What follows belongs to an exercise in optimizing a design on an open flow for small area; a production flow would make more cautious choices.
Function was checked by simulation only, so behaviour that the tests miss may differ from the original.
Not every run is shown, and edits may drop behaviour that the tests do not exercise.
Power figures rest on the tool's default switching activity, not on a simulated workload.

`flow/constraint.sdc`:
```
create_clock -name core_clock -period 5.0 [get_ports {clk}]
set_input_delay 1.0000 -clock core_clock [delete_from_list [all_inputs] [get_ports {clk}]]
set_output_delay 1.0000 -clock core_clock [all_outputs]
set_load 0.01 [all_outputs]
```
`flow/design.v`:
```
module coord_list(
    input clk,
    input rst,
    input NE1,  
    input NWE,  
    input [2:0] ADDR,  
    input [7:0] DATA,  
    output reg [27:0] ram
);
    parameter [2:0] COLOR_ADDR = 'd1;
    parameter [2:0] XCOORD_ADDR_LOWER = 'd2;
    parameter [2:0] XCOORD_ADDR_UPPER = 'd3;
    parameter [2:0] YCOORD_ADDR_LOWER = 'd4;
    parameter [2:0] YCOORD_ADDR_UPPER = 'd5;
    reg [27:0] n_ram;
    wire d_latch_enable;
    assign d_latch_enable = ~NE1 & ~NWE;
    always @* begin
        n_ram = ram;
        case(ADDR)
        XCOORD_ADDR_LOWER : begin
            n_ram[0] = DATA[0];
            n_ram[1] = DATA[1];
            n_ram[2] = DATA[2];
            n_ram[3] = DATA[3];
            n_ram[4] = DATA[4];
            n_ram[5] = DATA[5];
            n_ram[6] = DATA[6];
            n_ram[7] = DATA[7];
        end
        XCOORD_ADDR_UPPER : begin
            n_ram[8] = DATA[0];
            n_ram[9] = DATA[1];
            n_ram[10] = DATA[2];
            n_ram[11] = DATA[3];
            n_ram[12] = DATA[4];
        end
        YCOORD_ADDR_LOWER : begin
            n_ram[13+0] = DATA[0];
            n_ram[13+1] = DATA[1];
            n_ram[13+2] = DATA[2];
            n_ram[13+3] = DATA[3];
            n_ram[13+4] = DATA[4];
            n_ram[13+5] = DATA[5];
            n_ram[13+6] = DATA[6];
            n_ram[13+7] = DATA[7];
        end
        YCOORD_ADDR_UPPER : begin
            n_ram[13+8] = DATA[0];
            n_ram[13+9] = DATA[1];
            n_ram[13+10] = DATA[2];
            n_ram[13+11] = DATA[3];
            n_ram[13+12] = DATA[4];
        end
        COLOR_ADDR : begin
            n_ram[26] = DATA[0];
            n_ram[27] = DATA[1];
        end
        endcase
    end
    always@(posedge clk) begin
       if (rst) begin
            ram <= 28'd0;
       end else if (d_latch_enable) begin
            ram[12:0] <= n_ram[12:0];
            ram[25:13] <= n_ram[25:13];
            ram[27:26] <= n_ram[27:26];
        end
    end
endmodule
module driver(
	input clk,
	input rst,  
	input NE1,  
	input NWE,  
	input [2:0] ADDR,  
	input [7:0] DATA,  
	output r,
	output g,
	output b,
	output reg h_sync,
	output reg v_sync
);
    wire [27:0] ram;
    coord_list inst(
    .clk(clk),
    .rst(rst),
    .NE1(NE1),
    .NWE(NWE), 
    .ADDR(ADDR),
    .DATA(DATA), 
    .ram(ram)
    );
    reg [25:0] lut_input;
wire lut_output;
reg[57:0] w_or;
assign lut_output = |w_or;
always @* begin
	w_or = 'd0;
	w_or[6'd1] = {13'd40, 13'd0} == lut_input;
	w_or[6'd2] = {13'd40, 13'd1} == lut_input;
	w_or[6'd3] = {13'd40, 13'd2} == lut_input;
	w_or[6'd4] = {13'd40, 13'd3} == lut_input;
	w_or[6'd5] = {13'd40, 13'd4} == lut_input;
	w_or[6'd6] = {13'd40, 13'd5} == lut_input;
	w_or[6'd7] = {13'd40, 13'd6} == lut_input;
	w_or[6'd8] = {13'd39, 13'd7} == lut_input;
	w_or[6'd9] = {13'd39, 13'd8} == lut_input;
	w_or[6'd10] = {13'd39, 13'd9} == lut_input;
	w_or[6'd11] = {13'd39, 13'd10} == lut_input;
	w_or[6'd12] = {13'd38, 13'd11} == lut_input;
	w_or[6'd13] = {13'd38, 13'd12} == lut_input;
	w_or[6'd14] = {13'd38, 13'd13} == lut_input;
	w_or[6'd15] = {13'd38, 13'd14} == lut_input;
	w_or[6'd16] = {13'd37, 13'd15} == lut_input;
	w_or[6'd17] = {13'd37, 13'd16} == lut_input;
	w_or[6'd18] = {13'd36, 13'd17} == lut_input;
	w_or[6'd19] = {13'd36, 13'd18} == lut_input;
	w_or[6'd20] = {13'd35, 13'd19} == lut_input;
	w_or[6'd21] = {13'd35, 13'd20} == lut_input;
	w_or[6'd22] = {13'd34, 13'd21} == lut_input;
	w_or[6'd23] = {13'd34, 13'd22} == lut_input;
	w_or[6'd24] = {13'd33, 13'd23} == lut_input;
	w_or[6'd25] = {13'd32, 13'd24} == lut_input;
	w_or[6'd26] = {13'd31, 13'd25} == lut_input;
	w_or[6'd27] = {13'd31, 13'd26} == lut_input;
	w_or[6'd28] = {13'd30, 13'd27} == lut_input;
	w_or[6'd29] = {13'd29, 13'd28} == lut_input;
	w_or[6'd30] = {13'd28, 13'd29} == lut_input;
	w_or[6'd31] = {13'd27, 13'd30} == lut_input;
	w_or[6'd32] = {13'd26, 13'd31} == lut_input;
	w_or[6'd33] = {13'd25, 13'd31} == lut_input;
	w_or[6'd34] = {13'd24, 13'd32} == lut_input;
	w_or[6'd35] = {13'd23, 13'd33} == lut_input;
	w_or[6'd36] = {13'd22, 13'd34} == lut_input;
	w_or[6'd37] = {13'd21, 13'd34} == lut_input;
	w_or[6'd38] = {13'd20, 13'd35} == lut_input;
	w_or[6'd39] = {13'd19, 13'd35} == lut_input;
	w_or[6'd40] = {13'd18, 13'd36} == lut_input;
	w_or[6'd41] = {13'd17, 13'd36} == lut_input;
	w_or[6'd42] = {13'd16, 13'd37} == lut_input;
	w_or[6'd43] = {13'd15, 13'd37} == lut_input;
	w_or[6'd44] = {13'd14, 13'd38} == lut_input;
	w_or[6'd45] = {13'd13, 13'd38} == lut_input;
	w_or[6'd46] = {13'd12, 13'd38} == lut_input;
	w_or[6'd47] = {13'd11, 13'd38} == lut_input;
	w_or[6'd48] = {13'd10, 13'd39} == lut_input;
	w_or[6'd49] = {13'd9, 13'd39} == lut_input;
	w_or[6'd50] = {13'd8, 13'd39} == lut_input;
	w_or[6'd51] = {13'd7, 13'd39} == lut_input;
	w_or[6'd52] = {13'd6, 13'd40} == lut_input;
	w_or[6'd53] = {13'd5, 13'd40} == lut_input;
	w_or[6'd54] = {13'd4, 13'd40} == lut_input;
	w_or[6'd55] = {13'd3, 13'd40} == lut_input;
	w_or[6'd56] = {13'd2, 13'd40} == lut_input;
	w_or[6'd57] = {13'd1, 13'd40} == lut_input;
	w_or[6'd0] = {13'd0, 13'd40} == lut_input;
end
    reg [13:0] dx, next_dx;
    reg [13:0] dy, next_dy;
    reg [12:0] x_center, y_center;
    wire [12:0]  next_x_center, next_y_center;
    assign next_x_center = ram[12:0];
    assign next_y_center = ram[24:13];
	parameter [9:0] H_ACTIVE = 10'd639;
	parameter [9:0] H_FRONT = 10'd15;
	parameter [9:0] H_PULSE = 10'd95;
	parameter [9:0] H_BACK = 10'd47;
	parameter [9:0] V_ACTIVE = 10'd479;
	parameter [9:0] V_FRONT = 10'd9;
	parameter [9:0] V_PULSE = 10'd1;
	parameter [9:0] V_BACK = 10'd32;
	parameter [1:0] H_ACTIVE_STATE = 2'd0;
	parameter [1:0] H_FRONT_STATE = 2'd1;
	parameter [1:0] H_PULSE_STATE = 2'd2;
	parameter [1:0] H_BACK_STATE = 2'd3;
	parameter [1:0] V_ACTIVE_STATE = 2'd0;
	parameter [1:0] V_FRONT_STATE = 2'd1;
	parameter [1:0] V_PULSE_STATE = 2'd2;
	parameter [1:0] V_BACK_STATE = 2'd3;
	reg [1:0] h_state, v_state, next_h_state, next_v_state;
	reg [12:0] H_Counter, V_Counter, Next_H_Counter, Next_V_Counter;
	reg next_h_sync, next_v_sync, line_done, next_line_done;
    reg [2:0] color, next_color;
	always @* begin
		Next_H_Counter = H_Counter;
		Next_V_Counter = V_Counter;
		next_h_state = h_state;
		next_v_state = v_state;
		next_h_sync = h_sync;
		next_v_sync = v_sync;
        next_line_done   = line_done;
		if (h_state == H_ACTIVE_STATE) begin
			Next_H_Counter = (H_Counter == H_ACTIVE) ? 10'd0 : (H_Counter + 10'd1);
			next_h_sync = 1;
			next_line_done = 0;
			next_h_state = (H_Counter == H_ACTIVE) ? H_FRONT_STATE : H_ACTIVE_STATE;
		end else if (h_state == H_FRONT_STATE) begin
			Next_H_Counter = (H_Counter == H_FRONT) ? 10'd0 : (H_Counter + 10'd1);
			next_h_sync = 1;
			next_h_state = (H_Counter == H_FRONT) ? H_PULSE_STATE : H_FRONT_STATE;
		end else if (h_state == H_PULSE_STATE) begin
			Next_H_Counter = (H_Counter == H_PULSE) ? 10'd0 : (H_Counter + 10'd1);
			next_h_sync = 0;
			next_h_state = (H_Counter == H_PULSE) ? H_BACK_STATE : H_PULSE_STATE;
		end else if (h_state == H_BACK_STATE) begin
			Next_H_Counter = (H_Counter == H_BACK) ? 10'd0 : (H_Counter + 10'd1);
			next_h_sync = 1;
			next_h_state = (H_Counter == H_BACK) ? H_ACTIVE_STATE : H_BACK_STATE;
			next_line_done = (H_Counter == (H_BACK - 1)) ? 1 : 0;
		end
		if (v_state == V_ACTIVE_STATE) begin
			Next_V_Counter = (line_done) ? ((V_Counter == V_ACTIVE) ? 10'd0 : (V_Counter + 10'd1)) : V_Counter;
			next_v_sync = 1;
			next_v_state = (line_done) ? ((V_Counter == V_ACTIVE) ? V_FRONT_STATE : V_ACTIVE_STATE) : V_ACTIVE_STATE;
		end else if (v_state == V_FRONT_STATE) begin
			Next_V_Counter = (line_done) ? ((V_Counter == V_FRONT) ? 10'd0 : (V_Counter + 10'd1)) : V_Counter;
			next_v_sync = 1;
			next_v_state = (line_done) ? ((V_Counter == V_FRONT) ? V_PULSE_STATE : V_FRONT_STATE) : V_FRONT_STATE;
		end else if (v_state == V_PULSE_STATE) begin
			Next_V_Counter = (line_done) ? ((V_Counter == V_PULSE) ? 10'd0 : (V_Counter + 10'd1)) : V_Counter;
			next_v_sync = 0;
			next_v_state = (line_done) ? ((V_Counter == V_PULSE) ? V_BACK_STATE : V_PULSE_STATE) : V_PULSE_STATE;
		end else if (v_state == V_BACK_STATE) begin
			Next_V_Counter = (line_done) ? ((V_Counter == V_BACK) ? 10'd0 : (V_Counter + 10'd1)) : V_Counter;
			next_v_sync = 1;
			next_v_state = (line_done) ? ((V_Counter == V_BACK) ? V_ACTIVE_STATE : V_BACK_STATE) : V_BACK_STATE;
		end
	end
    always @* begin
        next_color = 3'b000;
        lut_input = 26'd0;
        if(h_state == H_ACTIVE_STATE && v_state == V_ACTIVE_STATE) begin
            lut_input = {{1'b0, dx[11:0]}, {1'b0, dy[11:0]}};
            if(lut_output) begin
                next_color[0] = ram[27:26] == 2'd1;
                next_color[1] = ram[27:26] == 2'd2 || ram[27:26] == 2'd1;
                next_color[2] = ram[27:26] == 2'd3;
            end
        end
    end
    assign r = color[2];
    assign g = color[1];
    assign b = color[0];
    always @* begin
        next_dx = (H_Counter > x_center) ? (H_Counter - x_center) : (x_center - H_Counter);
        next_dy = (V_Counter > y_center) ? (V_Counter - y_center) : (y_center - V_Counter);
    end
	always @(posedge clk) begin
		if (rst) begin
			H_Counter <= 13'd0;
			V_Counter <= 13'd0;
			h_state <= H_ACTIVE_STATE;
			v_state <= V_ACTIVE_STATE;
			h_sync <= 1'b1;
			v_sync <= 1'b1;
			line_done <= 1'b0;
			color <= 3'b000;
			x_center <= 13'd0;
			y_center <= 13'd0;
			dx <= 14'd0;
			dy <= 14'd0;
		end else begin 
			H_Counter <= Next_H_Counter;
			V_Counter <= Next_V_Counter;
			h_state <= next_h_state;
			v_state <= next_v_state;
			h_sync <= next_h_sync;
			v_sync <= next_v_sync;
            line_done <= next_line_done;
            color <= next_color;
            x_center <= next_x_center;
            y_center <= next_y_center;
            dx <= next_dx;
            dy <= next_dy;
		end
	end
endmodule
```
`flow/config.mk`:
```
export PLATFORM = sky130hd
export DESIGN_NAME = driver
export DESIGN_NICKNAME = driver
export VERILOG_FILES = /design/flow/design.v
export SDC_FILE = /design/flow/constraint.sdc
export NUM_CORES = 4
export LEC_CHECK = 0
export CAP_MARGIN = 20
export CORE_MARGIN = 2
export CORE_UTILIZATION = 40
export PLACE_DENSITY = 0.6
export SLEW_MARGIN = 20
```
`flow/run.sh`:
```
#!/bin/bash
# synth_recipe.tcl (not shown) runs the flow's synth.tcl, then flattens the netlist and writes it again
# the make line also repeats each setting of config.mk as NAME=value (left out here)
make -C /OpenROAD-flow-scripts/flow DESIGN_CONFIG=/design/flow/config.mk WORK_HOME=/design/flow/orfs CLKGATE_MAP_FILE= SYNTH_SCRIPT=/design/flow/synth_recipe.tcl finish
```
### Met1 routing, run 1

(3 px per micron)
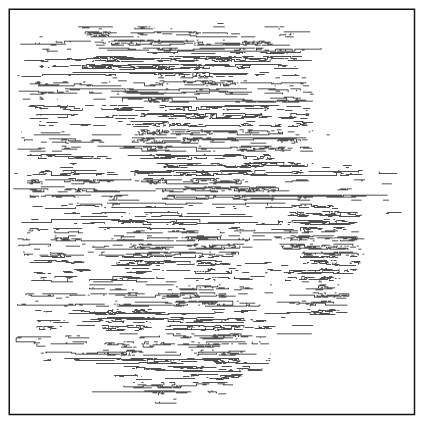
share of all routed wire: 51%
nets with wire on the layer: 835
grt met1 use: 0.267
Routed Wire Length: 15.8 mm

### Signal wires by layer, run 1

(4 px per micron)
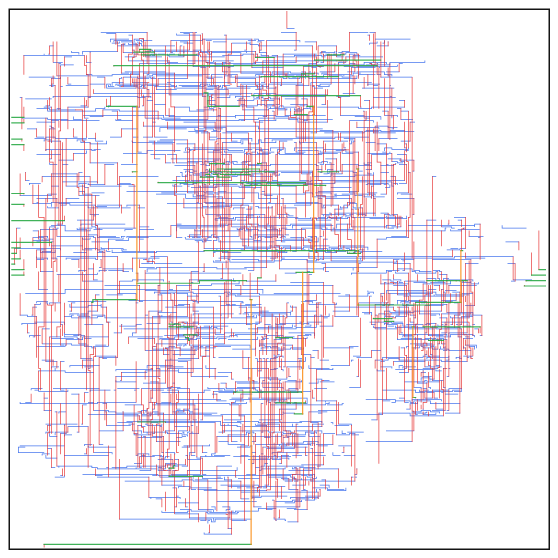
legend:
  met4:
    color: orange
    wire_length: 251 microns
  met3:
    color: green
    wire_length: 631 microns
  met1:
    color: blue
    wire_length: 8060 microns
  met2:
    color: red
    wire_length: 6860 microns

### Supply voltage drop heat map, run 1

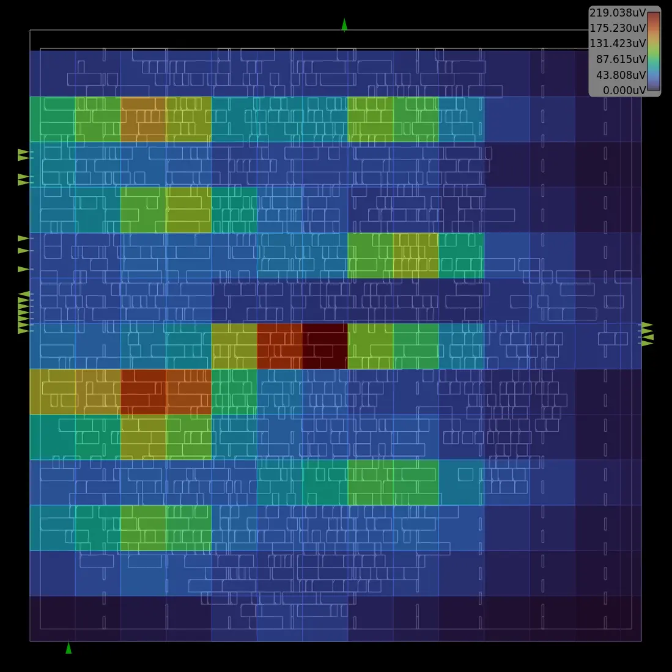
Switching Power: 0.522 mW
total power: 2.00 mW
Cell Int Power: 1.47 mW

==> notes.md, run 1 <==
outcome - no timing/DRC/antenna violations
vias in the first global route - 5288
post-placement cell area - 7140 sq um
max cap viols - 0
Final setup viols - 0
Setup TNS - 0 ns
Crit path arrival time - 3.21 ns
crit path time final - 2.98 ns
GRT Util Overall - 0.185
Top delay family on crit path - compound AO/OA/AOI/OAI gates
Final Hold Viols - 0
Worst path slowest cell - a21oi_2
CTS Sinks - 112
register area share after synthesis - 0.329
Worst R2R Path Depth - 9
Clock Latency Late Sink - 0.36 ns
Power Density - 267 nW/um^2
Max stage delay on crit path - 0.68 ns
largest net degree at the start of global routing - 51
Critical Path Sink - dx[6]
die height - 135 microns
routability cong. - 0.894
Tightest Pin Transition - 0.948 ns
Die Wd - 135 microns
io pins - 20
clk_skew - 0.0109 ns
TritonCTS buffer count - 9
FF+latch count, synth - 112
switching fraction of total power - 0.262
DRT Pass-1 Iters - 5
RSZ-0062 raised after global routing - false
H-tree depth - 3
Area growth syn-to-layout - 9.53%
HP Class - register to register
clock share of power - 0.406
Combinational Power Share - 0.121
Required @ worst endpoint - 5.22 ns
CTS hold repair buffers - 0
Pleak - 3.03 nW
antenna viol nets, final - 0
r2r setup slk - 2.02 ns
Worst R2R Start - H_Counter[7]
Cell variety after synth - 67
R2R Path End - dx[6]
Ant. Diodes - 0
Levels on crit path - 9
Initial DRC Count - 446
Vias per Instance - 5.27
routed wire length per instance - 14.9 microns
hpwl dp - 12.0 mm
vias - 5585
CP max FO - 14
first-pass GRT wire length - 26.8 mm
Netlist Area Pre-Place - 6820 sq um
core area - 16600 sq um
CP Capture Type - register
Hold Slack - 0.464 ns
relative slew slack - 0.362
critical-path cell list - ha_1, and2_1, a221o_1, a21oi_1, o211ai_1, a21oi_2, mux2i_1, xor2_1, nor2_1
Post-synth ARST share - 0
Post-Syn Instances - 839
final instance area - 7470 sq um
sequential power share - 0.472
Fmax - 335 MHz
# port buffers - 19
Finished Core Util - 0.449
Slew Limit Fails - 0
crit path kind - register to register
Clock Path Buffers - 2
post_cts resized - 0
Post-synth EDFFs - 0
crit path from - H_Counter[7]
syn nets - 912
nets - 907
CTS tree - done
Ys Warns - 2
Max IR drop VDD - 0.175 mV
Worst-path clk slew - 0.07 ns
fin crit share - 0.597
die area - 18100 sq um
Residual DRC - 0
syn avg cell area - 8.13 sq um
row count - 47
layout cells sized above 1 - 0.0477
Initial Util - 0.410
initial antenna violation count - 0
setup repair bufs after CTS - 0
GR Overflow Total - 0
Post-synth top flop - dfxtp_1
WP buf/inv - 0
Clock Root Buffer - clkbuf_16
Startpoint Class - register
[run 1: routing by layer]
metal | global-route usage | up-vias | routed length, microns
li1 | - | 2911 | -
met1 | 0.267 | 2532 | 8060
met2 | 0.278 | 125 | 6860
met3 | 0.0289 | 17 | 630
met4 | 0.0661 | 0 | 250
met5 | 0 | - | 0
[run 1: cell usage in the layout, fill, tap and decap left out, types with 4 or more instances in the layout]
master and instances:
o21a_1 4, o31ai_1 4, nand3_1 20, a31oi_1 13
a21oi_2 4, a21o_1 9, inv_1 67, xor2_1 10
and2_1 7, xnor2_1 13, nor3_1 21, clkdlybuf4s50_1 18
o21bai_1 4, a21oi_1 56, nand4_1 13, nor3b_1 7
a221oi_1 9, nand2_1 48, and3_1 11, nor2_1 98
nor2b_1 42, mux2i_1 38, fa_1 4, clkbuf_16 9
dfxtp_1 112, nor4_1 11, o21ai_0 42, nand2b_1 16
o211ai_1 4, a211oi_1 8, ha_1 54
[run 1: cell usage after synthesis (4+ instances only)]
cell type,number,area share
a21o_1,9,0.0099
dfxtp_1,112,0.33
fa_1,4,0.012
a211oi_1,8,0.0088
xor2_1,10,0.013
nor4_1,11,0.010
nand4_1,13,0.012
nand3_1,20,0.015
nor2b_1,42,0.039
a21oi_1,56,0.041
mux2i_1,38,0.056
inv_1,67,0.037
a21oi_2,4,0.0051
o21ai_0,42,0.031
o21a_1,4,0.0044
nor3b_1,7,0.0077
o31ai_1,4,0.0044
a221oi_1,9,0.012
nand2b_1,16,0.015
ha_1,54,0.099
nor3_1,21,0.015
a31oi_1,13,0.012
xnor2_1,13,0.017
and3_1,11,0.010
and2_1,7,0.0064
clkbuf_1,29,0.016
o21bai_1,4,0.0044
nand2_1,48,0.026
o211ai_1,4,0.0044
nor2_1,98,0.054
[run 1: sequential cells by signal, summed over array words and instances, names as in the netlist, 2 cells and up]
register and count:
H_Counter 13, dx 12, h_state 2, x_center 13, color 3, v_state 2
y_center 12, V_Counter 13, dy 12, inst.ram 27
[run 1: worst min path at each step]
stage | end | start | cells past startpoint | slack [ns]
CTS | y_center[9] | inst.ram[22] | 1 | 0.46
global route | y_center[9] | inst.ram[22] | 1 | 0.48
finish | x_center[4] | inst.ram[4] | 1 | 0.46
floorplan | x_center[0] | inst.ram[0] | 1 | 0.44
detailed placement | x_center[4] | inst.ram[4] | 1 | 0.45
global placement | x_center[3] | inst.ram[3] | 1 | 0.45
[run 1: final cells by class]
class	instances	area [sq um]
Tap cell	220	275
Clock inverter	7	109
Sequential cell	112	2240
Fill cell	1641	9170
Multi-Input combinational cell	622	4170
Timing Repair Buffer	20	195
Inverter	69	259
Clock buffer	9	225
[run 1: worst reg2reg max path, delay by kind of cell, from the launching register on]
| kind | cells | cell delay (ns) |
|---|---|---|
| AOI/OAI and AO/OA | 4 | 1.31 |
| xor gates and xnor gates | 1 | 0.16 |
| adders and majority gates | 1 | 0.35 |
| DFF | 1 | 0.48 |
| muxes | 1 | 0.31 |
| and+or+nand+nor | 2 | 0.26 |
[run 1: stage by stage]
| stage | instances | setup slack (ns) |
|---|---|---|
| floorplan | 839 | 2.51 |
| CTS | 1059 | 2.02 |
| global route | 1059 | 1.71 |
| global placement | 1043 | 2.09 |
| detailed placement | 1043 | 2.03 |
| finish | 1059 | 2.02 |
[run 1: power by group through the flow]
| stage | registers [mW] | logic [mW] | clock network, mW |
|---|---|---|---|
| 6_report | 0.944 | 0.242 | 0.811 |
| 5_1_grt | 0.950 | 0.271 | 0.870 |
| 4_1_cts | 0.944 | 0.242 | 0.836 |
| 3_5_place_dp | 0.965 | 0.242 | 0 |
| 3_3_place_gp | 0.966 | 0.241 | 0 |
| 2_1_floorplan | 0.947 | 0.203 | 0 |
[run 1: logic make-up after synthesis]
logic type                 Yosys count  share of synthesized area
muxes                               41                     0.0607
AOI/OAI and AO/OA                  183                      0.173
DFF                                112                      0.329
and+or+nand+nor                    317                      0.237
adders and majority gates           58                      0.111
buffers and inverters              105                     0.0605
xor gates and xnor gates            23                     0.0295
### Ports around the boundary, run 1

(4 px per micron) Pins as bars across the die edge, other pins in gray.
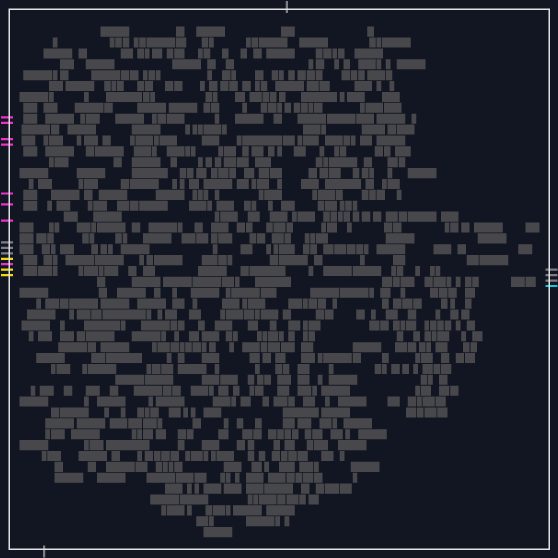

==> run 2: a larger rewrite; changed files in full <==
removed: flow/run.sh
==> flow/design.v <==
module coord_list(
    input clk,
    input rst,
    input NE1,
    input NWE,
    input [2:0] ADDR,
    input [7:0] DATA,
    output reg [12:0] xc,
    output reg [11:0] yc,
    output reg [1:0] col
);
    wire we = ~NE1 & ~NWE;
    wire [7:0] d = rst ? 8'd0 : DATA;
    always @(posedge clk) begin
        if (rst | (we & (ADDR == 3'd2))) xc[7:0]  <= d;
        if (rst | (we & (ADDR == 3'd3))) xc[12:8] <= d[4:0];
        if (rst | (we & (ADDR == 3'd4))) yc[7:0]  <= d;
        if (rst | (we & (ADDR == 3'd5))) yc[11:8] <= d[3:0];
        if (rst | (we & (ADDR == 3'd1))) col      <= d[1:0];
    end
endmodule
module driver(
    input clk,
    input rst,
    input NE1,
    input NWE,
    input [2:0] ADDR,
    input [7:0] DATA,
    output r,
    output g,
    output b,
    output h_sync,
    output v_sync
);
    wire [12:0] xc;
    wire [11:0] yc;
    wire [1:0] col;
    coord_list regs(
        .clk(clk), .rst(rst), .NE1(NE1), .NWE(NWE), .ADDR(ADDR), .DATA(DATA),
        .xc(xc), .yc(yc), .col(col)
    );
    reg [9:0] hc, vc;
    reg p, m;
    reg [2:0] color;
    wire [9:0] hc_n, vc_n;
    wire p_n, m_n;
    wire [2:0] color_n;
    core c(
        .rst(rst), .hc(hc), .vc(vc), .xc(xc), .yc(yc), .col(col), .p(p), .m(m),
        .hc_n(hc_n), .vc_n(vc_n), .p_n(p_n), .m_n(m_n), .color_n(color_n),
        .h_sync(h_sync), .v_sync(v_sync)
    );
    always @(posedge clk) begin
        hc <= hc_n;
        vc <= vc_n;
        p <= p_n;
        m <= m_n;
        color <= color_n;
    end
    assign r = color[2];
    assign g = color[1];
    assign b = color[0];
endmodule
module core(
    input rst,
    input [9:0] hc, input [9:0] vc,
    input [12:0] xc, input [11:0] yc, input [1:0] col,
    input p, input m,
    output [9:0] hc_n, output [9:0] vc_n,
    output p_n, output m_n, output [2:0] color_n,
    output h_sync, output v_sync
);
  wire new_n79, new_n80, new_n81, new_n83, new_n84, new_n85, new_n87,
    new_n88, new_n89, new_n91, new_n92, new_n93, new_n95, new_n96, new_n97,
    new_n98, new_n99, new_n100, new_n102, new_n103, new_n104, new_n106,
    new_n107, new_n108, new_n110, new_n111, new_n112, new_n114, new_n116,
    new_n117, new_n118, new_n119, new_n120, new_n121, new_n122, new_n124,
    new_n125, new_n126, new_n128, new_n129, new_n130, new_n132, new_n133,
    new_n134, new_n136, new_n137, new_n138, new_n140, new_n141, new_n142,
    new_n144, new_n145, new_n146, new_n148, new_n149, new_n150, new_n152,
    new_n153, new_n154, new_n155, new_n156, new_n157, new_n159, new_n161,
    new_n162, new_n163, new_n164, new_n165, new_n166, new_n167, new_n168,
    new_n169, new_n170, new_n171, new_n172, new_n173, new_n174, new_n175,
    new_n176, new_n177, new_n178, new_n179, new_n180, new_n181, new_n182,
    new_n183, new_n184, new_n185, new_n186, new_n187, new_n188, new_n189,
    new_n190, new_n191, new_n192, new_n193, new_n194, new_n195, new_n196,
    new_n197, new_n198, new_n199, new_n200, new_n201, new_n202, new_n203,
    new_n204, new_n205, new_n206, new_n207, new_n208, new_n209, new_n210,
    new_n211, new_n212, new_n213, new_n214, new_n215, new_n216, new_n217,
    new_n218, new_n219, new_n220, new_n221, new_n222, new_n223, new_n224,
    new_n225, new_n226, new_n227, new_n228, new_n229, new_n230, new_n231,
    new_n232, new_n233, new_n234, new_n235, new_n236, new_n237, new_n238,
    new_n239, new_n240, new_n241, new_n242, new_n243, new_n244, new_n245,
    new_n246, new_n247, new_n248, new_n249, new_n250, new_n251, new_n252,
    new_n253, new_n254, new_n255, new_n256, new_n257, new_n258, new_n259,
    new_n260, new_n261, new_n262, new_n263, new_n264, new_n265, new_n266,
    new_n267, new_n268, new_n269, new_n270, new_n271, new_n272, new_n273,
    new_n274, new_n275, new_n276, new_n277, new_n278, new_n279, new_n280,
    new_n281, new_n282, new_n283, new_n284, new_n285, new_n286, new_n287,
    new_n288, new_n289, new_n290, new_n291, new_n292, new_n293, new_n294,
    new_n295, new_n296, new_n297, new_n298, new_n299, new_n300, new_n301,
    new_n302, new_n303, new_n304, new_n305, new_n306, new_n307, new_n308,
    new_n309, new_n310, new_n311, new_n312, new_n313, new_n314, new_n315,
    new_n316, new_n317, new_n318, new_n319, new_n320, new_n321, new_n322,
    new_n323, new_n324, new_n325, new_n326, new_n327, new_n328, new_n329,
    new_n330, new_n331, new_n332, new_n333, new_n334, new_n335, new_n336,
    new_n337, new_n338, new_n339, new_n340, new_n341, new_n342, new_n343,
    new_n344, new_n345, new_n346, new_n347, new_n348, new_n349, new_n350,
    new_n351, new_n352, new_n353, new_n354, new_n355, new_n356, new_n357,
    new_n358, new_n359, new_n360, new_n361, new_n362, new_n363, new_n364,
    new_n365, new_n366, new_n367, new_n368, new_n369, new_n370, new_n371,
    new_n372, new_n373, new_n374, new_n375, new_n376, new_n377, new_n378,
    new_n379, new_n380, new_n381, new_n382, new_n383, new_n384, new_n385,
    new_n386, new_n387, new_n388, new_n389, new_n390, new_n391, new_n392,
    new_n393, new_n394, new_n395, new_n396, new_n397, new_n398, new_n399,
    new_n400, new_n401, new_n402, new_n403, new_n404, new_n405, new_n406,
    new_n407, new_n408, new_n409, new_n410, new_n411, new_n412, new_n413,
    new_n414, new_n415, new_n416, new_n417, new_n418, new_n419, new_n420,
    new_n421, new_n422, new_n423, new_n424, new_n425, new_n426, new_n427,
    new_n428, new_n429, new_n430, new_n431, new_n432, new_n433, new_n434,
    new_n435, new_n436, new_n437, new_n438, new_n439, new_n440, new_n441,
    new_n442, new_n443, new_n444, new_n445, new_n446, new_n447, new_n448,
    new_n449, new_n450, new_n451, new_n452, new_n453, new_n454, new_n455,
    new_n456, new_n457, new_n458, new_n459, new_n460, new_n461, new_n462,
    new_n463, new_n464, new_n465, new_n466, new_n467, new_n468, new_n469,
    new_n470, new_n471, new_n472, new_n473, new_n474, new_n475, new_n476,
    new_n477, new_n478, new_n479, new_n481, new_n482, new_n483, new_n484,
    new_n485, new_n487, new_n488, new_n489, new_n490, new_n494, new_n495,
    new_n496, new_n497, new_n498, new_n499, new_n500, new_n501, new_n502,
    new_n504, new_n505, new_n506, new_n507, new_n508, new_n509, new_n510,
    new_n511, new_n512, new_n513, new_n514, new_n515;
  assign hc_n[0] = rst | ~hc[0];
  assign new_n79 = ~hc[0] & ~hc[1];
  assign new_n80 = hc[0] & hc[1];
  assign new_n81 = ~rst & ~new_n80;
  assign hc_n[1] = ~new_n79 & new_n81;
  assign new_n83 = ~hc[2] & ~new_n80;
  assign new_n84 = hc[2] & new_n80;
  assign new_n85 = ~rst & ~new_n84;
  assign hc_n[2] = ~new_n83 & new_n85;
  assign new_n87 = hc[3] & new_n84;
  assign new_n88 = ~hc[3] & ~new_n84;
  assign new_n89 = ~rst & ~new_n88;
  assign hc_n[3] = ~new_n87 & new_n89;
  assign new_n91 = hc[4] & new_n87;
  assign new_n92 = ~hc[4] & ~new_n87;
  assign new_n93 = ~rst & ~new_n92;
  assign hc_n[4] = ~new_n91 & new_n93;
  assign new_n95 = hc[8] & hc[9];
  assign new_n96 = new_n91 & new_n95;
  assign new_n97 = ~rst & ~new_n96;
  assign new_n98 = hc[5] & new_n91;
  assign new_n99 = ~hc[5] & ~new_n91;
  assign new_n100 = ~new_n98 & ~new_n99;
  assign hc_n[5] = new_n97 & new_n100;
  assign new_n102 = hc[6] & new_n98;
  assign new_n103 = ~hc[6] & ~new_n98;
  assign new_n104 = new_n97 & ~new_n103;
  assign hc_n[6] = ~new_n102 & new_n104;
  assign new_n106 = hc[7] & new_n102;
  assign new_n107 = ~hc[7] & ~new_n102;
  assign new_n108 = new_n97 & ~new_n107;
  assign hc_n[7] = ~new_n106 & new_n108;
  assign new_n110 = hc[8] & new_n106;
  assign new_n111 = ~hc[8] & ~new_n106;
  assign new_n112 = new_n97 & ~new_n111;
  assign hc_n[8] = ~new_n110 & new_n112;
  assign new_n114 = ~hc[9] & ~new_n110;
  assign hc_n[9] = new_n97 & ~new_n114;
  assign new_n116 = vc[2] & vc[3];
  assign new_n117 = vc[9] & new_n116;
  assign new_n118 = new_n96 & new_n117;
  assign new_n119 = ~rst & ~new_n118;
  assign new_n120 = vc[0] & new_n96;
  assign new_n121 = ~vc[0] & ~new_n96;
  assign new_n122 = ~new_n120 & ~new_n121;
  assign vc_n[0] = new_n119 & new_n122;
  assign new_n124 = vc[1] & new_n120;
  assign new_n125 = ~vc[1] & ~new_n120;
  assign new_n126 = new_n119 & ~new_n125;
  assign vc_n[1] = ~new_n124 & new_n126;
  assign new_n128 = ~vc[2] & ~new_n124;
  assign new_n129 = vc[2] & new_n124;
  assign new_n130 = new_n119 & ~new_n129;
  assign vc_n[2] = ~new_n128 & new_n130;
  assign new_n132 = ~vc[3] & ~new_n129;
  assign new_n133 = new_n116 & new_n124;
  assign new_n134 = new_n119 & ~new_n133;
  assign vc_n[3] = ~new_n132 & new_n134;
  assign new_n136 = vc[4] & new_n133;
  assign new_n137 = ~vc[4] & ~new_n133;
  assign new_n138 = new_n119 & ~new_n137;
  assign vc_n[4] = ~new_n136 & new_n138;
  assign new_n140 = ~vc[5] & ~new_n136;
  assign new_n141 = vc[5] & new_n136;
  assign new_n142 = new_n119 & ~new_n141;
  assign vc_n[5] = ~new_n140 & new_n142;
  assign new_n144 = vc[6] & new_n141;
  assign new_n145 = ~vc[6] & ~new_n141;
  assign new_n146 = new_n119 & ~new_n145;
  assign vc_n[6] = ~new_n144 & new_n146;
  assign new_n148 = vc[7] & new_n144;
  assign new_n149 = ~vc[7] & ~new_n144;
  assign new_n150 = new_n119 & ~new_n149;
  assign vc_n[7] = ~new_n148 & new_n150;
  assign new_n152 = ~vc[8] & ~new_n148;
  assign new_n153 = vc[5] & vc[6];
  assign new_n154 = vc[7] & vc[8];
  assign new_n155 = new_n153 & new_n154;
  assign new_n156 = new_n136 & new_n155;
  assign new_n157 = new_n119 & ~new_n156;
  assign vc_n[8] = ~new_n152 & new_n157;
  assign new_n159 = ~vc[9] & ~new_n156;
  assign vc_n[9] = new_n119 & ~new_n159;
  assign new_n161 = ~hc[0] & xc[0];
  assign new_n162 = hc[0] & ~xc[0];
  assign new_n163 = ~new_n161 & ~new_n162;
  assign new_n164 = ~hc[1] & xc[1];
  assign new_n165 = hc[1] & ~xc[1];
  assign new_n166 = ~new_n164 & ~new_n165;
  assign new_n167 = ~hc[5] & ~new_n95;
  assign new_n168 = xc[5] & new_n167;
  assign new_n169 = ~xc[5] & ~new_n167;
  assign new_n170 = ~new_n168 & ~new_n169;
  assign new_n171 = hc[4] & ~new_n95;
  assign new_n172 = xc[4] & ~new_n171;
  assign new_n173 = ~hc[3] & xc[3];
  assign new_n174 = hc[3] & ~xc[3];
  assign new_n175 = ~new_n173 & ~new_n174;
  assign new_n176 = hc[2] & ~xc[2];
  assign new_n177 = ~hc[2] & xc[2];
  assign new_n178 = ~new_n161 & ~new_n164;
  assign new_n179 = ~new_n165 & ~new_n178;
  assign new_n180 = ~new_n177 & ~new_n179;
  assign new_n181 = ~new_n176 & ~new_n180;
  assign new_n182 = new_n175 & new_n181;
  assign new_n183 = ~new_n173 & ~new_n182;
  assign new_n184 = ~xc[4] & new_n171;
  assign new_n185 = ~new_n172 & ~new_n184;
  assign new_n186 = ~new_n183 & new_n185;
  assign new_n187 = ~new_n172 & ~new_n186;
  assign new_n188 = new_n170 & ~new_n187;
  assign new_n189 = ~new_n168 & ~new_n188;
  assign new_n190 = hc[6] & ~xc[6];
  assign new_n191 = ~hc[6] & xc[6];
  assign new_n192 = ~new_n190 & ~new_n191;
  assign new_n193 = new_n189 & new_n192;
  assign new_n194 = ~new_n189 & ~new_n192;
  assign new_n195 = ~new_n193 & ~new_n194;
  assign new_n196 = new_n166 & new_n195;
  assign new_n197 = ~new_n166 & ~new_n195;
  assign new_n198 = ~new_n196 & ~new_n197;
  assign new_n199 = new_n161 & ~new_n198;
  assign new_n200 = new_n162 & new_n198;
  assign new_n201 = ~new_n199 & ~new_n200;
  assign new_n202 = ~new_n163 & new_n201;
  assign new_n203 = ~new_n176 & ~new_n177;
  assign new_n204 = new_n163 & new_n166;
  assign new_n205 = ~new_n179 & ~new_n204;
  assign new_n206 = new_n195 & new_n205;
  assign new_n207 = new_n179 & ~new_n195;
  assign new_n208 = ~new_n206 & ~new_n207;
  assign new_n209 = new_n203 & ~new_n208;
  assign new_n210 = ~new_n203 & new_n208;
  assign new_n211 = ~new_n209 & ~new_n210;
  assign new_n212 = new_n202 & ~new_n211;
  assign new_n213 = ~new_n175 & ~new_n181;
  assign new_n214 = ~new_n182 & ~new_n213;
  assign new_n215 = new_n204 & new_n211;
  assign new_n216 = new_n195 & ~new_n215;
  assign new_n217 = new_n214 & ~new_n216;
  assign new_n218 = ~new_n214 & new_n216;
  assign new_n219 = ~new_n217 & ~new_n218;
  assign new_n220 = ~new_n212 & ~new_n219;
  assign new_n221 = vc[1] & ~yc[1];
  assign new_n222 = ~vc[1] & yc[1];
  assign new_n223 = ~vc[0] & yc[0];
  assign new_n224 = ~new_n222 & ~new_n223;
  assign new_n225 = ~new_n221 & ~new_n224;
  assign new_n226 = yc[2] & new_n225;
  assign new_n227 = vc[2] & ~vc[9];
  assign new_n228 = ~yc[2] & ~new_n225;
  assign new_n229 = ~new_n226 & ~new_n228;
  assign new_n230 = ~new_n227 & new_n229;
  assign new_n231 = ~new_n226 & ~new_n230;
  assign new_n232 = vc[3] & ~vc[9];
  assign new_n233 = yc[3] & ~new_n232;
  assign new_n234 = ~yc[3] & new_n232;
  assign new_n235 = ~new_n233 & ~new_n234;
  assign new_n236 = ~new_n231 & new_n235;
  assign new_n237 = new_n231 & ~new_n235;
  assign new_n238 = ~new_n236 & ~new_n237;
  assign new_n239 = new_n227 & ~new_n229;
  assign new_n240 = ~new_n230 & ~new_n239;
  assign new_n241 = ~new_n221 & ~new_n222;
  assign new_n242 = vc[0] & ~yc[0];
  assign new_n243 = ~new_n223 & ~new_n242;
  assign new_n244 = new_n241 & new_n243;
  assign new_n245 = new_n240 & new_n244;
  assign new_n246 = ~new_n238 & new_n245;
  assign new_n247 = new_n220 & new_n246;
  assign new_n248 = ~new_n202 & new_n211;
  assign new_n249 = new_n219 & ~new_n248;
  assign new_n250 = ~new_n241 & new_n243;
  assign new_n251 = ~new_n212 & new_n250;
  assign new_n252 = ~vc[4] & yc[4];
  assign new_n253 = vc[4] & ~yc[4];
  assign new_n254 = ~new_n252 & ~new_n253;
  assign new_n255 = ~new_n233 & ~new_n236;
  assign new_n256 = new_n254 & ~new_n255;
  assign new_n257 = ~new_n252 & ~new_n256;
  assign new_n258 = yc[5] & ~new_n257;
  assign new_n259 = ~vc[5] & ~vc[9];
  assign new_n260 = ~yc[5] & new_n257;
  assign new_n261 = ~new_n258 & ~new_n260;
  assign new_n262 = new_n259 & new_n261;
  assign new_n263 = ~new_n258 & ~new_n262;
  assign new_n264 = vc[6] & ~yc[6];
  assign new_n265 = ~vc[6] & yc[6];
  assign new_n266 = ~new_n264 & ~new_n265;
  assign new_n267 = ~new_n263 & ~new_n266;
  assign new_n268 = ~vc[6] & yc[7];
  assign new_n269 = yc[8] & new_n268;
  assign new_n270 = new_n267 & ~new_n269;
  assign new_n271 = ~yc[7] & ~yc[8];
  assign new_n272 = new_n264 & ~new_n271;
  assign new_n273 = ~new_n265 & ~new_n272;
  assign new_n274 = new_n263 & new_n273;
  assign new_n275 = ~new_n270 & ~new_n274;
  assign new_n276 = ~yc[9] & ~new_n275;
  assign new_n277 = new_n241 & ~new_n276;
  assign new_n278 = ~new_n241 & new_n276;
  assign new_n279 = ~new_n277 & ~new_n278;
  assign new_n280 = ~new_n223 & new_n279;
  assign new_n281 = ~new_n242 & ~new_n279;
  assign new_n282 = ~new_n280 & ~new_n281;
  assign new_n283 = new_n212 & ~new_n243;
  assign new_n284 = ~new_n282 & new_n283;
  assign new_n285 = ~new_n251 & ~new_n284;
  assign new_n286 = new_n249 & new_n285;
  assign new_n287 = ~new_n249 & ~new_n282;
  assign new_n288 = ~new_n244 & ~new_n276;
  assign new_n289 = new_n240 & ~new_n288;
  assign new_n290 = ~new_n240 & new_n288;
  assign new_n291 = ~new_n289 & ~new_n290;
  assign new_n292 = ~new_n287 & new_n291;
  assign new_n293 = ~new_n286 & new_n292;
  assign new_n294 = ~new_n245 & ~new_n276;
  assign new_n295 = new_n238 & new_n294;
  assign new_n296 = ~new_n238 & ~new_n294;
  assign new_n297 = ~new_n295 & ~new_n296;
  assign new_n298 = ~new_n220 & new_n297;
  assign new_n299 = new_n293 & new_n298;
  assign new_n300 = ~new_n247 & ~new_n299;
  assign new_n301 = new_n183 & ~new_n185;
  assign new_n302 = ~new_n186 & ~new_n301;
  assign new_n303 = new_n214 & new_n215;
  assign new_n304 = new_n195 & ~new_n303;
  assign new_n305 = new_n302 & new_n304;
  assign new_n306 = ~new_n302 & ~new_n304;
  assign new_n307 = ~new_n305 & ~new_n306;
  assign new_n308 = ~new_n300 & new_n307;
  assign new_n309 = ~new_n219 & new_n297;
  assign new_n310 = new_n211 & new_n309;
  assign new_n311 = new_n282 & ~new_n291;
  assign new_n312 = ~new_n202 & new_n244;
  assign new_n313 = ~new_n311 & ~new_n312;
  assign new_n314 = ~new_n202 & ~new_n291;
  assign new_n315 = ~new_n313 & ~new_n314;
  assign new_n316 = ~new_n291 & ~new_n315;
  assign new_n317 = new_n310 & ~new_n316;
  assign new_n318 = ~new_n254 & new_n255;
  assign new_n319 = ~new_n256 & ~new_n318;
  assign new_n320 = ~new_n238 & ~new_n319;
  assign new_n321 = new_n238 & new_n319;
  assign new_n322 = ~new_n320 & ~new_n321;
  assign new_n323 = new_n219 & ~new_n322;
  assign new_n324 = new_n276 & new_n319;
  assign new_n325 = ~new_n276 & ~new_n319;
  assign new_n326 = ~new_n324 & ~new_n325;
  assign new_n327 = new_n323 & new_n326;
  assign new_n328 = ~new_n211 & new_n327;
  assign new_n329 = ~new_n317 & ~new_n328;
  assign new_n330 = ~new_n244 & ~new_n291;
  assign new_n331 = new_n204 & ~new_n244;
  assign new_n332 = ~new_n201 & new_n244;
  assign new_n333 = ~new_n331 & ~new_n332;
  assign new_n334 = ~new_n282 & ~new_n333;
  assign new_n335 = new_n285 & new_n334;
  assign new_n336 = ~new_n330 & ~new_n335;
  assign new_n337 = new_n163 & ~new_n166;
  assign new_n338 = new_n311 & ~new_n337;
  assign new_n339 = ~new_n282 & new_n314;
  assign new_n340 = ~new_n338 & ~new_n339;
  assign new_n341 = ~new_n336 & new_n340;
  assign new_n342 = ~new_n329 & new_n341;
  assign new_n343 = new_n310 & new_n315;
  assign new_n344 = new_n211 & new_n327;
  assign new_n345 = new_n293 & new_n344;
  assign new_n346 = ~new_n343 & ~new_n345;
  assign new_n347 = ~new_n204 & ~new_n346;
  assign new_n348 = new_n215 & new_n297;
  assign new_n349 = new_n323 & new_n348;
  assign new_n350 = ~new_n340 & new_n349;
  assign new_n351 = new_n336 & new_n350;
  assign new_n352 = new_n285 & ~new_n331;
  assign new_n353 = ~new_n211 & ~new_n291;
  assign new_n354 = new_n309 & new_n353;
  assign new_n355 = ~new_n334 & new_n354;
  assign new_n356 = ~new_n352 & new_n355;
  assign new_n357 = ~new_n351 & ~new_n356;
  assign new_n358 = ~new_n347 & new_n357;
  assign new_n359 = ~new_n342 & new_n358;
  assign new_n360 = ~new_n307 & ~new_n359;
  assign new_n361 = ~new_n308 & ~new_n360;
  assign new_n362 = ~new_n259 & ~new_n261;
  assign new_n363 = ~new_n262 & ~new_n362;
  assign new_n364 = new_n276 & new_n363;
  assign new_n365 = ~new_n170 & new_n187;
  assign new_n366 = ~new_n188 & ~new_n365;
  assign new_n367 = ~new_n195 & ~new_n366;
  assign new_n368 = ~new_n302 & ~new_n366;
  assign new_n369 = ~new_n214 & ~new_n366;
  assign new_n370 = ~new_n368 & ~new_n369;
  assign new_n371 = new_n195 & new_n370;
  assign new_n372 = ~new_n367 & ~new_n371;
  assign new_n373 = ~new_n276 & ~new_n363;
  assign new_n374 = new_n372 & ~new_n373;
  assign new_n375 = ~new_n364 & new_n374;
  assign new_n376 = ~new_n327 & ~new_n375;
  assign new_n377 = ~new_n361 & ~new_n376;
  assign new_n378 = ~new_n282 & new_n337;
  assign new_n379 = ~new_n201 & new_n282;
  assign new_n380 = new_n291 & ~new_n379;
  assign new_n381 = ~new_n378 & new_n380;
  assign new_n382 = ~new_n297 & new_n340;
  assign new_n383 = ~new_n381 & new_n382;
  assign new_n384 = ~new_n299 & ~new_n383;
  assign new_n385 = ~new_n211 & ~new_n384;
  assign new_n386 = ~new_n349 & ~new_n385;
  assign new_n387 = ~new_n319 & ~new_n363;
  assign new_n388 = new_n319 & new_n363;
  assign new_n389 = ~new_n387 & ~new_n388;
  assign new_n390 = new_n219 & ~new_n384;
  assign new_n391 = ~new_n389 & ~new_n390;
  assign new_n392 = ~new_n386 & new_n391;
  assign new_n393 = new_n334 & new_n354;
  assign new_n394 = ~new_n244 & new_n381;
  assign new_n395 = ~new_n312 & ~new_n394;
  assign new_n396 = new_n317 & new_n395;
  assign new_n397 = ~new_n393 & ~new_n396;
  assign new_n398 = new_n322 & ~new_n397;
  assign new_n399 = new_n246 & new_n303;
  assign new_n400 = new_n326 & new_n399;
  assign new_n401 = ~new_n398 & ~new_n400;
  assign new_n402 = ~new_n392 & new_n401;
  assign new_n403 = ~new_n372 & ~new_n402;
  assign new_n404 = ~new_n377 & ~new_n403;
  assign new_n405 = ~xc[12] & ~new_n368;
  assign new_n406 = new_n302 & new_n366;
  assign new_n407 = new_n303 & new_n406;
  assign new_n408 = ~new_n405 & ~new_n407;
  assign new_n409 = hc[8] & ~hc[9];
  assign new_n410 = ~xc[8] & new_n409;
  assign new_n411 = xc[8] & ~new_n409;
  assign new_n412 = ~new_n410 & ~new_n411;
  assign new_n413 = hc[7] & ~xc[7];
  assign new_n414 = new_n191 & ~new_n413;
  assign new_n415 = new_n412 & ~new_n414;
  assign new_n416 = ~hc[8] & hc[9];
  assign new_n417 = ~new_n410 & ~new_n416;
  assign new_n418 = ~hc[7] & xc[7];
  assign new_n419 = ~new_n417 & new_n418;
  assign new_n420 = ~new_n412 & new_n419;
  assign new_n421 = ~new_n415 & ~new_n420;
  assign new_n422 = ~new_n413 & ~new_n418;
  assign new_n423 = ~new_n191 & ~new_n422;
  assign new_n424 = ~new_n421 & ~new_n423;
  assign new_n425 = ~new_n195 & new_n424;
  assign new_n426 = ~new_n408 & new_n425;
  assign new_n427 = ~new_n214 & ~new_n302;
  assign new_n428 = new_n366 & ~new_n427;
  assign new_n429 = ~new_n412 & ~new_n413;
  assign new_n430 = new_n190 & ~new_n418;
  assign new_n431 = new_n412 & new_n430;
  assign new_n432 = ~new_n190 & ~new_n422;
  assign new_n433 = ~new_n431 & ~new_n432;
  assign new_n434 = ~new_n429 & new_n433;
  assign new_n435 = ~new_n428 & new_n434;
  assign new_n436 = new_n195 & new_n435;
  assign new_n437 = ~new_n426 & ~new_n436;
  assign new_n438 = ~new_n320 & new_n363;
  assign new_n439 = vc[8] & ~yc[8];
  assign new_n440 = ~vc[8] & yc[8];
  assign new_n441 = ~new_n439 & ~new_n440;
  assign new_n442 = ~vc[7] & yc[7];
  assign new_n443 = vc[7] & ~yc[7];
  assign new_n444 = ~new_n442 & ~new_n443;
  assign new_n445 = new_n441 & new_n444;
  assign new_n446 = ~new_n264 & ~new_n445;
  assign new_n447 = ~new_n267 & ~new_n446;
  assign new_n448 = ~new_n438 & new_n447;
  assign new_n449 = ~new_n276 & new_n448;
  assign new_n450 = ~new_n441 & ~new_n442;
  assign new_n451 = ~new_n265 & ~new_n444;
  assign new_n452 = new_n265 & ~new_n443;
  assign new_n453 = new_n441 & new_n452;
  assign new_n454 = ~new_n451 & ~new_n453;
  assign new_n455 = ~new_n450 & new_n454;
  assign new_n456 = ~new_n387 & new_n455;
  assign new_n457 = new_n276 & new_n456;
  assign new_n458 = ~new_n449 & ~new_n457;
  assign new_n459 = ~new_n441 & new_n443;
  assign new_n460 = new_n441 & new_n442;
  assign new_n461 = new_n264 & ~new_n460;
  assign new_n462 = ~new_n459 & new_n461;
  assign new_n463 = new_n263 & new_n462;
  assign new_n464 = ~xc[8] & new_n416;
  assign new_n465 = ~new_n189 & ~new_n464;
  assign new_n466 = ~new_n417 & ~new_n465;
  assign new_n467 = ~xc[9] & new_n466;
  assign new_n468 = xc[9] & ~new_n466;
  assign new_n469 = yc[9] & ~new_n439;
  assign new_n470 = ~rst & ~xc[10];
  assign new_n471 = ~xc[11] & ~yc[10];
  assign new_n472 = ~yc[11] & new_n471;
  assign new_n473 = new_n470 & new_n472;
  assign new_n474 = ~new_n469 & new_n473;
  assign new_n475 = ~new_n468 & new_n474;
  assign new_n476 = ~new_n467 & new_n475;
  assign new_n477 = ~new_n463 & new_n476;
  assign new_n478 = ~new_n458 & new_n477;
  assign new_n479 = ~new_n437 & new_n478;
  assign p_n = ~new_n404 & new_n479;
  assign new_n481 = ~hc[7] & ~hc[8];
  assign new_n482 = hc[9] & ~new_n481;
  assign new_n483 = ~rst & ~vc[9];
  assign new_n484 = p & new_n483;
  assign new_n485 = ~new_n155 & new_n484;
  assign m_n = ~new_n482 & new_n485;
  assign new_n487 = ~col[0] & ~col[1];
  assign new_n488 = ~rst & m;
  assign new_n489 = col[0] & col[1];
  assign new_n490 = new_n488 & ~new_n489;
  assign color_n[1] = ~new_n487 & new_n490;
  assign color_n[0] = col[0] & color_n[1];
  assign color_n[2] = new_n488 & new_n489;
  assign new_n494 = ~hc[1] & ~hc[2];
  assign new_n495 = ~hc[3] & new_n494;
  assign new_n496 = hc[4] & ~new_n495;
  assign new_n497 = ~hc[5] & ~hc[6];
  assign new_n498 = ~new_n496 & new_n497;
  assign new_n499 = hc[5] & hc[6];
  assign new_n500 = new_n496 & new_n499;
  assign new_n501 = hc[7] & new_n416;
  assign new_n502 = ~new_n500 & new_n501;
  assign h_sync = new_n498 | ~new_n502;
  assign new_n504 = ~hc[4] & ~hc[9];
  assign new_n505 = ~vc[0] & new_n504;
  assign new_n506 = new_n481 & new_n497;
  assign new_n507 = new_n505 & new_n506;
  assign new_n508 = new_n495 & new_n507;
  assign new_n509 = ~vc[1] & vc[2];
  assign new_n510 = new_n508 & ~new_n509;
  assign new_n511 = vc[1] & ~vc[2];
  assign new_n512 = ~new_n508 & ~new_n511;
  assign new_n513 = ~vc[4] & new_n232;
  assign new_n514 = new_n155 & new_n513;
  assign new_n515 = ~new_n512 & new_n514;
  assign v_sync = new_n510 | ~new_n515;
endmodule
==> flow/flow/run.sh <==
#!/bin/bash
# Own layout flow: the standard ORFS flow, with two changes:
#  - synthesis is the standard script, but ABC maps with flow/abc.script
#    (area-oriented) and the full-adder extraction step is skipped;
#  - port buffers use the smallest buffer (buf_1).
# Registers are untouched: the flip-flop mapping happens before ABC exactly
# as in the standard synthesis.
set -euo pipefail
W=$PWD
sed "s#log_cmd abc {\*}\$abc_args#log_cmd abc -script $W/flow/abc.script {*}[lrange \$abc_args 2 end]#" \
    "$FLOW_HOME/scripts/synth.tcl" > "$W/synth_mod.tcl"
grep -q "flow/abc.script" "$W/synth_mod.tcl"
sed "s#\$::env(SCRIPTS_DIR)/synth.tcl#$W/synth_mod.tcl#" "$W/synth_recipe.tcl" > "$W/my_synth.tcl"
grep -q "synth_mod.tcl" "$W/my_synth.tcl"
sed "s#SYNTH_SCRIPT=[^ ]*#SYNTH_SCRIPT=$W/my_synth.tcl#" "$W/standard.sh" > "$W/my_standard.sh"
grep -q "my_synth.tcl" "$W/my_standard.sh"
bash "$W/my_standard.sh" ADDER_MAP_FILE= \
    "BUFFER_PORTS_ARGS=-buffer_cell sky130_fd_sc_hd__buf_1" \
    finish > "$W/flow_make.log" 2>&1
==> flow/flow/abc.script <==
strash
dch -f
amap
topo
stime -c
==> flow/standard.sh <==
#!/bin/bash
# synth_recipe.tcl (not shown) runs the flow's synth.tcl, then flattens the netlist and writes it again
# the make line also repeats each setting of config.mk as NAME=value (left out here)
make -C /OpenROAD-flow-scripts/flow DESIGN_CONFIG=/design/flow/config.mk WORK_HOME=/design/flow/orfs CLKGATE_MAP_FILE= SYNTH_SCRIPT=/design/flow/synth_recipe.tcl "${@:-finish}"
### Ports around the boundary, run 2

(6 px per micron) Pins as bars across the die edge, other pins in gray.
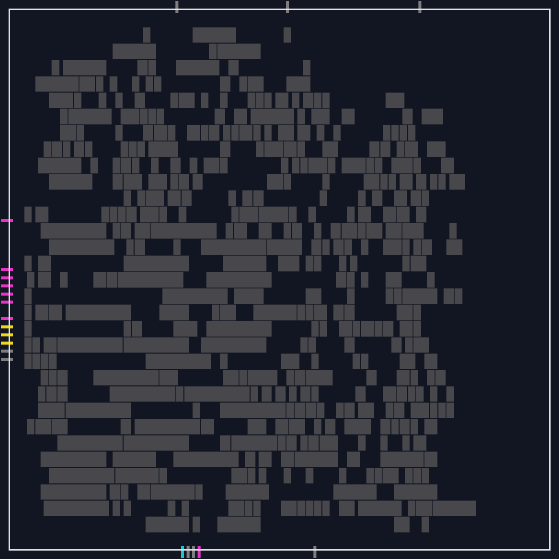
legend:
  r:
    color: cyan
    pins: 1
    direction: output
    edge: bottom
  DATA:
    color: magenta
    pins: 8
    direction: input
    edge: 7 left, 1 bottom
  ADDR:
    color: yellow
    pins: 3
    direction: input
    edge: left
Die Wd: 89.8 microns
# port buffers: 19
die height: 89.8 microns

### Met1 routing, run 2

(4 px per micron)
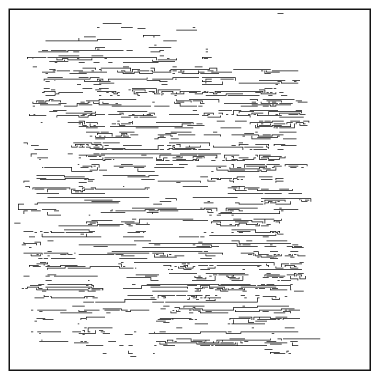
vias: 2728
Routed Wire Length: 7.01 mm
grt met1 use: 0.234

### Signal wires by layer, run 2

(6 px per micron)
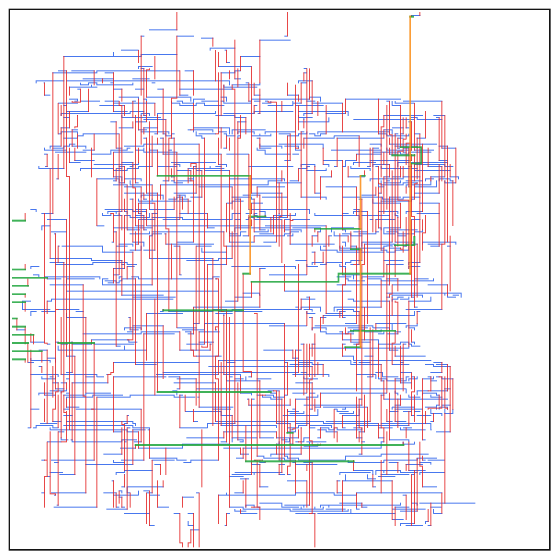
legend:
  met3:
    color: green
    wire_length: 217 microns
  met1:
    color: blue
    wire_length: 3320 microns
  met4:
    color: orange
    wire_length: 84.3 microns
  met2:
    color: red
    wire_length: 3390 microns

==> notes.md, run 2 <==
Pleak - 1.12 nW (-63%)
Residual DRC - 0 (unchanged)
post-synthesis adder-cell area fraction - 0 (-0.111)
hpwl dp - 5.50 mm (-54%)
Post-synth ARST share - 0 (unchanged)
crit path time final - 4.45 ns (+1.47 ns)
Post-Syn Instances - 389 (-54%)
row count - 31 (-34%)
Combinational Power Share - 0.271 (+0.150)
crit path kind - register to register
Clock Root Buffer - clkbuf_8
largest family of logic cells by synthesized area - simple AND/OR/NAND/NOR gates
Max IR drop VDD - 0.141 mV (-19%)
Worst path slowest cell - edfxtp_1
Crit path arrival time - 4.67 ns (+1.46 ns)
Regs by FF count - regs.xc: 13 flops, regs.yc: 12 flops
H-tree depth - 2 (-1)
most frequent cells after synthesis - 95 x nor2_1, 48 x clkinv_1, 39 x nand2_1
Post-synth top flop - edfxtp_1
Ys Warns - 2 (unchanged)
final instance area - 3410 sq um (-54%)
core area - 7180 sq um (-57%)
routability cong. - 0.895 (about the same)
CTS tree - done
relative slew slack - 0.473 (+0.111)
clk_skew - 0.00777 ns (-0.00317 ns)
post-synthesis simple-gate area fraction - 0.264 (+0.0261)
vias in the first global route - 2564 (-52%)
routed wire length per instance - 13.3 microns (-11%)
total power - 1.03 mW (-49%)
Post-synth EDFFs - 27 (+27)
max cap viols - 0 (unchanged)
HP Class - register to register
Fmax - 225 MHz (-33%)
Clock Latency Late Sink - 0.31 ns (-0.05 ns)
Switching Power - 0.342 mW (-35%)
GR Overflow Total - 0 (unchanged)
Cell Int Power - 0.683 mW (-54%)
r2r setup slk - 0.55 ns (-1.47 ns)
Final setup viols - 0 (unchanged)
layout cells sized above 1 - 0.0839 (+0.0362)
CP Capture Type - register
FF+latch count, synth - 52 (-54%)
Post-Synth XOR/XNOR Area - 0 (-0.0295)
nets - 443 (-51%)
commonest non-fill, non-tap cell in the layout - nor2_1
Biggest register - regs.xc
io pins - 20 (unchanged)
Tightest Pin Transition - 0.782 ns (-0.166 ns)
CTS Sinks - 52 (-54%)
fin crit share - 0.890 (+0.293)
Setup TNS - 0 ns (unchanged)
syn nets - 404 (-56%)
largest area contributor in the netlist - edfxtp_1
GRT Util Overall - 0.179 (-0.00603)
register area share after synthesis - 0.445 (+0.116)
max FFs per register - 13 (-52%)
DRT Pass-1 Iters - 4 (-1)
Vias per Instance - 5.17 (-2.0%)
Required @ worst endpoint - 5.22 ns (about the same)
Netlist Area Pre-Place - 2950 sq um (-57%)
Initial Util - 0.411 (+0.000766)
largest net degree at the start of global routing - 20 (-61%)
Ant. Diodes - 0 (unchanged)
outcome - no timing/DRC/antenna violations
Cell variety after synth - 37 (-45%)
share of the synthesized area in the top cell type - 0.275 (-0.0535)
post-placement cell area - 3240 sq um (-55%)
Area growth syn-to-layout - 15.6%
Slew Limit Fails - 0 (unchanged)
die area - 8070 sq um (-55%)
Final Hold Viols - 0 (unchanged)
Power Density - 301 nW/um^2 (+13%)
most frequent cells in the layout - 94 x nor2_1, 48 x clkinv_1, 39 x nand2_1
clock share of power - 0.254 (-0.152)
Max stage delay on crit path - 0.43 ns (-0.25 ns)
Worst-path clk slew - 0.10 ns (+0.03 ns)
top-count cell post-synth - nor2_1
Clock Path Buffers - 2 (unchanged)
sequential power share - 0.475 (+0.003)
TritonCTS buffer count - 5 (-4)
main area contributors after synthesis - edfxtp_1 28%, dfxtp_1 17%, nor2_1 12%
CTS hold repair buffers - 0 (unchanged)
initial antenna violation count - 0 (unchanged)
antenna viol nets, final - 0 (unchanged)
==> run 2: cell count changes after synthesis, moves of 16 or more <==
cell | previous run | this run
a21oi_1 | 56 | 27
clkbuf_1 | 29 | 0
clkinv_1 | 1 | 48
dfxtp_1 | 112 | 25
edfxtp_1 | 0 | 27
ha_1 | 54 | 0
inv_1 | 67 | 0
mux2i_1 | 38 | 0
nand3_1 | 20 | 4
nor2b_1 | 42 | 13
==> run 2: cell type report <==
type,instances,area (sq um)
Clock inverter,3,33.8
Timing Repair Buffer,32,169
Clock buffer,5,68.8
Inverter,48,180
Fill cell,718,3770
Sequential cell,52,1310
Tap cell,99,124
Multi-Input combinational cell,289,1520
==> run 2: path summary, 6_finish.rpt <==
kind,endpoint,from,cells after the start
setup / recovery,p,regs.yc[1],28
hold / removal,hc[0],hc[0],1
setup reg to reg,p,regs.yc[1],28
hold reg to reg,hc[0],hc[0],1
==> run 2: metal layers <==
metal  track usage  wire length [microns]
met5             0                      0
met4        0.0487                     84
met3        0.0235                    216
met2         0.311                   3390
met1         0.234                   3320
==> run 2: worst max-delay path: cells and delay by family (launching register included) <==
kind | cells | cell delay, ns
AO/OA/AOI/OAI | 14 | 1.77
buffers and inverters | 2 | 0.27
flip-flops | 1 | 0.43
AND/OR/NAND/NOR | 12 | 1.88
==> run 2: per-stage QoR <==
stage / std cells / utilization / hold WS, ns / setup slack, ns
after floorplan: 389 / - / 0.370 / 0.328
after global placement: 519 / 0.451 / 0.383 / 0.273
after detailed placement: 519 / 0.451 / 0.388 / 0.193
after CTS: 527 / 0.466 / 0.414 / 0.0971
after global routing: 528 / 0.475 / 0.437 / -0.0348
final: 528 / 0.475 / 0.407 / 0.550
==> run 2: cell families (layout without fill, tap and decap cells) <==
kind of cell	after synthesis	after routing
AOI/OAI and AO/OA	109	109
buffers and inverters	48	88
DFF	52	52
and+or+nand+nor	180	180
==> run 2: power groups by stage <==
stage | Sequential [mW] | Clock (mW) | Combinational, mW
floorplan | 0.491 | 0 | 0.181
detailed placement | 0.497 | 0 | 0.255
finish | 0.487 | 0.260 | 0.278
global route | 0.490 | 0.285 | 0.312
CTS | 0.487 | 0.269 | 0.257
global placement | 0.497 | 0 | 0.254
==> run 2: repair_timing <==
item	4_1_cts	5_1_grt
setup buffers	0	1
gates resized for setup	0	20
setup endpoints to repair	0	1
### Supply voltage drop heat map, run 2

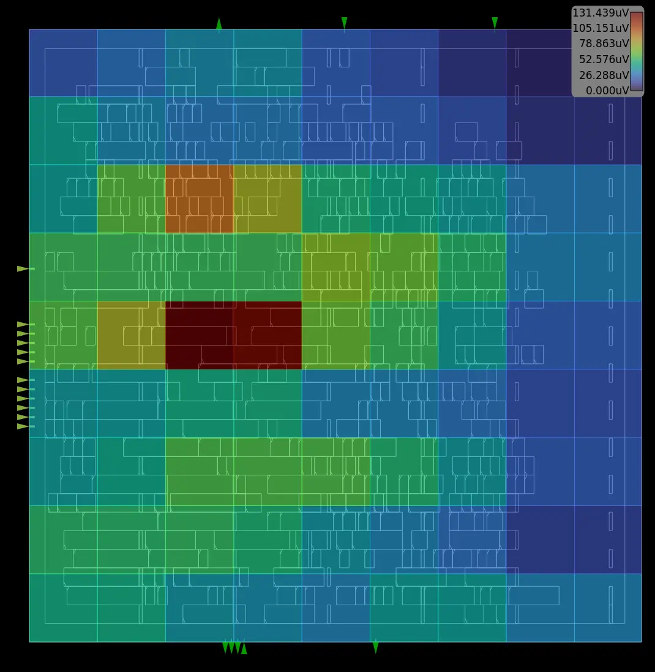

==> run 3, diff against run 2 <==
==> flow/flow/run.sh (replaced) <==
#!/bin/bash
# Own layout flow: the standard ORFS flow (standard.sh), with these
# changes only:
#  - synthesis is the standard script, but ABC maps with flow/abc.script
#    (area-oriented) and the full-adder extraction step is skipped; the
#    flip-flops are mapped before ABC exactly as in the standard synthesis;
#  - port buffers use the smallest buffer (buf_1);
#  - clock tree synthesis inserts no dummy loads.
set -euo pipefail
W=$PWD
sed "s#log_cmd abc {\*}\$abc_args#log_cmd abc -script $W/flow/abc.script {*}[lrange \$abc_args 2 end]#" \
    "$FLOW_HOME/scripts/synth.tcl" > "$W/synth_mod.tcl"
grep -q "flow/abc.script" "$W/synth_mod.tcl"
sed "s#\$::env(SCRIPTS_DIR)/synth.tcl#$W/synth_mod.tcl#" "$W/synth_recipe.tcl" > "$W/my_synth.tcl"
grep -q "synth_mod.tcl" "$W/my_synth.tcl"
sed "s#SYNTH_SCRIPT=[^ ]*#SYNTH_SCRIPT=$W/my_synth.tcl#" "$W/standard.sh" > "$W/my_standard.sh"
grep -q "my_synth.tcl" "$W/my_standard.sh"
CTS="-sink_clustering_enable -repair_clock_nets -dont_use_dummy_load"
[ -f "$W/flow/cts_args" ] && CTS="$CTS $(cat "$W/flow/cts_args")"
bash "$W/my_standard.sh" ADDER_MAP_FILE= \
    "BUFFER_PORTS_ARGS=-buffer_cell sky130_fd_sc_hd__buf_1" \
    "CTS_ARGS=$CTS" \
    finish > "$W/flow_make.log" 2>&1
--- a/flow/config.mk
+++ b/flow/config.mk
@@ -7,6 +7,7 @@
 export LEC_CHECK = 0
 export CAP_MARGIN = 20
 export CORE_MARGIN = 2
-export CORE_UTILIZATION = 40
-export PLACE_DENSITY = 0.6
+export CORE_UTILIZATION = 55
+export GPL_TIMING_DRIVEN = 0
+export PLACE_DENSITY = 0.7
 export SLEW_MARGIN = 20
### Supply voltage drop heat map, run 3

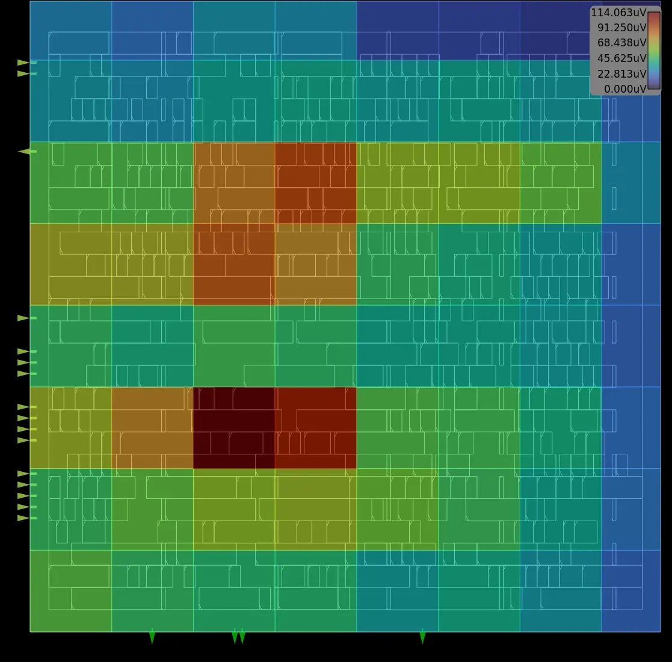
Switching Power: 0.316 mW
Power Density: 293 nW/um^2
Cell Int Power: 0.669 mW

### Ports around the boundary, run 3

(6 px per micron) Pins as bars across the die edge, other pins in gray.
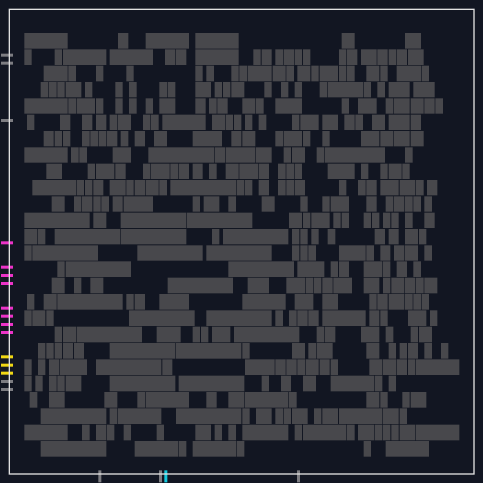
die height: 77.2 microns
Die Wd: 77.2 microns

==> notes.md, run 3 <==
most frequent cells in the layout - 92 x nor2_1, 43 x clkinv_1, 39 x nand2_1
sequential power share - 0.494 (+0.019)
relative slew slack - 0.427 (-0.0463)
Residual DRC - 0 (unchanged)
Post-Syn Instances - 389 (unchanged)
CTS tree - done
Worst R2R Start - regs.xc[1]
initial antenna violation count - 0 (unchanged)
DRT Pass-1 Iters - 4 (unchanged)
Final Hold Viols - 0 (unchanged)
Worst-path clk slew - 0.11 ns (about the same)
nets - 438 (-1.1%)
setup slack after layout - 0.427 ns (-0.123 ns)
Regs by FF count - regs.xc: 13 flops, regs.yc: 12 flops
FF+latch count, synth - 52 (unchanged)
Initial DRC Count - 147
Combinational Power Share - 0.290 (+0.019)
Cell variety after synth - 37 (unchanged)
register area share after synthesis - 0.445 (unchanged)
syn avg cell area - 7.58 sq um
Netlist Area Pre-Place - 2950 sq um (unchanged)
row count - 26 (-16%)
Initial Util - 0.574 (+0.163)
HP Class - register to register
final std cells w/o fill - 491 (-7.0%)
crit path time final - 4.57 ns (+0.123 ns)
Post-synth ARST share - 0 (unchanged)
top-count cell post-synth - nor2_1
Placed Instances - 478 (-7.9%)
switching fraction of total power - 0.321
CTS Sinks - 52 (unchanged)
max FFs per register - 13 (unchanged)
Worst R2R Path Depth - 31 (+11%)
Worst path slowest cell - edfxtp_1
first-pass GRT wire length - 11.1 mm
most frequent cells after synthesis - 95 x nor2_1, 48 x clkinv_1, 39 x nand2_1
Slew Limit Fails - 0 (unchanged)
R2R Path End - p
Final setup viols - 0 (unchanged)
layout cells sized above 1 - 0.105 (+0.0206)
outcome - no timing/DRC/antenna violations
antenna viol nets, final - 0 (unchanged)
GR Overflow Total - 0 (unchanged)
Post-synth top flop - edfxtp_1
Tightest Pin Transition - 0.851 ns (+0.0687 ns)
Max stage delay on crit path - 0.43 ns (about the same)
fin crit share - 0.915 (+0.0245)
die area - 5960 sq um (-26%)
cell mode on critical path - nor2_1
Worst Hold Endpoint - hc[0]
hpwl dp - 5.20 mm (-5.5%)
main area contributors after synthesis - edfxtp_1 28%, dfxtp_1 17%, nor2_1 12%
vias in the first global route - 2440 (-4.8%)
Required @ worst endpoint - 5.20 ns (-0.02 ns)
commonest non-fill, non-tap cell in the layout - nor2_1
CP max FO - 6
Pleak - 1.10 nW (-1.1%)
Ant. Diodes - 0 (unchanged)
Fmax - 219 MHz (-2.7%)
core area - 5140 sq um (-28%)
# port buffers - 19 (unchanged)
max cap viols - 0 (unchanged)
syn nets - 404 (unchanged)
r2r setup slk - 0.43 ns (-0.12 ns)
Startpoint Class - register
Post-synth EDFFs - 27 (unchanged)
routed wire length per instance - 13.8 microns (+3.8%)
io pins - 20 (unchanged)
Biggest register - regs.xc
Crit path arrival time - 4.78 ns (+0.11 ns)
Vias per Instance - 5.50 (+6.4%)
crit path kind - register to register
largest area contributor in the netlist - edfxtp_1
CTS hold repair buffers - 0 (unchanged)
largest net degree at the start of global routing - 19 (-5.0%)
Area growth syn-to-layout - 14.0%
routability cong. - 0.825 (-7.8%)
dpl ws - -0.770 ns (-0.963 ns)
Clock Latency Late Sink - 0.31 ns (about the same)
clk_skew - 0.0339 ns (+0.0261 ns)
Ys Warns - 2 (unchanged)
hold depth - 1 (unchanged)
Clock Root Buffer - clkbuf_8
TritonCTS buffer count - 5 (unchanged)
GRT Util Overall - 0.236 (+0.0579)
total power - 0.985 mW (-3.9%)
share of the synthesized area in the top cell type - 0.275 (unchanged)
Max IR drop VDD - 0.177 mV (+25%)
CP Capture Type - register
Worst Min Path Start - hc[0]
H-tree depth - 2 (unchanged)
Clock Path Buffers - 2 (unchanged)
clock share of power - 0.215 (-0.039)
### Met1 routing, run 3

(4 px per micron)
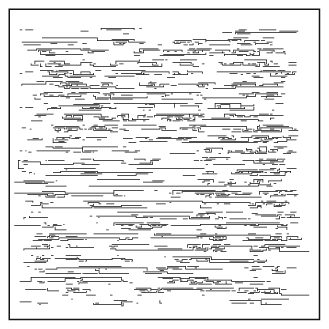
share of all routed wire: 48%
longest straight run: 34.3 microns
main direction: horizontal
wire length on this layer: 3270 microns
nets with wire on the layer: 412
grt met1 use: 0.321
Routed Wire Length: 6.77 mm
vias: 2700

[run 3: cell counts after synthesis]
No cell type changed its count.
[run 3: layout make-up]
type | instances | area (sq um)
flip-flops and latches | 52 | 1310
inverters | 48 | 181
well taps | 70 | 87.6
fillers | 484 | 1780
multi-input cells | 289 | 1580
clock buffers | 5 | 68.8
repair buffers | 27 | 131
[run 3: stage by stage]
stage               TNS, ns  area (sq um)  hold WS, ns  utilization
global route        -0.0666          3360        0.412        0.654
finish                    0          3360        0.400        0.654
global placement     -0.714          3110        0.377        0.604
detailed placement   -0.770          3110        0.381        0.605
floorplan                 0          2950        0.370            -
CTS                       0          3230        0.398        0.628
[run 3: logic make-up (layout without fill, tap and decap cells)]
logic type      after synthesis  in the layout  synth area share
compound gates              109            109             0.230
buf+inv                      48             80            0.0611
flops                        52             52             0.445
simple gates                180            180             0.264
[run 3: worst max path at each step]
stage | cells past startpoint | slack, ns | startpoint | to
final | 31 | 0.43 | regs.xc[1] | p
after global routing | 32 | -0.07 | vc[0] | p
after CTS | 30 | 0.04 | vc[0] | p
after detailed placement | 31 | -0.77 | vc[0] | p
after global placement | 31 | -0.71 | vc[0] | p
after floorplan | 31 | 0.33 | vc[0] | p
[run 3: power by group through the flow]
stage	Combinational [mW]	Clock (mW)	Sequential (mW)
after floorplan	0.181	0	0.491
after global placement	0.226	0	0.496
after detailed placement	0.231	0	0.496
after CTS	0.244	0.218	0.486
after global routing	0.320	0.234	0.490
final	0.286	0.212	0.487
[run 3: worst max-delay path, delay by kind of cell (launching register included)]
kind | cells | cell delay (ns)
AO/OA/AOI/OAI | 14 | 2.03
AND/OR/NAND/NOR | 16 | 1.81
flip-flops | 1 | 0.43
buffers and inverters | 1 | 0.17
[run 3: repair_timing]
action,in CTS,in global routing
resized for setup,9,30
setup buffers,3,5
setup endpoints to repair,1,1
pin swaps,1,3
[run 3: per-layer routing]
metal | global-route usage | share of wire | routed length, microns | vias up
li1 | - | - | - | 1448
met1 | 0.321 | 0.48 | 3270 | 1201
met2 | 0.386 | 0.47 | 3170 | 45
met3 | 0.0435 | 0.034 | 232 | 6
met4 | 0.0679 | 0.014 | 92 | 0
met5 | 0 | 0 | 0 | -
### Sizing map, run 3

(8 px per micron)
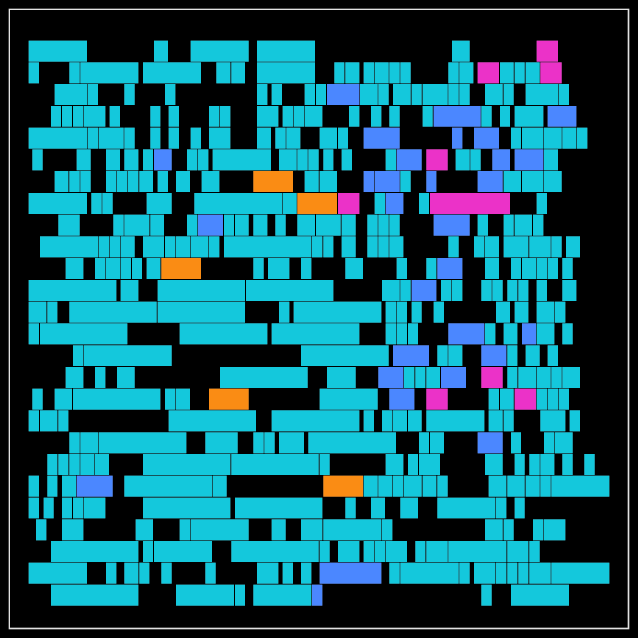

==> run 4, diff against run 3 <==
==> flow/run.sh (new file) <==
#!/bin/bash
# synth_recipe.tcl (not shown) runs the flow's synth.tcl, then flattens the netlist and writes it again
# the make line also repeats each setting of config.mk as NAME=value (left out here)
make -C /OpenROAD-flow-scripts/flow DESIGN_CONFIG=/design/flow/config.mk WORK_HOME=/design/flow/orfs CLKGATE_MAP_FILE= SYNTH_SCRIPT=/design/flow/synth_recipe.tcl finish
==> flow/config.mk (replaced) <==
export PLATFORM = sky130hd
export DESIGN_NAME = driver
export DESIGN_NICKNAME = driver
export VERILOG_FILES = /design/flow/design.v
export SDC_FILE = /design/flow/constraint.sdc
export NUM_CORES = 4
export LEC_CHECK = 0
export ABC_AREA = 1
export CAP_MARGIN = 20
export CORE_MARGIN = 2
export CORE_UTILIZATION = 40
export PLACE_DENSITY = 0.6
export SLEW_MARGIN = 20
removed: flow/flow/run.sh
removed: flow/flow/abc.script
removed: flow/standard.sh
### Sizing map, run 4

(6 px per micron)
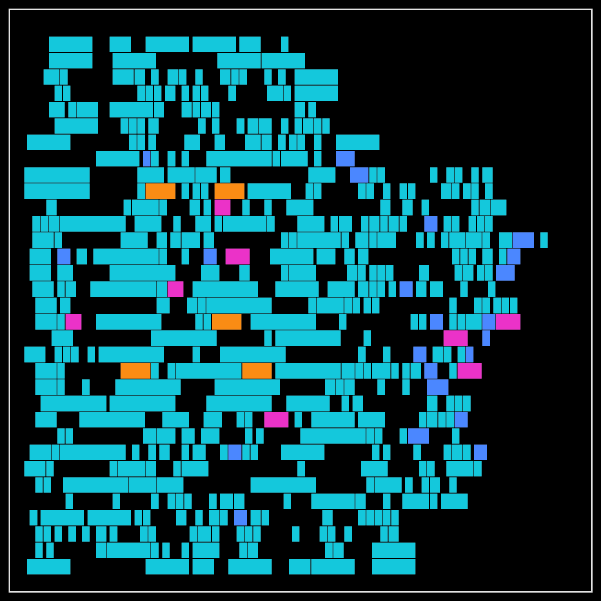
legend:
  drive 2:
    color: blue
    cells: 22
    share: 4.6%
    most_used: nand2_2
  drive 6 and up:
    color: orange
    cells: 5
    share: 1.0%
    most_used: clkbuf_8
  drive 3 to 4:
    color: magenta
    cells: 8
    share: 1.7%
    most_used: nor2_4
  drive 1 or less:
    color: cyan
    cells: 447
    share: 93%
    most_used: inv_1
setup slack after layout: 0.960 ns
Area growth syn-to-layout: 12.0%
Signal buffers: 21
final instance area: 3860 sq um

### Met1 routing, run 4

(4 px per micron)
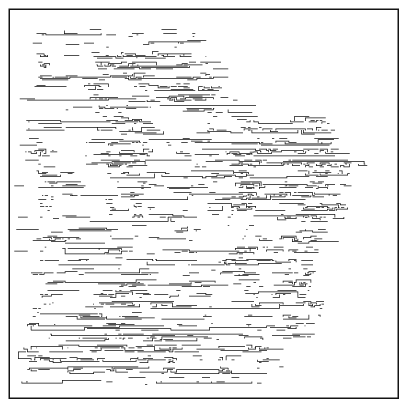
share of all routed wire: 47%
wire length on this layer: 3520 microns
vias: 2827
Routed Wire Length: 7.55 mm
grt met1 use: 0.213

### Supply voltage drop heat map, run 4

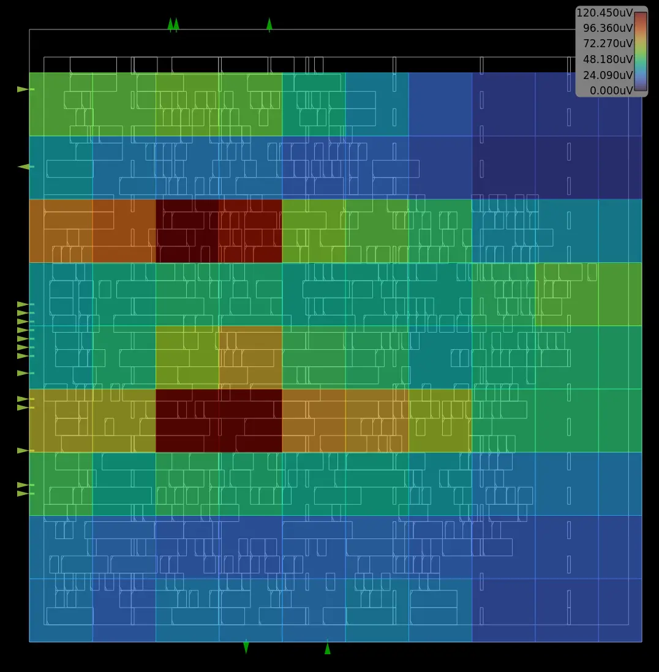
total power: 1.03 mW
Switching Power: 0.347 mW
Power Density: 266 nW/um^2
Cell Int Power: 0.679 mW

==> notes.md, run 4 <==
# port buffers - 19 (unchanged)
crit path from - vc[0]
WP buf/inv - 5 (+4)
outcome - no timing/DRC/antenna violations
Slew Limit Fails - 0 (unchanged)
Netlist Area Pre-Place - 3450 sq um (+17%)
Clock Latency Late Sink - 0.30 ns (about the same)
max cap viols - 0 (unchanged)
relative slew slack - 0.466 (+0.0397)
most frequent cells in the layout - 95 x inv_1, 88 x nand2_1, 65 x nor2_1
TritonCTS buffer count - 5 (unchanged)
CP max FO - 9 (+3)
CP Capture Type - register
initial antenna violation count - 0 (unchanged)
filler instances - 837 (+73%)
Required @ worst endpoint - 5.24 ns (+0.04 ns)
die height - 96.9 microns (+25%)
GR Overflow Total - 0 (unchanged)
Tightest Pin Transition - 0.792 ns (-0.0590 ns)
post-synthesis simple-gate area fraction - 0.294 (+0.0303)
clk_skew - 0.00516 ns (-0.0287 ns)
H-tree depth - 2 (unchanged)
vias in the first global route - 2842 (+16%)
multiplexer share of the synthesized area - 0 (unchanged)
die area - 9380 sq um (+57%)
Cell variety after synth - 36 (-2.7%)
HP Class - register to register
core area - 8300 sq um (+61%)
share of the synthesized area in the top cell type - 0.235 (-0.0399)
Vias per Instance - 4.82 (-12%)
dpl ws - 1.00 ns (+1.77 ns)
crit path time final - 4.04 ns (-0.532 ns)
Combinational Power Share - 0.303 (+0.013)
Clock Root Buffer - clkbuf_8
Worst R2R Start - vc[0]
Startpoint Class - register
cell mode on critical path - nand2_1
first-pass GRT wire length - 13.0 mm (+17%)
Worst path slowest cell - fa_1
antenna viol nets, final - 0 (unchanged)
CTS tree - done
largest net degree at the start of global routing - 16 (-3)
Max IR drop VDD - 0.204 mV (+15%)
Ys Warns - 2 (unchanged)
Max stage delay on crit path - 0.41 ns (-0.02 ns)
Post-synth ARST share - 0 (unchanged)
Worst Min Path Start - hc[0]
Clock Path Buffers - 2 (unchanged)
Compound-Gate Fraction of Synth Area - 0.0816 (-0.149)
setup repair bufs after CTS - 0 (-3)
hpwl dp - 6.17 mm (+19%)
Top delay family on crit path - adder cells
register area share after synthesis - 0.380 (-0.0646)
GRT Util Overall - 0.169 (-0.0669)
CTS hold repair buffers - 0 (unchanged)
crit path kind - register to register
routability cong. - 0.868 (+5.3%)
main area contributors after synthesis - edfxtp_1 24%, dfxtp_1 15%, inv_1 10%
Regs by FF count - regs.xc: 13 flops, regs.yc: 12 flops
switching fraction of total power - 0.338 (+0.0169)
row count - 33 (+27%)
most frequent cells after synthesis - 95 x inv_1, 88 x nand2_1, 65 x nor2_1
Pleak - 1.76 nW (+60%)
Post-synth top flop - edfxtp_1
routed wire length per instance - 12.9 microns (-6.7%)
fin crit share - 0.808 (-0.106)
Biggest register - regs.xc
Fmax - 248 MHz (+13%)
Final Hold Viols - 0 (unchanged)
RSZ-0062 raised after global routing - false
commonest non-fill, non-tap cell in the layout - inv_1
Post-Synth XOR/XNOR Area - 0.00762 (+0.00762)
Post-Syn Instances - 455 (+17%)
post_cts resized - 0 (-9)
sequential power share - 0.473 (-0.021)
largest area contributor in the netlist - edfxtp_1
Setup TNS - 0 ns (unchanged)
FF+latch count, synth - 52 (unchanged)
Residual DRC - 0 (unchanged)
DRT Pass-1 Iters - 4 (unchanged)
Hold Slack - 0.461 ns (+0.0605 ns)
Initial Util - 0.415 (-0.158)
Crit path arrival time - 4.28 ns (-0.50 ns)
syn avg cell area - 7.58 sq um (about the same)
max FFs per register - 13 (unchanged)
Die Wd - 96.9 microns (+25%)
io pins - 20 (unchanged)
Worst-path clk slew - 0.09 ns (-0.02 ns)
Final setup viols - 0 (unchanged)
CTS Sinks - 52 (unchanged)
post-synthesis adder-cell area fraction - 0.128 (+0.128)
syn nets - 501 (+24%)
Ant. Diodes - 0 (unchanged)
top-count cell post-synth - inv_1
nets - 527 (+20%)
clock share of power - 0.224 (+0.009)
largest family of logic cells by synthesized area - simple AND/OR/NAND/NOR gates
layout cells sized above 1 - 0.0726 (-0.0319)
Post-synth EDFFs - 27 (unchanged)
Initial DRC Count - 111 (-24%)
run 4: final timing paths:
check           to  slack (ns)  cells after the start
min          hc[0]        0.46                      1
max reg2reg      p        0.96                     29
max              p        0.96                     29
min reg2reg  hc[0]        0.46                      1
run 4: power by group through the flow:
stage                     Sequential (mW)  Combinational (mW)  Clock, mW
after detailed placement            0.496               0.309          0
after floorplan                     0.491               0.236          0
after CTS                           0.486               0.311      0.238
after global routing                0.489               0.360      0.255
after global placement              0.495               0.312          0
final                               0.485               0.311      0.230
run 4: area by class of cell:
cell class / count / area, sq um / area share
clock buffers: 6 / 72.6 / 0.0188
repair buffers: 21 / 205 / 0.0531
clock inverters: 2 / 11.3 / 0.00292
flip-flops and latches: 52 / 1310 / 0.340
well taps: 105 / 131 / 0.0340
multi-input cells: 303 / 1760 / 0.456
inverters: 98 / 368 / 0.0953
run 4: layer usage:
metal	global-route usage	wire, microns
met4	0.0542	181
met1	0.213	3520
met2	0.298	3590
met3	0.0267	259
met5	0	0
run 4: worst reg2reg max path: cells and delay by family (launching register included):
| kind | cells | cell delay, ns |
|---|---|---|
| AO/OA/AOI/OAI | 3 | 0.42 |
| adder cells (fa/ha/maj) | 5 | 1.55 |
| buffers and inverters | 5 | 0.48 |
| flip-flops | 1 | 0.37 |
| AND/OR/NAND/NOR | 16 | 1.15 |
run 4: metrics by stage:
stage / util / cells / instance area (sq um)
after floorplan: - / 455 / 3450
after global placement: 0.455 / 579 / 3780
after detailed placement: 0.455 / 579 / 3780
after CTS: 0.465 / 587 / 3860
after global routing: 0.465 / 587 / 3860
final: 0.465 / 587 / 3860
run 4: cell families (layout without fill, tap and decap cells):
logic type | after synthesis | after routing
AO/OA/AOI/OAI | 46 | 46
XOR/XNOR | 3 | 3
adder cells (fa/ha/maj) | 31 | 31
AND/OR/NAND/NOR | 223 | 223
flip-flops | 52 | 52
buffers and inverters | 100 | 127
### Signal wires by layer, run 4

(4 px per micron)
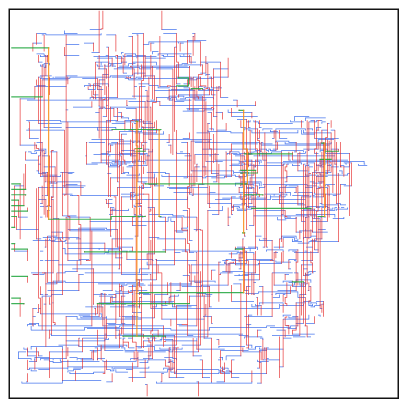

==> run 5: too many edits to list; what changed since run 4 <==
flow/design.v: 571 -> 574 lines; modules unchanged: 0
  coord_list: edited, 21 -> 26 lines
  driver: edited, 42 -> 40 lines
  core: edited, 508 -> 508 lines
==> module coord_list as of run 5 <==
module coord_list(
    input clk,
    input rst,
    input NE1,
    input NWE,
    input [2:0] ADDR,
    input [7:0] DATA,
    output reg [9:0] xc,
    output reg xn,
    output reg [9:0] yc,
    output reg [1:0] col
);
    wire we = ~NE1 & ~NWE;
    wire [7:0] d = rst ? 8'd0 : DATA;
    wire [1:0] hi = (d[3] | d[2]) ? 2'd3 : d[1:0];
    always @(posedge clk) begin
        if (rst | (we & (ADDR == 3'd2))) xc[7:0] <= d;
        if (rst | (we & (ADDR == 3'd3))) begin
            xc[9:8] <= hi;
            xn <= d[4];
        end
        if (rst | (we & (ADDR == 3'd4))) yc[7:0] <= d;
        if (rst | (we & (ADDR == 3'd5))) yc[9:8] <= hi;
        if (rst | (we & (ADDR == 3'd1))) col <= d[1:0];
    end
endmodule
==> module driver as of run 5 <==
module driver(
    input clk,
    input rst,
    input NE1,
    input NWE,
    input [2:0] ADDR,
    input [7:0] DATA,
    output r,
    output g,
    output b,
    output h_sync,
    output v_sync
);
    wire [9:0] xc, yc;
    wire xn;
    wire [1:0] col;
    coord_list regs(
        .clk(clk), .rst(rst), .NE1(NE1), .NWE(NWE), .ADDR(ADDR), .DATA(DATA),
        .xc(xc), .xn(xn), .yc(yc), .col(col)
    );
    reg [9:0] hc, vc;
    reg p, m;
    reg [1:0] cc;
    wire [9:0] hc_n, vc_n;
    wire p_n, m_n;
    wire [1:0] cc_n;
    core c(
        .rst(rst), .hc(hc), .vc(vc), .xc(xc), .xn(xn), .yc(yc), .col(col),
        .p(p), .m(m), .cc(cc),
        .hc_n(hc_n), .vc_n(vc_n), .p_n(p_n), .m_n(m_n), .cc_n(cc_n),
        .h_sync(h_sync), .v_sync(v_sync), .r(r), .g(g), .b(b)
    );
    always @(posedge clk) begin
        hc <= hc_n;
        vc <= vc_n;
        p <= p_n;
        m <= m_n;
        cc <= cc_n;
    end
endmodule
==> flow/flow/run.sh (new file) <==
#!/bin/bash
# Own layout flow: the standard ORFS flow (standard.sh), with these
# changes only:
#  - synthesis is the standard script, but ABC maps with flow/abc.script
#    (area-oriented) and the full-adder extraction step is skipped; the
#    flip-flops are mapped before ABC exactly as in the standard synthesis;
#  - port buffers use the smallest buffer (buf_1);
#  - clock tree synthesis inserts no dummy loads.
set -euo pipefail
W=$PWD
sed "s#log_cmd abc {\*}\$abc_args#log_cmd abc -script $W/flow/abc.script {*}[lrange \$abc_args 2 end]#" \
    "$FLOW_HOME/scripts/synth.tcl" > "$W/synth_mod.tcl"
grep -q "flow/abc.script" "$W/synth_mod.tcl"
sed "s#\$::env(SCRIPTS_DIR)/synth.tcl#$W/synth_mod.tcl#" "$W/synth_recipe.tcl" > "$W/my_synth.tcl"
grep -q "synth_mod.tcl" "$W/my_synth.tcl"
sed "s#SYNTH_SCRIPT=[^ ]*#SYNTH_SCRIPT=$W/my_synth.tcl#" "$W/standard.sh" > "$W/my_standard.sh"
grep -q "my_synth.tcl" "$W/my_standard.sh"
CTS="-sink_clustering_enable -repair_clock_nets -dont_use_dummy_load"
[ -f "$W/flow/cts_args" ] && CTS="$CTS $(cat "$W/flow/cts_args")"
bash "$W/my_standard.sh" ADDER_MAP_FILE= \
    "BUFFER_PORTS_ARGS=-buffer_cell sky130_fd_sc_hd__buf_1" \
    "CTS_ARGS=$CTS" \
    finish > "$W/flow_make.log" 2>&1
==> flow/flow/abc.script (new file) <==
strash
dch -f
amap
topo
==> flow/standard.sh (new file) <==
#!/bin/bash
# synth_recipe.tcl (not shown) runs the flow's synth.tcl, then flattens the netlist and writes it again
# the make line also repeats each setting of config.mk as NAME=value (left out here)
make -C /OpenROAD-flow-scripts/flow DESIGN_CONFIG=/design/flow/config.mk WORK_HOME=/design/flow/orfs CLKGATE_MAP_FILE= SYNTH_SCRIPT=/design/flow/synth_recipe.tcl "${@:-finish}"
--- a/flow/config.mk
+++ b/flow/config.mk
@@ -6,8 +6,8 @@
 export NUM_CORES = 4
 export LEC_CHECK = 0
-export ABC_AREA = 1
 export CAP_MARGIN = 20
 export CORE_MARGIN = 2
-export CORE_UTILIZATION = 40
-export PLACE_DENSITY = 0.6
+export CORE_UTILIZATION = 55
+export GPL_TIMING_DRIVEN = 0
+export PLACE_DENSITY = 0.7
 export SLEW_MARGIN = 20
removed: flow/run.sh
### Signal wires by layer, run 5

(6 px per micron)
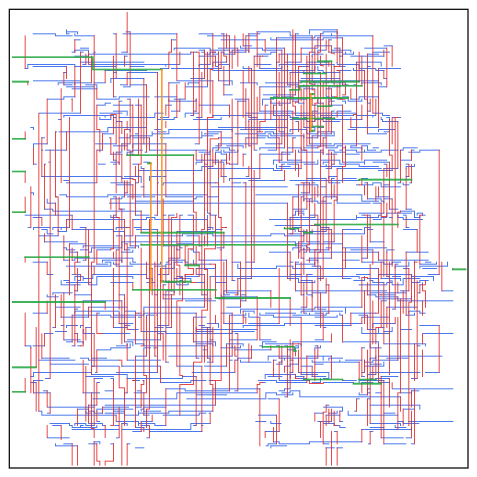
legend:
  met3:
    color: green
    wire_length: 253 microns
  met1:
    color: blue
    wire_length: 3220 microns
  met4:
    color: orange
    wire_length: 62.6 microns
  met2:
    color: red
    wire_length: 3230 microns

### Supply voltage drop heat map, run 5

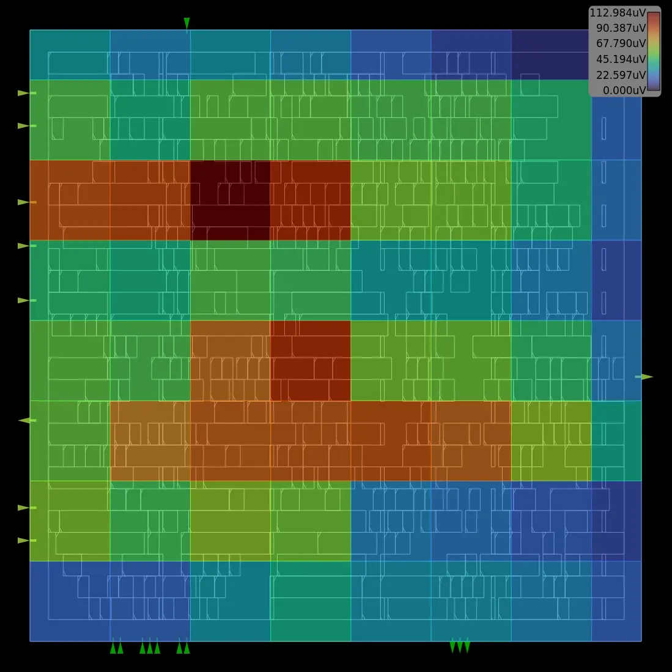
total power: 0.961 mW
Power Density: 293 nW/um^2
Switching Power: 0.324 mW

==> notes.md, run 5 <==
Hold Slack - 0.404 ns (-0.0566 ns)
Required @ worst endpoint - 5.19 ns (-0.05 ns)
core area - 5070 sq um (-39%)
Post-synth EDFFs - 23 (-15%)
commonest non-fill, non-tap cell in the layout - nor2_1
setup slack after layout - 0.321 ns (-0.639 ns)
Routed Wire Length - 6.76 mm (-10%)
share of the synthesized area in the top cell type - 0.241 (+0.00571)
layout cells sized above 1 - 0.0894 (+0.0168)
most frequent cells after synthesis - 91 x nor2_1, 62 x clkinv_1, 36 x nand2_1
Final Hold Viols - 0 (unchanged)
clk_skew - 0.0216 ns (+0.0165 ns)
Final setup viols - 0 (unchanged)
Tightest Pin Transition - 1.08 ns (+0.286 ns)
Clock Latency Late Sink - 0.30 ns (about the same)
die area - 5810 sq um (-38%)
GR Overflow Total - 0 (unchanged)
CP Capture Type - register
post-placement cell area - 3030 sq um (-20%)
Max stage delay on crit path - 0.42 ns (about the same)
filler instances - 458 (-45%)
CTS Sinks - 47 (-9.6%)
main area contributors after synthesis - edfxtp_1 24%, dfxtp_1 17%, nor2_1 12%
Area growth syn-to-layout - 14.5%
Netlist Area Pre-Place - 2870 sq um (-17%)
crit path kind - register to register
Post-Syn Instances - 396 (-13%)
row count - 26 (-21%)
Placed Instances - 485 (-16%)
Startpoint Class - register
WP buf/inv - 6 (+1)
GRT Util Overall - 0.230 (+0.0604)
TritonCTS buffer count - 5 (unchanged)
Slew Limit Fails - 0 (unchanged)
Ys Warns - 2 (unchanged)
first-pass GRT wire length - 10.9 mm (-17%)
final instance area - 3280 sq um (-15%)
Cell variety after synth - 32 (-11%)
max cap viols - 0 (unchanged)
fin crit share - 0.936 (+0.128)
Worst path slowest cell - dfxtp_1
syn avg cell area - 7.24 sq um (-4.4%)
relative slew slack - 0.274 (-0.193)
HP Class - register to register
initial antenna violation count - 0 (unchanged)
FF+latch area - 1170 sq um (-11%)
CTS tree - done
Finished Core Util - 0.647 (+0.182)
Max IR drop VDD - 0.207 mV (+1.4%)
Vias per Instance - 5.67 (+18%)
vias - 2807 (-0.71%)
register area share after synthesis - 0.408 (+0.0281)
syn nets - 411 (-18%)
nets - 442 (-16%)
io pins - 20 (unchanged)
DRT Pass-1 Iters - 5 (+1)
largest net degree at the start of global routing - 17 (+1)
Initial Util - 0.565 (+0.150)
Post-synth ARST share - 0 (unchanged)
dpl ws - -0.796 ns (-1.80 ns)
outcome - no timing/DRC/antenna violations
H-tree depth - 2 (unchanged)
Post-synth top flop - dfxtp_1
crit path time final - 4.68 ns (+0.639 ns)
Top delay family on crit path - compound AO/OA/AOI/OAI gates
Ant. Diodes - 0 (unchanged)
# port buffers - 19 (unchanged)
Initial DRC Count - 252 (+130%)
### Ports around the boundary, run 5

(6 px per micron) Pins as bars across the die edge, other pins in gray.
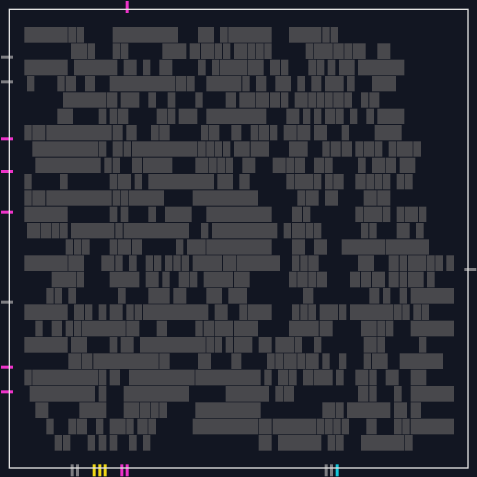
legend:
  DATA:
    color: magenta
    pins: 8
    direction: input
    edge: 5 left, 2 bottom, 1 top
  r:
    color: cyan
    pins: 1
    direction: output
    edge: bottom
  ADDR:
    color: yellow
    pins: 3
    direction: input
    edge: bottom
all pins by edge: 10 bottom, 8 left, 1 top, 1 right
Die Wd: 76.2 microns
die height: 76.2 microns

-- run 5: changes by cell type after synthesis, sizes merged, moves of 14 or more --
cell | previous run | this run
inv | 98 | 0
nand2 | 99 | 36
clkinv | 0 | 62
ha | 24 | 0
nor2 | 70 | 91
o22ai | 3 | 21
nand3 | 25 | 9
nor2b | 0 | 15
o21ai | 15 | 29
-- run 5: report_power, final --
group / switching (mW) / leakage [nW] / internal [mW]
Clock: 0.115 / 0.0359 / 0.0904
Combinational: 0.196 / 0.645 / 0.121
Sequential: 0.0125 / 0.418 / 0.426
Total: 0.324 / 1.10 / 0.637
-- run 5: what timing repair did --
| item | CTS | global route |
|---|---|---|
| pin swaps | 1 | 5 |
| setup buffers | 2 | 3 |
| endpoints found under the setup margin | 1 | 1 |
| gates resized for setup | 11 | 32 |
-- run 5: worst register-to-register path: cells and delay by family (launching register included) --
kind | cells | cell delay (ns)
flops | 1 | 0.42
compound gates | 11 | 1.89
buf+inv | 6 | 0.72
simple gates | 12 | 1.54
-- run 5: layout make-up --
class | count | area share
clock buffers | 5 | 0.0210
repair buffers | 24 | 0.0332
flip-flops and latches | 47 | 0.357
inverters | 62 | 0.0716
well taps | 70 | 0.0267
multi-input cells | 287 | 0.491
-- run 5: cells by family after synthesis --
logic type	count (synthesis)	synth area share
AO/OA/AOI/OAI	104	0.232
buffers and inverters	62	0.0812
flip-flops	47	0.408
AND/OR/NAND/NOR	183	0.279
-- run 5: routing by layer --
metal / routed length, microns / vias to the layer above / GRT usage
met5: 0 / - / 0
met1: 3220 / 1292 / 0.321
met3: 252 / 6 / 0.0308
li1: - / 1451 / -
met4: 62 / 0 / 0.0491
met2: 3230 / 58 / 0.383
-- run 5: final timing paths --
check	start	endpoint	cells past startpoint
setup / recovery	hc[8]	p	29
hold / removal	hc[0]	hc[0]	1
hold reg to reg	hc[0]	hc[0]	1
setup reg to reg	hc[8]	p	29
-- run 5: stage by stage --
| stage | setup TNS (ns) | power [mW] |
|---|---|---|
| after floorplan | 0 | 0.639 |
| after global placement | -0.723 | 0.690 |
| after detailed placement | -0.796 | 0.695 |
| after CTS | 0 | 0.913 |
| after global routing | -0.0807 | 1.01 |
| final | 0 | 0.961 |
### Met1 routing, run 5

(4 px per micron)
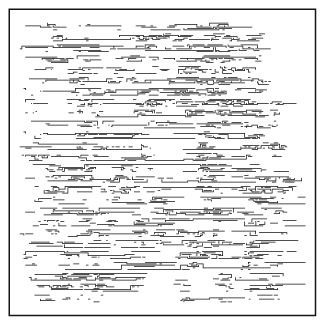

==> run 6, diff against run 5 <==
==> flow/flow/abc.script (replaced) <==
strash
dch -f
amap
topo
upsize -D 3800
dnsize -D 3800
### Met1 routing, run 6

(4 px per micron)
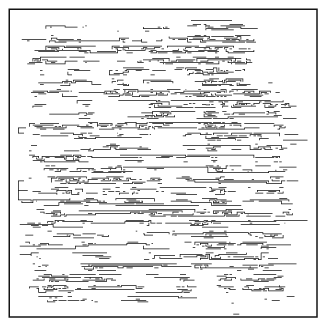
nets with wire on the layer: 416
main direction: horizontal
share of all routed wire: 47%
vias: 2726
grt met1 use: 0.306
Routed Wire Length: 6.64 mm

### Sizing map, run 6

(8 px per micron)
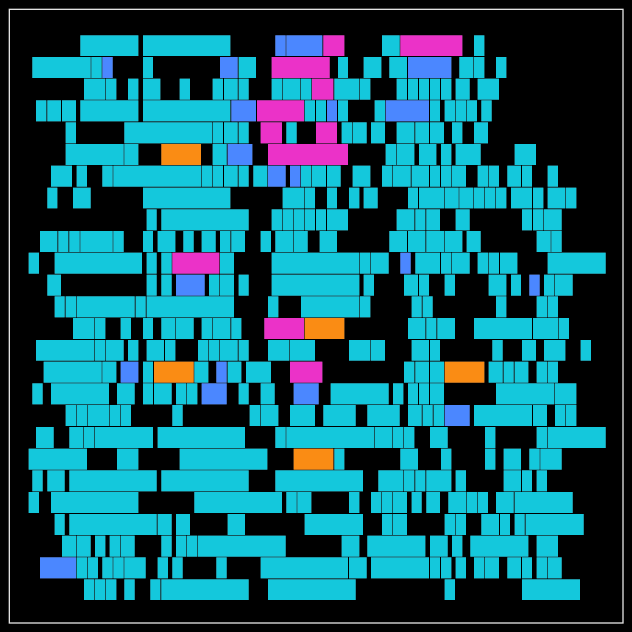
legend:
  drive 2:
    color: blue
    cells: 20
    share: 4.7%
    most_used: inv_2
  drive 3 to 4:
    color: magenta
    cells: 11
    share: 2.6%
    most_used: buf_4
  drive 6 and up:
    color: orange
    cells: 5
    share: 1.2%
    most_used: clkbuf_8
  drive 1 or less:
    color: cyan
    cells: 388
    share: 92%
    most_used: nor2_1

==> notes.md, run 6 <==
relative slew slack - 0.438 (+0.165)
DRT Pass-1 Iters - 6 (+1)
Placed Instances - 485 (unchanged)
# port buffers - 19 (unchanged)
Power Density - 293 nW/um^2 (about the same)
row count - 26 (unchanged)
syn avg cell area - 7.31 sq um (+0.92%)
Required @ worst endpoint - 5.18 ns (about the same)
vias in the first global route - 2403
Worst path slowest cell - dfxtp_1
largest area contributor in the netlist - edfxtp_1
Pleak - 1.09 nW
layout cells sized above 1 - 0.0849 (-0.00451)
CTS hold repair buffers - 0
Area growth syn-to-layout - 12.8%
Clock Latency Late Sink - 0.31 ns (about the same)
io pins - 20 (unchanged)
nets - 441 (-0.23%)
Post-synth top flop - dfxtp_1
CP max FO - 7
Worst R2R Start - hc[9]
TritonCTS buffer count - 5 (unchanged)
Worst Hold Endpoint - hc[0]
Slew Limit Fails - 0 (unchanged)
Final Hold Viols - 0 (unchanged)
GRT Util Overall - 0.231 (+0.000936)
Clock Path Buffers - 2
Cell variety after synth - 37 (+16%)
top-count cell post-synth - nor2_1
antenna viol nets, final - 0
largest net degree at the start of global routing - 17 (unchanged)
Final setup viols - 0 (unchanged)
Netlist Area Pre-Place - 2890 sq um (+0.92%)
final std cells w/o fill - 494
routed wire length per instance - 13.4 microns
most frequent cells in the layout - 89 x nor2_1, 55 x clkinv_1, 34 x nand2_1
Initial DRC Count - 236 (-6.3%)
share of the synthesized area in the top cell type - 0.239 (-0.00219)
Clock Root Buffer - clkbuf_8
Hold Slack - 0.410 ns (+0.00562 ns)
commonest non-fill, non-tap cell in the layout - nor2_1
main area contributors after synthesis - edfxtp_1 24%, dfxtp_1 17%, nor2_1 12%
die height - 76.5 microns (+0.43%)
fin crit share - 0.926 (-0.0100)
Post-synth EDFFs - 23 (unchanged)
Worst R2R Path Depth - 28 (-3.4%)
post-placement cell area - 3060 sq um (+0.87%)
Vias per Instance - 5.52 (-2.7%)
filler instances - 472 (+3.1%)
Max stage delay on crit path - 0.39 ns (-0.03 ns)
Crit path arrival time - 4.81 ns
Max IR drop VDD - 0.195 mV (-5.6%)
GR Overflow Total - 0 (unchanged)
final instance area - 3260 sq um (-0.57%)
CTS tree - done
Fmax - 216 MHz
hpwl dp - 5.20 mm
die area - 5860 sq um (+0.87%)
register area share after synthesis - 0.405 (-0.00371)
Die Wd - 76.5 microns (+0.43%)
CTS Sinks - 47 (unchanged)
first-pass GRT wire length - 10.8 mm (-0.44%)
Tightest Pin Transition - 0.837 ns (-0.241 ns)
most frequent cells after synthesis - 90 x nor2_1, 56 x clkinv_1, 36 x nand2_1
R2R Path End - p
FF+latch count, synth - 47
H-tree depth - 2 (unchanged)
crit path kind - register to register
Ant. Diodes - 0 (unchanged)
syn nets - 411 (unchanged)
Post-synth ARST share - 0 (unchanged)
core area - 5110 sq um (+0.64%)
Worst Min Path Start - hc[0]
Ys Warns - 2 (unchanged)
CP Capture Type - register
outcome - no timing/DRC/antenna violations
clk_skew - 0.0249 ns (+0.00325 ns)
crit path time final - 4.63 ns (-0.0500 ns)
hold depth - 1 (unchanged)
HP Class - register to register
Initial Util - 0.567 (+0.00155)
Startpoint Class - register
initial antenna violation count - 0 (unchanged)
Residual DRC - 0
Post-Syn Instances - 396 (unchanged)
Worst-path clk slew - 0.09 ns
r2r setup slk - 0.37 ns
max cap viols - 0 (unchanged)
routability cong. - 0.875
### Signal wires by layer, run 6

(6 px per micron)
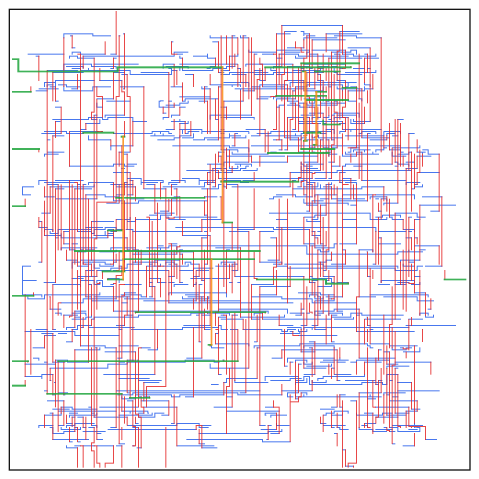
legend:
  met1:
    color: blue
    wire_length: 3100 microns
  met3:
    color: green
    wire_length: 307 microns
  met2:
    color: red
    wire_length: 3160 microns
  met4:
    color: orange
    wire_length: 84.3 microns

==> run 6: worst max-delay path by stage <==
stage / from / to / cells after the start
floorplan: hc[0] / p / 31
global placement: hc[9] / p / 28
detailed placement: hc[9] / p / 28
CTS: hc[1] / p / 29
global route: hc[9] / p / 28
finish: hc[9] / p / 28
==> run 6: kinds of logic after synthesis <==
family | share of synthesized area
AOI/OAI and AO/OA | 0.236
and+or+nand+nor | 0.279
buffers and inverters | 0.0804
DFF | 0.405
==> run 6: routing by layer <==
| layer | vias to the layer above | global-route usage | part of all wire |
|---|---|---|---|
| li1 | 1448 | - | - |
| met3 | 11 | 0.0355 | 0.046 |
| met2 | 62 | 0.394 | 0.48 |
| met1 | 1205 | 0.306 | 0.47 |
| met5 | - | 0 | 0 |
| met4 | 0 | 0.0600 | 0.013 |
==> run 6: power breakdown <==
group / internal [mW] / switching (mW) / leakage (nW)
Combinational: 0.116 / 0.194 / 0.637
Sequential: 0.426 / 0.0126 / 0.418
Clock: 0.0903 / 0.117 / 0.0359
Total: 0.632 / 0.324 / 1.09
==> run 6: through the flow <==
step,total power [mW],worst slack [ns],setup TNS [ns],util
2_1_floorplan,0.649,0.897,0,-
3_3_place_gp,0.701,0.330,0,0.598
3_5_place_dp,0.704,0.284,0,0.599
4_1_cts,0.905,0.220,0,0.612
5_1_grt,1.01,-0.0417,-0.0417,0.639
6_report,0.956,0.371,0,0.639
==> run 6: repair_timing <==
action / in CTS / in global routing
buffers inserted: 0 / 4
setup endpoints to repair: 0 / 1
gates resized for setup: 0 / 22
==> run 6: cell type report <==
class / count / area, sq um / share of cell area
clock buffers: 5 / 68.8 / 0.0211
inverters: 62 / 233 / 0.0713
multi-input cells: 287 / 1600 / 0.491
flip-flops and latches: 47 / 1170 / 0.359
well taps: 70 / 87.6 / 0.0268
repair buffers: 23 / 101 / 0.0310
==> run 6: worst max-delay path, delay by kind of cell (launching register included) <==
family	cells	cell delay [ns]
and+or+nand+nor	13	1.73
AOI/OAI and AO/OA	11	1.97
buffers and inverters	4	0.41
DFF	1	0.39
### Supply voltage drop heat map, run 6

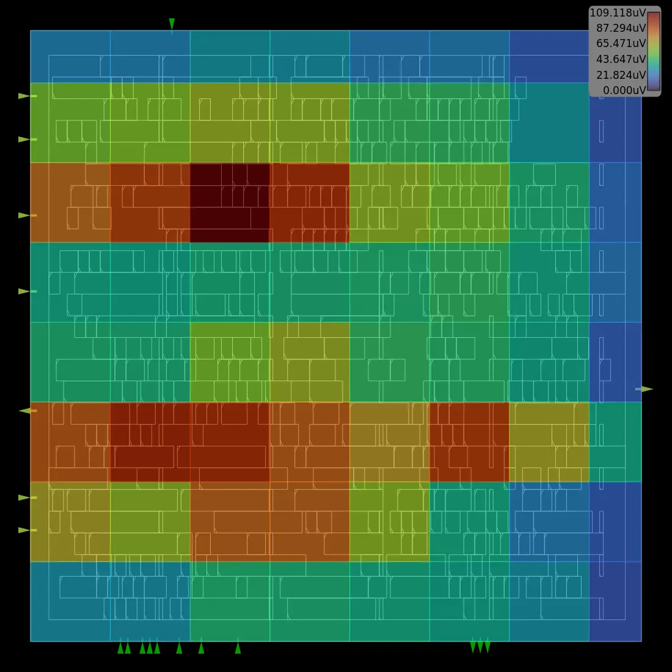

==> run 7, diff against run 6 <==
==> flow/flow/abc.script (replaced) <==
strash
dch -f
amap
topo
upsize -D 3400
dnsize -D 3400
### Supply voltage drop heat map, run 7

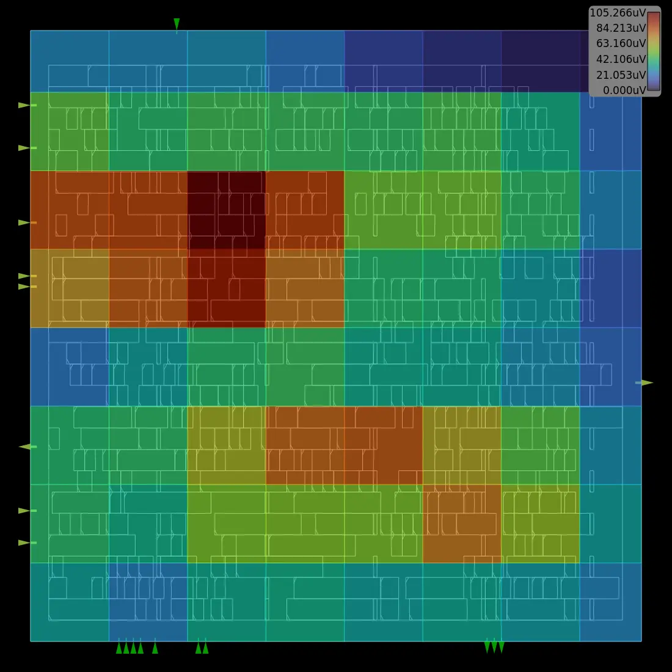
total power: 0.934 mW
Cell Int Power: 0.620 mW
Switching Power: 0.313 mW

### Signal wires by layer, run 7

(6 px per micron)
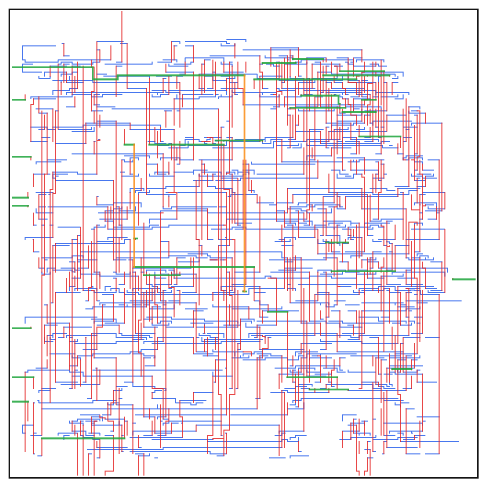
legend:
  met3:
    color: green
    wire_length: 239 microns
  met2:
    color: red
    wire_length: 2980 microns
  met1:
    color: blue
    wire_length: 3220 microns
  met4:
    color: orange
    wire_length: 56.4 microns
GRT Util Overall: 0.232
routed wire length per instance: 13.3 microns

### Sizing map, run 7

(8 px per micron)
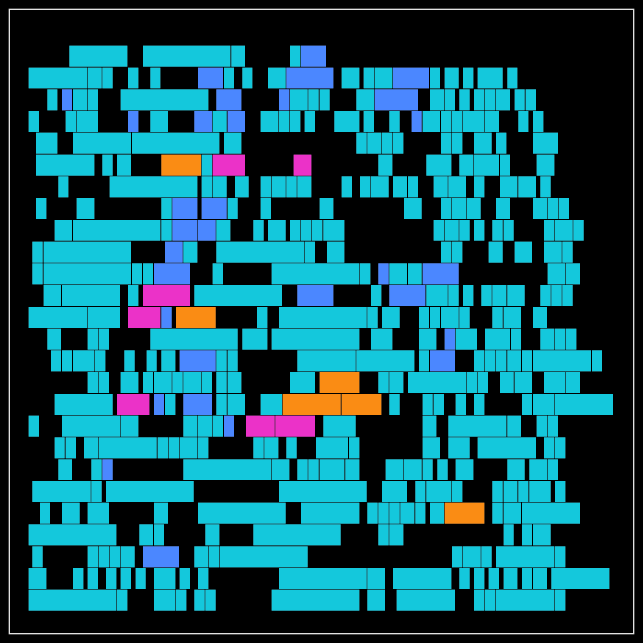
legend:
  drive 3 to 4:
    color: magenta
    cells: 7
    share: 1.7%
    most_used: nor2_4
  drive 1 or less:
    color: cyan
    cells: 376
    share: 90%
    most_used: nor2_1
  drive 2:
    color: blue
    cells: 31
    share: 7.4%
    most_used: inv_2
  drive 6 and up:
    color: orange
    cells: 6
    share: 1.4%
    most_used: clkbuf_8
Area growth syn-to-layout: 8.51%
setup slack after layout: 0.396 ns
final instance area: 3260 sq um
Signal buffers: 19

==> notes.md, run 7 <==
CTS hold repair buffers - 0 (unchanged)
most frequent cells in the layout - 88 x nor2_1, 51 x clkinv_1, 31 x nand2_1
syn avg cell area - 7.58 sq um (+3.7%)
met3 Track Usage GR - 0.0372 (+0.00166)
hpwl dp - 5.26 mm (+1.1%)
Crit path arrival time - 4.77 ns (-0.04 ns)
Post-Syn Instances - 396 (unchanged)
Worst path slowest cell - edfxtp_1
Worst Hold Endpoint - hc[0]
Pleak - 1.09 nW (-0.16%)
Startpoint Class - register
Initial Util - 0.580 (+0.0134)
CP Capture Type - register
Worst R2R Path Depth - 30 (+7.1%)
Worst R2R Start - regs.xc[0]
setup repair bufs after CTS - 0 (unchanged)
H-tree depth - 2 (unchanged)
antenna viol nets, final - 0 (unchanged)
post_cts resized - 0 (unchanged)
Initial DRC Count - 175 (-26%)
Slew Limit Fails - 0 (unchanged)
Power Density - 287 nW/um^2 (-2.1%)
clock share of power - 0.219 (+0.002)
GRT met2 Usage - 0.370 (-0.0240)
Ys Warns - 2 (unchanged)
vias in the first global route - 2424 (+0.87%)
first-pass GRT wire length - 11.1 mm (+2.7%)
CP max FO - 7 (unchanged)
Combinational Power Share - 0.311 (-0.014)
Tightest Pin Transition - 0.859 ns (+0.0212 ns)
vias - 2707 (-0.70%)
WP buf/inv - 2 (-2)
Netlist Area Pre-Place - 3000 sq um (+3.7%)
share of the synthesized area in the top cell type - 0.230 (-0.00846)
crit path time final - 4.60 ns (-0.0257 ns)
r2r setup slk - 0.40 ns (+0.03 ns)
Final Hold Viols - 0 (unchanged)
grt met1 use - 0.326 (+0.0198)
Cell variety after synth - 49 (+32%)
Post-synth ARST share - 0 (unchanged)
TritonCTS buffer count - 5 (unchanged)
die height - 77.9 microns (+1.7%)
Final setup viols - 0 (unchanged)
relative slew slack - 0.424 (-0.0142)
initial antenna violation count - 0 (unchanged)
routability cong. - 0.855 (-2.3%)
CTS tree - done
core area - 5170 sq um (+1.3%)
GR Overflow Total - 0 (unchanged)
Die Wd - 77.9 microns (+1.7%)
Post-synth EDFFs - 23 (unchanged)
Most Crowded Layer GR - met2
Setup TNS - 0 ns (unchanged)
Max stage delay on crit path - 0.43 ns (+0.04 ns)
DRT Pass-1 Iters - 5 (-1)
R2R Path End - p
largest area contributor in the netlist - edfxtp_1
row count - 26 (unchanged)
Required @ worst endpoint - 5.17 ns (about the same)
Worst-path clk slew - 0.10 ns (about the same)
layout cells sized above 1 - 0.105 (+0.0199)
most frequent cells after synthesis - 88 x nor2_1, 51 x clkinv_1, 31 x nand2_1
Worst Min Path Start - hc[0]
outcome - no timing/DRC/antenna violations
Ant. Diodes - 0 (unchanged)
commonest non-fill, non-tap cell in the layout - nor2_1
CTS Sinks - 47 (unchanged)
run 7: cell types whose count changed after synthesis, sizes merged:
cell    delta
and2b      +1
clkinv     -5
inv        +5
nor2b      -1
run 7: how the worst max path moves through the flow:
stage	start	endpoint	slack, ns	depth (start not counted)
2_1_floorplan	regs.xc[0]	p	1.0	30
3_3_place_gp	regs.yc[0]	p	0.44	23
3_5_place_dp	regs.yc[0]	p	0.37	23
4_1_cts	regs.yc[0]	p	0.29	23
5_1_grt	regs.xc[0]	p	0.02	30
6_report	regs.xc[0]	p	0.40	30
run 7: power groups by stage:
stage	Clock [mW]	Combinational, mW	Sequential, mW
after detailed placement	0	0.282	0.447
after global routing	0.223	0.330	0.441
after CTS	0.210	0.283	0.439
after floorplan	0	0.227	0.444
final	0.204	0.290	0.439
after global placement	0	0.277	0.447
run 7: per-stage QoR:
| stage | utilization | total power [mW] | setup slack (ns) | instances | cell area, sq um |
|---|---|---|---|---|---|
| 6_report | 0.629 | 0.934 | 0.396 | 490 | 3260 |
| 4_1_cts | 0.625 | 0.931 | 0.294 | 490 | 3230 |
| 3_5_place_dp | 0.612 | 0.729 | 0.375 | 485 | 3160 |
| 2_1_floorplan | - | 0.670 | 0.999 | 396 | 3000 |
| 5_1_grt | 0.629 | 0.994 | 0.0211 | 490 | 3260 |
| 3_3_place_gp | 0.611 | 0.724 | 0.436 | 485 | 3160 |
run 7: layout make-up:
| type | instances | area [sq um] |
|---|---|---|
| clock buffer | 5 | 68.8 |
| fill | 469 | 1920 |
| inverter | 62 | 235 |
| multi-input combinational | 287 | 1620 |
| sequential | 47 | 1170 |
| tap | 70 | 87.6 |
| timing repair buffer | 19 | 71.3 |
run 7: cell families (layout without fill, tap and decap cells):
kind of cell,Yosys count,in the layout,synth area share
buf+inv,62,86,0.0784
compound gates,104,104,0.243
flops,47,47,0.390
simple gates,183,183,0.288
run 7: layer usage:
metal	vias up	routed length [microns]
met5	-	0
met4	0	56
met3	5	239
met2	57	2980
met1	1203	3220
li1	1442	-
==> run 8, diff against run 7 <==
==> flow/flow/cts_args (new file) <==
-buf_list sky130_fd_sc_hd__clkbuf_8 -root_buf sky130_fd_sc_hd__clkbuf_8 -sink_clustering_size 24 -sink_clustering_max_diameter 80
### Ports around the boundary, run 8

(6 px per micron) Pins as bars across the die edge, other pins in gray.
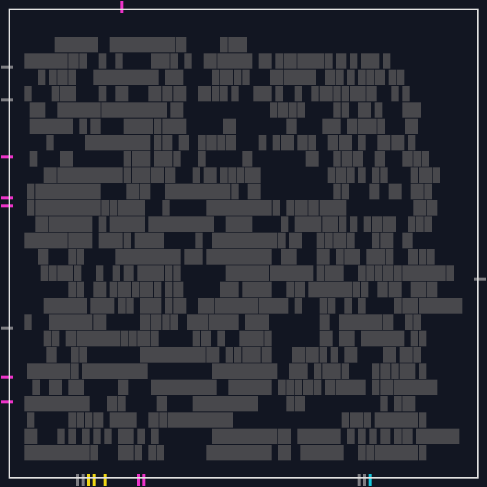
die height: 77.9 microns
Die Wd: 77.9 microns

==> notes.md, run 8 <==
Required @ worst endpoint - 5.17 ns (about the same)
relative slew slack - 0.424 (unchanged)
GRT Util Overall - 0.232 (unchanged)
FF+latch area - 1170 sq um (unchanged)
Worst R2R Start - regs.xc[0]
area of the multi-input gates - 1620 sq um (unchanged)
routed wire length per instance - 13.3 microns (unchanged)
die area - 6060 sq um
Initial Util - 0.580 (unchanged)
fin crit share - 0.921
Residual DRC - 0
Crit path arrival time - 4.77 ns (about the same)
setup repair bufs after CTS - 0 (unchanged)
Pleak - 1.09 nW (unchanged)
io pins - 20
Clock Latency Late Sink - 0.31 ns
top-count cell post-synth - nor2_1
Fmax - 217 MHz
# port buffers - 19
Cell variety after synth - 49 (unchanged)
Post-Syn Instances - 396 (unchanged)
final instance area - 3260 sq um (unchanged)
row count - 26 (unchanged)
Max stage delay on crit path - 0.43 ns (about the same)
Tightest Pin Transition - 0.859 ns (unchanged)
DRT Pass-1 Iters - 5 (unchanged)
main area contributors after synthesis - edfxtp_1 23%, dfxtp_1 16%, nor2_1 11%
hpwl dp - 5.26 mm (unchanged)
core area - 5170 sq um (unchanged)
Worst Min Path Start - hc[0]
Post-synth ARST share - 0 (unchanged)
initial antenna violation count - 0 (unchanged)
crit path from - regs.xc[0]
Max IR drop VDD - 0.230 mV
vias in the first global route - 2424 (unchanged)
TritonCTS buffer count - 5 (unchanged)
Setup TNS - 0 ns (unchanged)
crit path kind - register to register
Clock Root Buffer - clkbuf_8
syn nets - 411
Startpoint Class - register
Final setup viols - 0 (unchanged)
Ant. Diodes - 0 (unchanged)
Hold Slack - 0.416 ns
Post-synth top flop - dfxtp_1
register area share after synthesis - 0.390
Vias per Instance - 5.52
layout cells sized above 1 - 0.105 (unchanged)
CTS Sinks - 47 (unchanged)
share of the synthesized area in the top cell type - 0.230 (unchanged)
filler instances - 469 (unchanged)
Netlist Area Pre-Place - 3000 sq um (unchanged)
largest area contributor in the netlist - edfxtp_1
clk_skew - 0.0324 ns
H-tree depth - 2 (unchanged)
outcome - no timing/DRC/antenna violations
FF+latch count, synth - 47
Ys Warns - 2 (unchanged)
commonest non-fill, non-tap cell in the layout - nor2_1
Clock Path Buffers - 2
max cap viols - 0
most frequent cells in the layout - 88 x nor2_1, 51 x clkinv_1, 31 x nand2_1
first-pass GRT wire length - 11.1 mm (unchanged)
cell mode on critical path - o21ai_2
RSZ-0062 raised after global routing - false
post-placement cell area - 3160 sq um (unchanged)
Area growth syn-to-layout - 8.51% (unchanged)
CTS tree - done
HP Class - register to register
Post-synth EDFFs - 23 (unchanged)
Power Density - 287 nW/um^2 (unchanged)
antenna viol nets, final - 0 (unchanged)
CP max FO - 7 (unchanged)
nets - 437
largest net degree at the start of global routing - 18
r2r setup slk - 0.40 ns (about the same)
Final Hold Viols - 0 (unchanged)
GR Overflow Total - 0 (unchanged)
routability cong. - 0.855 (unchanged)
most frequent cells after synthesis - 88 x nor2_1, 51 x clkinv_1, 31 x nand2_1
Slew Limit Fails - 0 (unchanged)
Worst path slowest cell - edfxtp_1
crit path time final - 4.60 ns (unchanged)
Initial DRC Count - 175 (unchanged)
CP Capture Type - register
syn avg cell area - 7.58 sq um (unchanged)
Worst-path clk slew - 0.10 ns (about the same)
### Met1 routing, run 8

(4 px per micron)
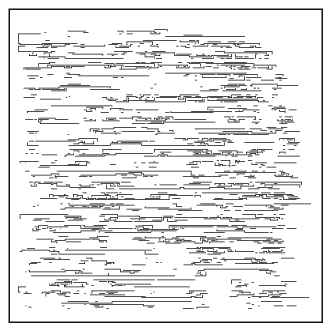
grt met1 use: 0.326
Routed Wire Length: 6.50 mm
vias: 2707

run 8: kinds of logic (layout without fill, tap and decap cells):
group | after synthesis | count (layout) | share of synthesized area
AOI/OAI and AO/OA | 104 | 104 | 0.243
DFF | 47 | 47 | 0.390
and+or+nand+nor | 183 | 183 | 0.288
buffers and inverters | 62 | 86 | 0.0784
run 8: metal layers:
metal | vias up | wire length (microns) | GRT usage
met5 | - | 0 | 0
met4 | 0 | 56 | 0.0625
met3 | 5 | 239 | 0.0372
met2 | 57 | 2980 | 0.370
met1 | 1203 | 3220 | 0.326
li1 | 1442 | - | -
run 8: critical path, delay by kind of cell, from the launching register on:
| kind | cells | cell delay (ns) |
|---|---|---|
| flip-flops | 1 | 0.43 |
| buffers and inverters | 2 | 0.20 |
| AO/OA/AOI/OAI | 13 | 1.94 |
| AND/OR/NAND/NOR | 15 | 1.88 |
run 8: power by group:
group          switching (mW)  internal (mW)  leakage [nW]  total [mW]
Combinational           0.186          0.104         0.636       0.290
Clock                   0.114         0.0903        0.0359       0.204
Sequential             0.0129          0.426         0.418       0.439
run 8: area by class of cell:
class,count,share of cell area
multi-input cells,287,0.498
flip-flops and latches,47,0.360
inverters,62,0.0723
well taps,70,0.0269
repair buffers,19,0.0219
clock buffers,5,0.0211
run 8: worst paths after layout:
kind         cells after the start     to
min reg2reg                      1  hc[0]
max                             30      p
max reg2reg                     30      p
min                              1  hc[0]
run 8: repair_timing:
| action | 4_1_cts | 5_1_grt |
|---|---|---|
| resized for setup | 0 | 5 |
| hold buffers | 0 | 0 |
| endpoints found under the setup margin | 0 | 1 |
run 8: stage by stage:
| stage | utilization | setup WS, ns | cells | power [mW] |
|---|---|---|---|---|
| 5_1_grt | 0.629 | 0.0211 | 490 | 0.994 |
| 3_5_place_dp | 0.612 | 0.375 | 485 | 0.729 |
| 2_1_floorplan | - | 0.999 | 396 | 0.670 |
| 3_3_place_gp | 0.611 | 0.436 | 485 | 0.724 |
| 4_1_cts | 0.625 | 0.294 | 490 | 0.931 |
| 6_report | 0.629 | 0.396 | 490 | 0.934 |
==> run 9, diff against run 8 <==
--- a/flow/flow/run.sh
+++ b/flow/flow/run.sh
@@ -16,7 +16,7 @@
 sed "s#SYNTH_SCRIPT=[^ ]*#SYNTH_SCRIPT=$W/my_synth.tcl#" "$W/standard.sh" > "$W/my_standard.sh"
 grep -q "my_synth.tcl" "$W/my_standard.sh"
 CTS="-sink_clustering_enable -repair_clock_nets -dont_use_dummy_load"
-[ -f "$W/flow/cts_args" ] && CTS="$CTS $(cat "$W/flow/cts_args")"
+[ -f "$W/flow/cts_args" ] && CTS="$(cat "$W/flow/cts_args")"
 bash "$W/my_standard.sh" ADDER_MAP_FILE= \
     "BUFFER_PORTS_ARGS=-buffer_cell sky130_fd_sc_hd__buf_1" \
     "CTS_ARGS=$CTS" \
==> flow/flow/cts_args (replaced) <==
-repair_clock_nets -dont_use_dummy_load -buf_list sky130_fd_sc_hd__clkbuf_8
==> notes.md, run 9 <==
die area - 6060 sq um (unchanged)
H-tree depth - 2 (unchanged)
routability cong. - 0.855 (unchanged)
fin crit share - 0.921 (unchanged)
Initial Util - 0.580 (unchanged)
Crit path arrival time - 4.77 ns (about the same)
Startpoint Class - register
highest metal used - met4
largest net degree at the start of global routing - 18 (unchanged)
Residual DRC - 0 (unchanged)
sequential power share - 0.470 (about the same)
Critical Path Sink - p
vias in the first global route - 2424 (unchanged)
Cell variety after synth - 49 (unchanged)
register area share after synthesis - 0.390 (unchanged)
Initial DRC Count - 175 (unchanged)
CP max FO - 7 (unchanged)
Slew Limit Fails - 0 (unchanged)
Ys Warns - 2 (unchanged)
TritonCTS buffer count - 5 (unchanged)
routed wire length per instance - 13.3 microns (unchanged)
most frequent cells after synthesis - 88 x nor2_1, 51 x clkinv_1, 31 x nand2_1
max cap viols - 0 (unchanged)
vias - 2707 (unchanged)
Worst R2R Path Depth - 30 (unchanged)
Combinational Power Share - 0.311 (about the same)
Post-synth ARST share - 0 (unchanged)
Post-synth top flop - dfxtp_1
GRT Util Overall - 0.232 (unchanged)
DRT Pass-1 Iters - 5 (unchanged)
hpwl dp - 5.26 mm (unchanged)
Switching Power - 0.313 mW (unchanged)
commonest non-fill, non-tap cell in the layout - nor2_1
Final Hold Viols - 0 (unchanged)
Tightest Pin Transition - 0.859 ns (unchanged)
met3 WL - 239 microns (unchanged)
Worst-path clk slew - 0.10 ns (about the same)
Die Wd - 77.9 microns (unchanged)
Routed Wire Length - 6.50 mm (unchanged)
CTS tree - done
switching fraction of total power - 0.335 (unchanged)
HP Class - register to register
syn nets - 411 (unchanged)
most frequent cells in the layout - 88 x nor2_1, 51 x clkinv_1, 31 x nand2_1
FF+latch count, synth - 47 (unchanged)
Cell Int Power - 0.620 mW (unchanged)
antenna viol nets, final - 0 (unchanged)
total length of routed met2 wires - 2.98 mm (unchanged)
Max IR drop VDD - 0.230 mV (unchanged)
syn avg cell area - 7.58 sq um (unchanged)
nets - 437 (unchanged)
crit path from - regs.xc[0]
layout cells sized above 1 - 0.105 (unchanged)
Fmax - 217 MHz (unchanged)
die height - 77.9 microns (unchanged)
crit path time final - 4.60 ns (unchanged)
core area - 5170 sq um (unchanged)
Clock Path Buffers - 2 (unchanged)
R2R Path End - p
largest area contributor in the netlist - edfxtp_1
first-pass GRT wire length - 11.1 mm (unchanged)
CTS Sinks - 47 (unchanged)
Setup TNS - 0 ns (unchanged)
CP Capture Type - register
Max stage delay on crit path - 0.43 ns (about the same)
share of the synthesized area in the top cell type - 0.230 (unchanged)
Post-Syn Instances - 396 (unchanged)
relative slew slack - 0.424 (unchanged)
Area growth syn-to-layout - 8.51% (unchanged)
r2r setup slk - 0.40 ns (about the same)
crit path kind - register to register
io pins - 20 (unchanged)
top-count cell post-synth - nor2_1
# port buffers - 19 (unchanged)
Worst path slowest cell - edfxtp_1
Pleak - 1.09 nW (unchanged)
Metal-1 WL - 3.22 mm (unchanged)
clk_skew - 0.0324 ns (unchanged)
Netlist Area Pre-Place - 3000 sq um (unchanged)
Post-synth EDFFs - 23 (unchanged)
cell mode on critical path - o21ai_2
Finished Core Util - 0.629 (unchanged)
Worst R2R Start - regs.xc[0]
outcome - no timing/DRC/antenna violations
RSZ-0062 raised after global routing - false
Final setup viols - 0 (unchanged)
clock share of power - 0.219 (about the same)
row count - 26 (unchanged)
main area contributors after synthesis - edfxtp_1 23%, dfxtp_1 16%, nor2_1 11%
GR Overflow Total - 0 (unchanged)
Required @ worst endpoint - 5.17 ns (about the same)
Clock Root Buffer - clkbuf_8
Power Density - 287 nW/um^2 (unchanged)
Ant. Diodes - 0 (unchanged)
Vias per Instance - 5.52 (unchanged)
initial antenna violation count - 0 (unchanged)
Clock Latency Late Sink - 0.31 ns (about the same)
-- run 9: cell counts after synthesis --
Identical to the previous run, type by type.
-- run 9: power by group through the flow --
stage                     clock network (mW)  logic (mW)  registers [mW]
after floorplan                            0       0.227           0.444
after global placement                     0       0.277           0.447
after global routing                   0.223       0.330           0.441
after CTS                              0.210       0.283           0.439
after detailed placement                   0       0.282           0.447
final                                  0.204       0.290           0.439
-- run 9: how the worst min path moves through the flow --
stage | start | end | cells after the start
2_1_floorplan | hc[0] | hc[0] | 1
3_3_place_gp | hc[0] | hc[0] | 1
3_5_place_dp | hc[0] | hc[0] | 1
4_1_cts | hc[0] | hc[0] | 1
5_1_grt | hc[0] | hc[0] | 1
6_report | hc[0] | hc[0] | 1
-- run 9: metal layers --
metal  GRT usage  vias up
li1            -     1442
met1       0.326     1203
met2       0.370       57
met3      0.0372        5
met4      0.0625        0
met5           0        -
-- run 9: metrics by stage --
step                power [mW]  std cells  instance area [sq um]  hold WS, ns  setup WS [ns]
finish                   0.934        490                   3260        0.416          0.396
global route             0.994        490                   3260        0.430         0.0211
CTS                      0.931        490                   3230        0.415          0.294
detailed placement       0.729        485                   3160        0.390          0.375
global placement         0.724        485                   3160        0.389          0.436
floorplan                0.670        396                   3000        0.378          0.999
-- run 9: critical path: cells and delay by family (launching register included) --
family	cells	cell delay, ns
AOI/OAI and AO/OA	13	1.94
buffers and inverters	2	0.20
and+or+nand+nor	15	1.88
DFF	1	0.43
-- run 9: repair_timing --
action | 4_1_cts | 5_1_grt
hold buffers | 0 | 0
resized for setup | 0 | 5
setup buffers | 0 | 0
setup endpoints to repair | 0 | 1
-- run 9: layout make-up --
cell class	count	area, sq um
sequential	47	1170
fill	469	1920
clock buffer	5	68.8
multi-input combinational	287	1620
tap	70	87.6
inverter	62	235
timing repair buffer	19	71.3
-- run 9: kinds of logic (layout without fill, tap and decap cells) --
logic type,count (synthesis),after routing,synth area share
AND/OR/NAND/NOR,183,183,0.288
AO/OA/AOI/OAI,104,104,0.243
buffers and inverters,62,86,0.0784
flip-flops,47,47,0.390

re-timing with driven ports:
The flow's constraints put no driver on any port. The routed layouts listed below were extracted and timed again, unchanged, in two steps. Step 1: set_driving_cell puts a clkbuf_16 on clk and a buf_2 on each other input, an assumption about the parent block. Step 2 times the ports against the registers' clock, not the clock port: input delays grow and output delays shrink by t, the midpoint of the rising clock arrivals with the driver on. Slacks: no drivers / after step 1 / after step 2; pairs: no drivers / after step 1.
| run | t, ns | slack for setup (ns) | cell pins on the clock port's net |
|---|---|---|---|
| run 1 | 0.394 | 2.017 / 2.017 / 2.017 | 1 |
| run 2 | 0.340 | 0.550 / 0.550 / 0.550 | 1 |
| run 3 | 0.320 | 0.427 / 0.427 / 0.427 | 1 |
| run 4 | 0.325 | 0.960 / 0.960 / 0.960 | 1 |
| run 5 | 0.315 | 0.321 / 0.321 / 0.321 | 1 |
| run 6 | 0.326 | 0.371 / 0.371 / 0.371 | 1 |
| run 7 | 0.323 | 0.396 / 0.396 / 0.396 | 1 |
| run 8 | 0.323 | 0.396 / 0.396 / 0.396 | 1 |
| run 9 | 0.323 | 0.396 / 0.396 / 0.396 | 1 |
After both steps every run listed still meets setup and hold.
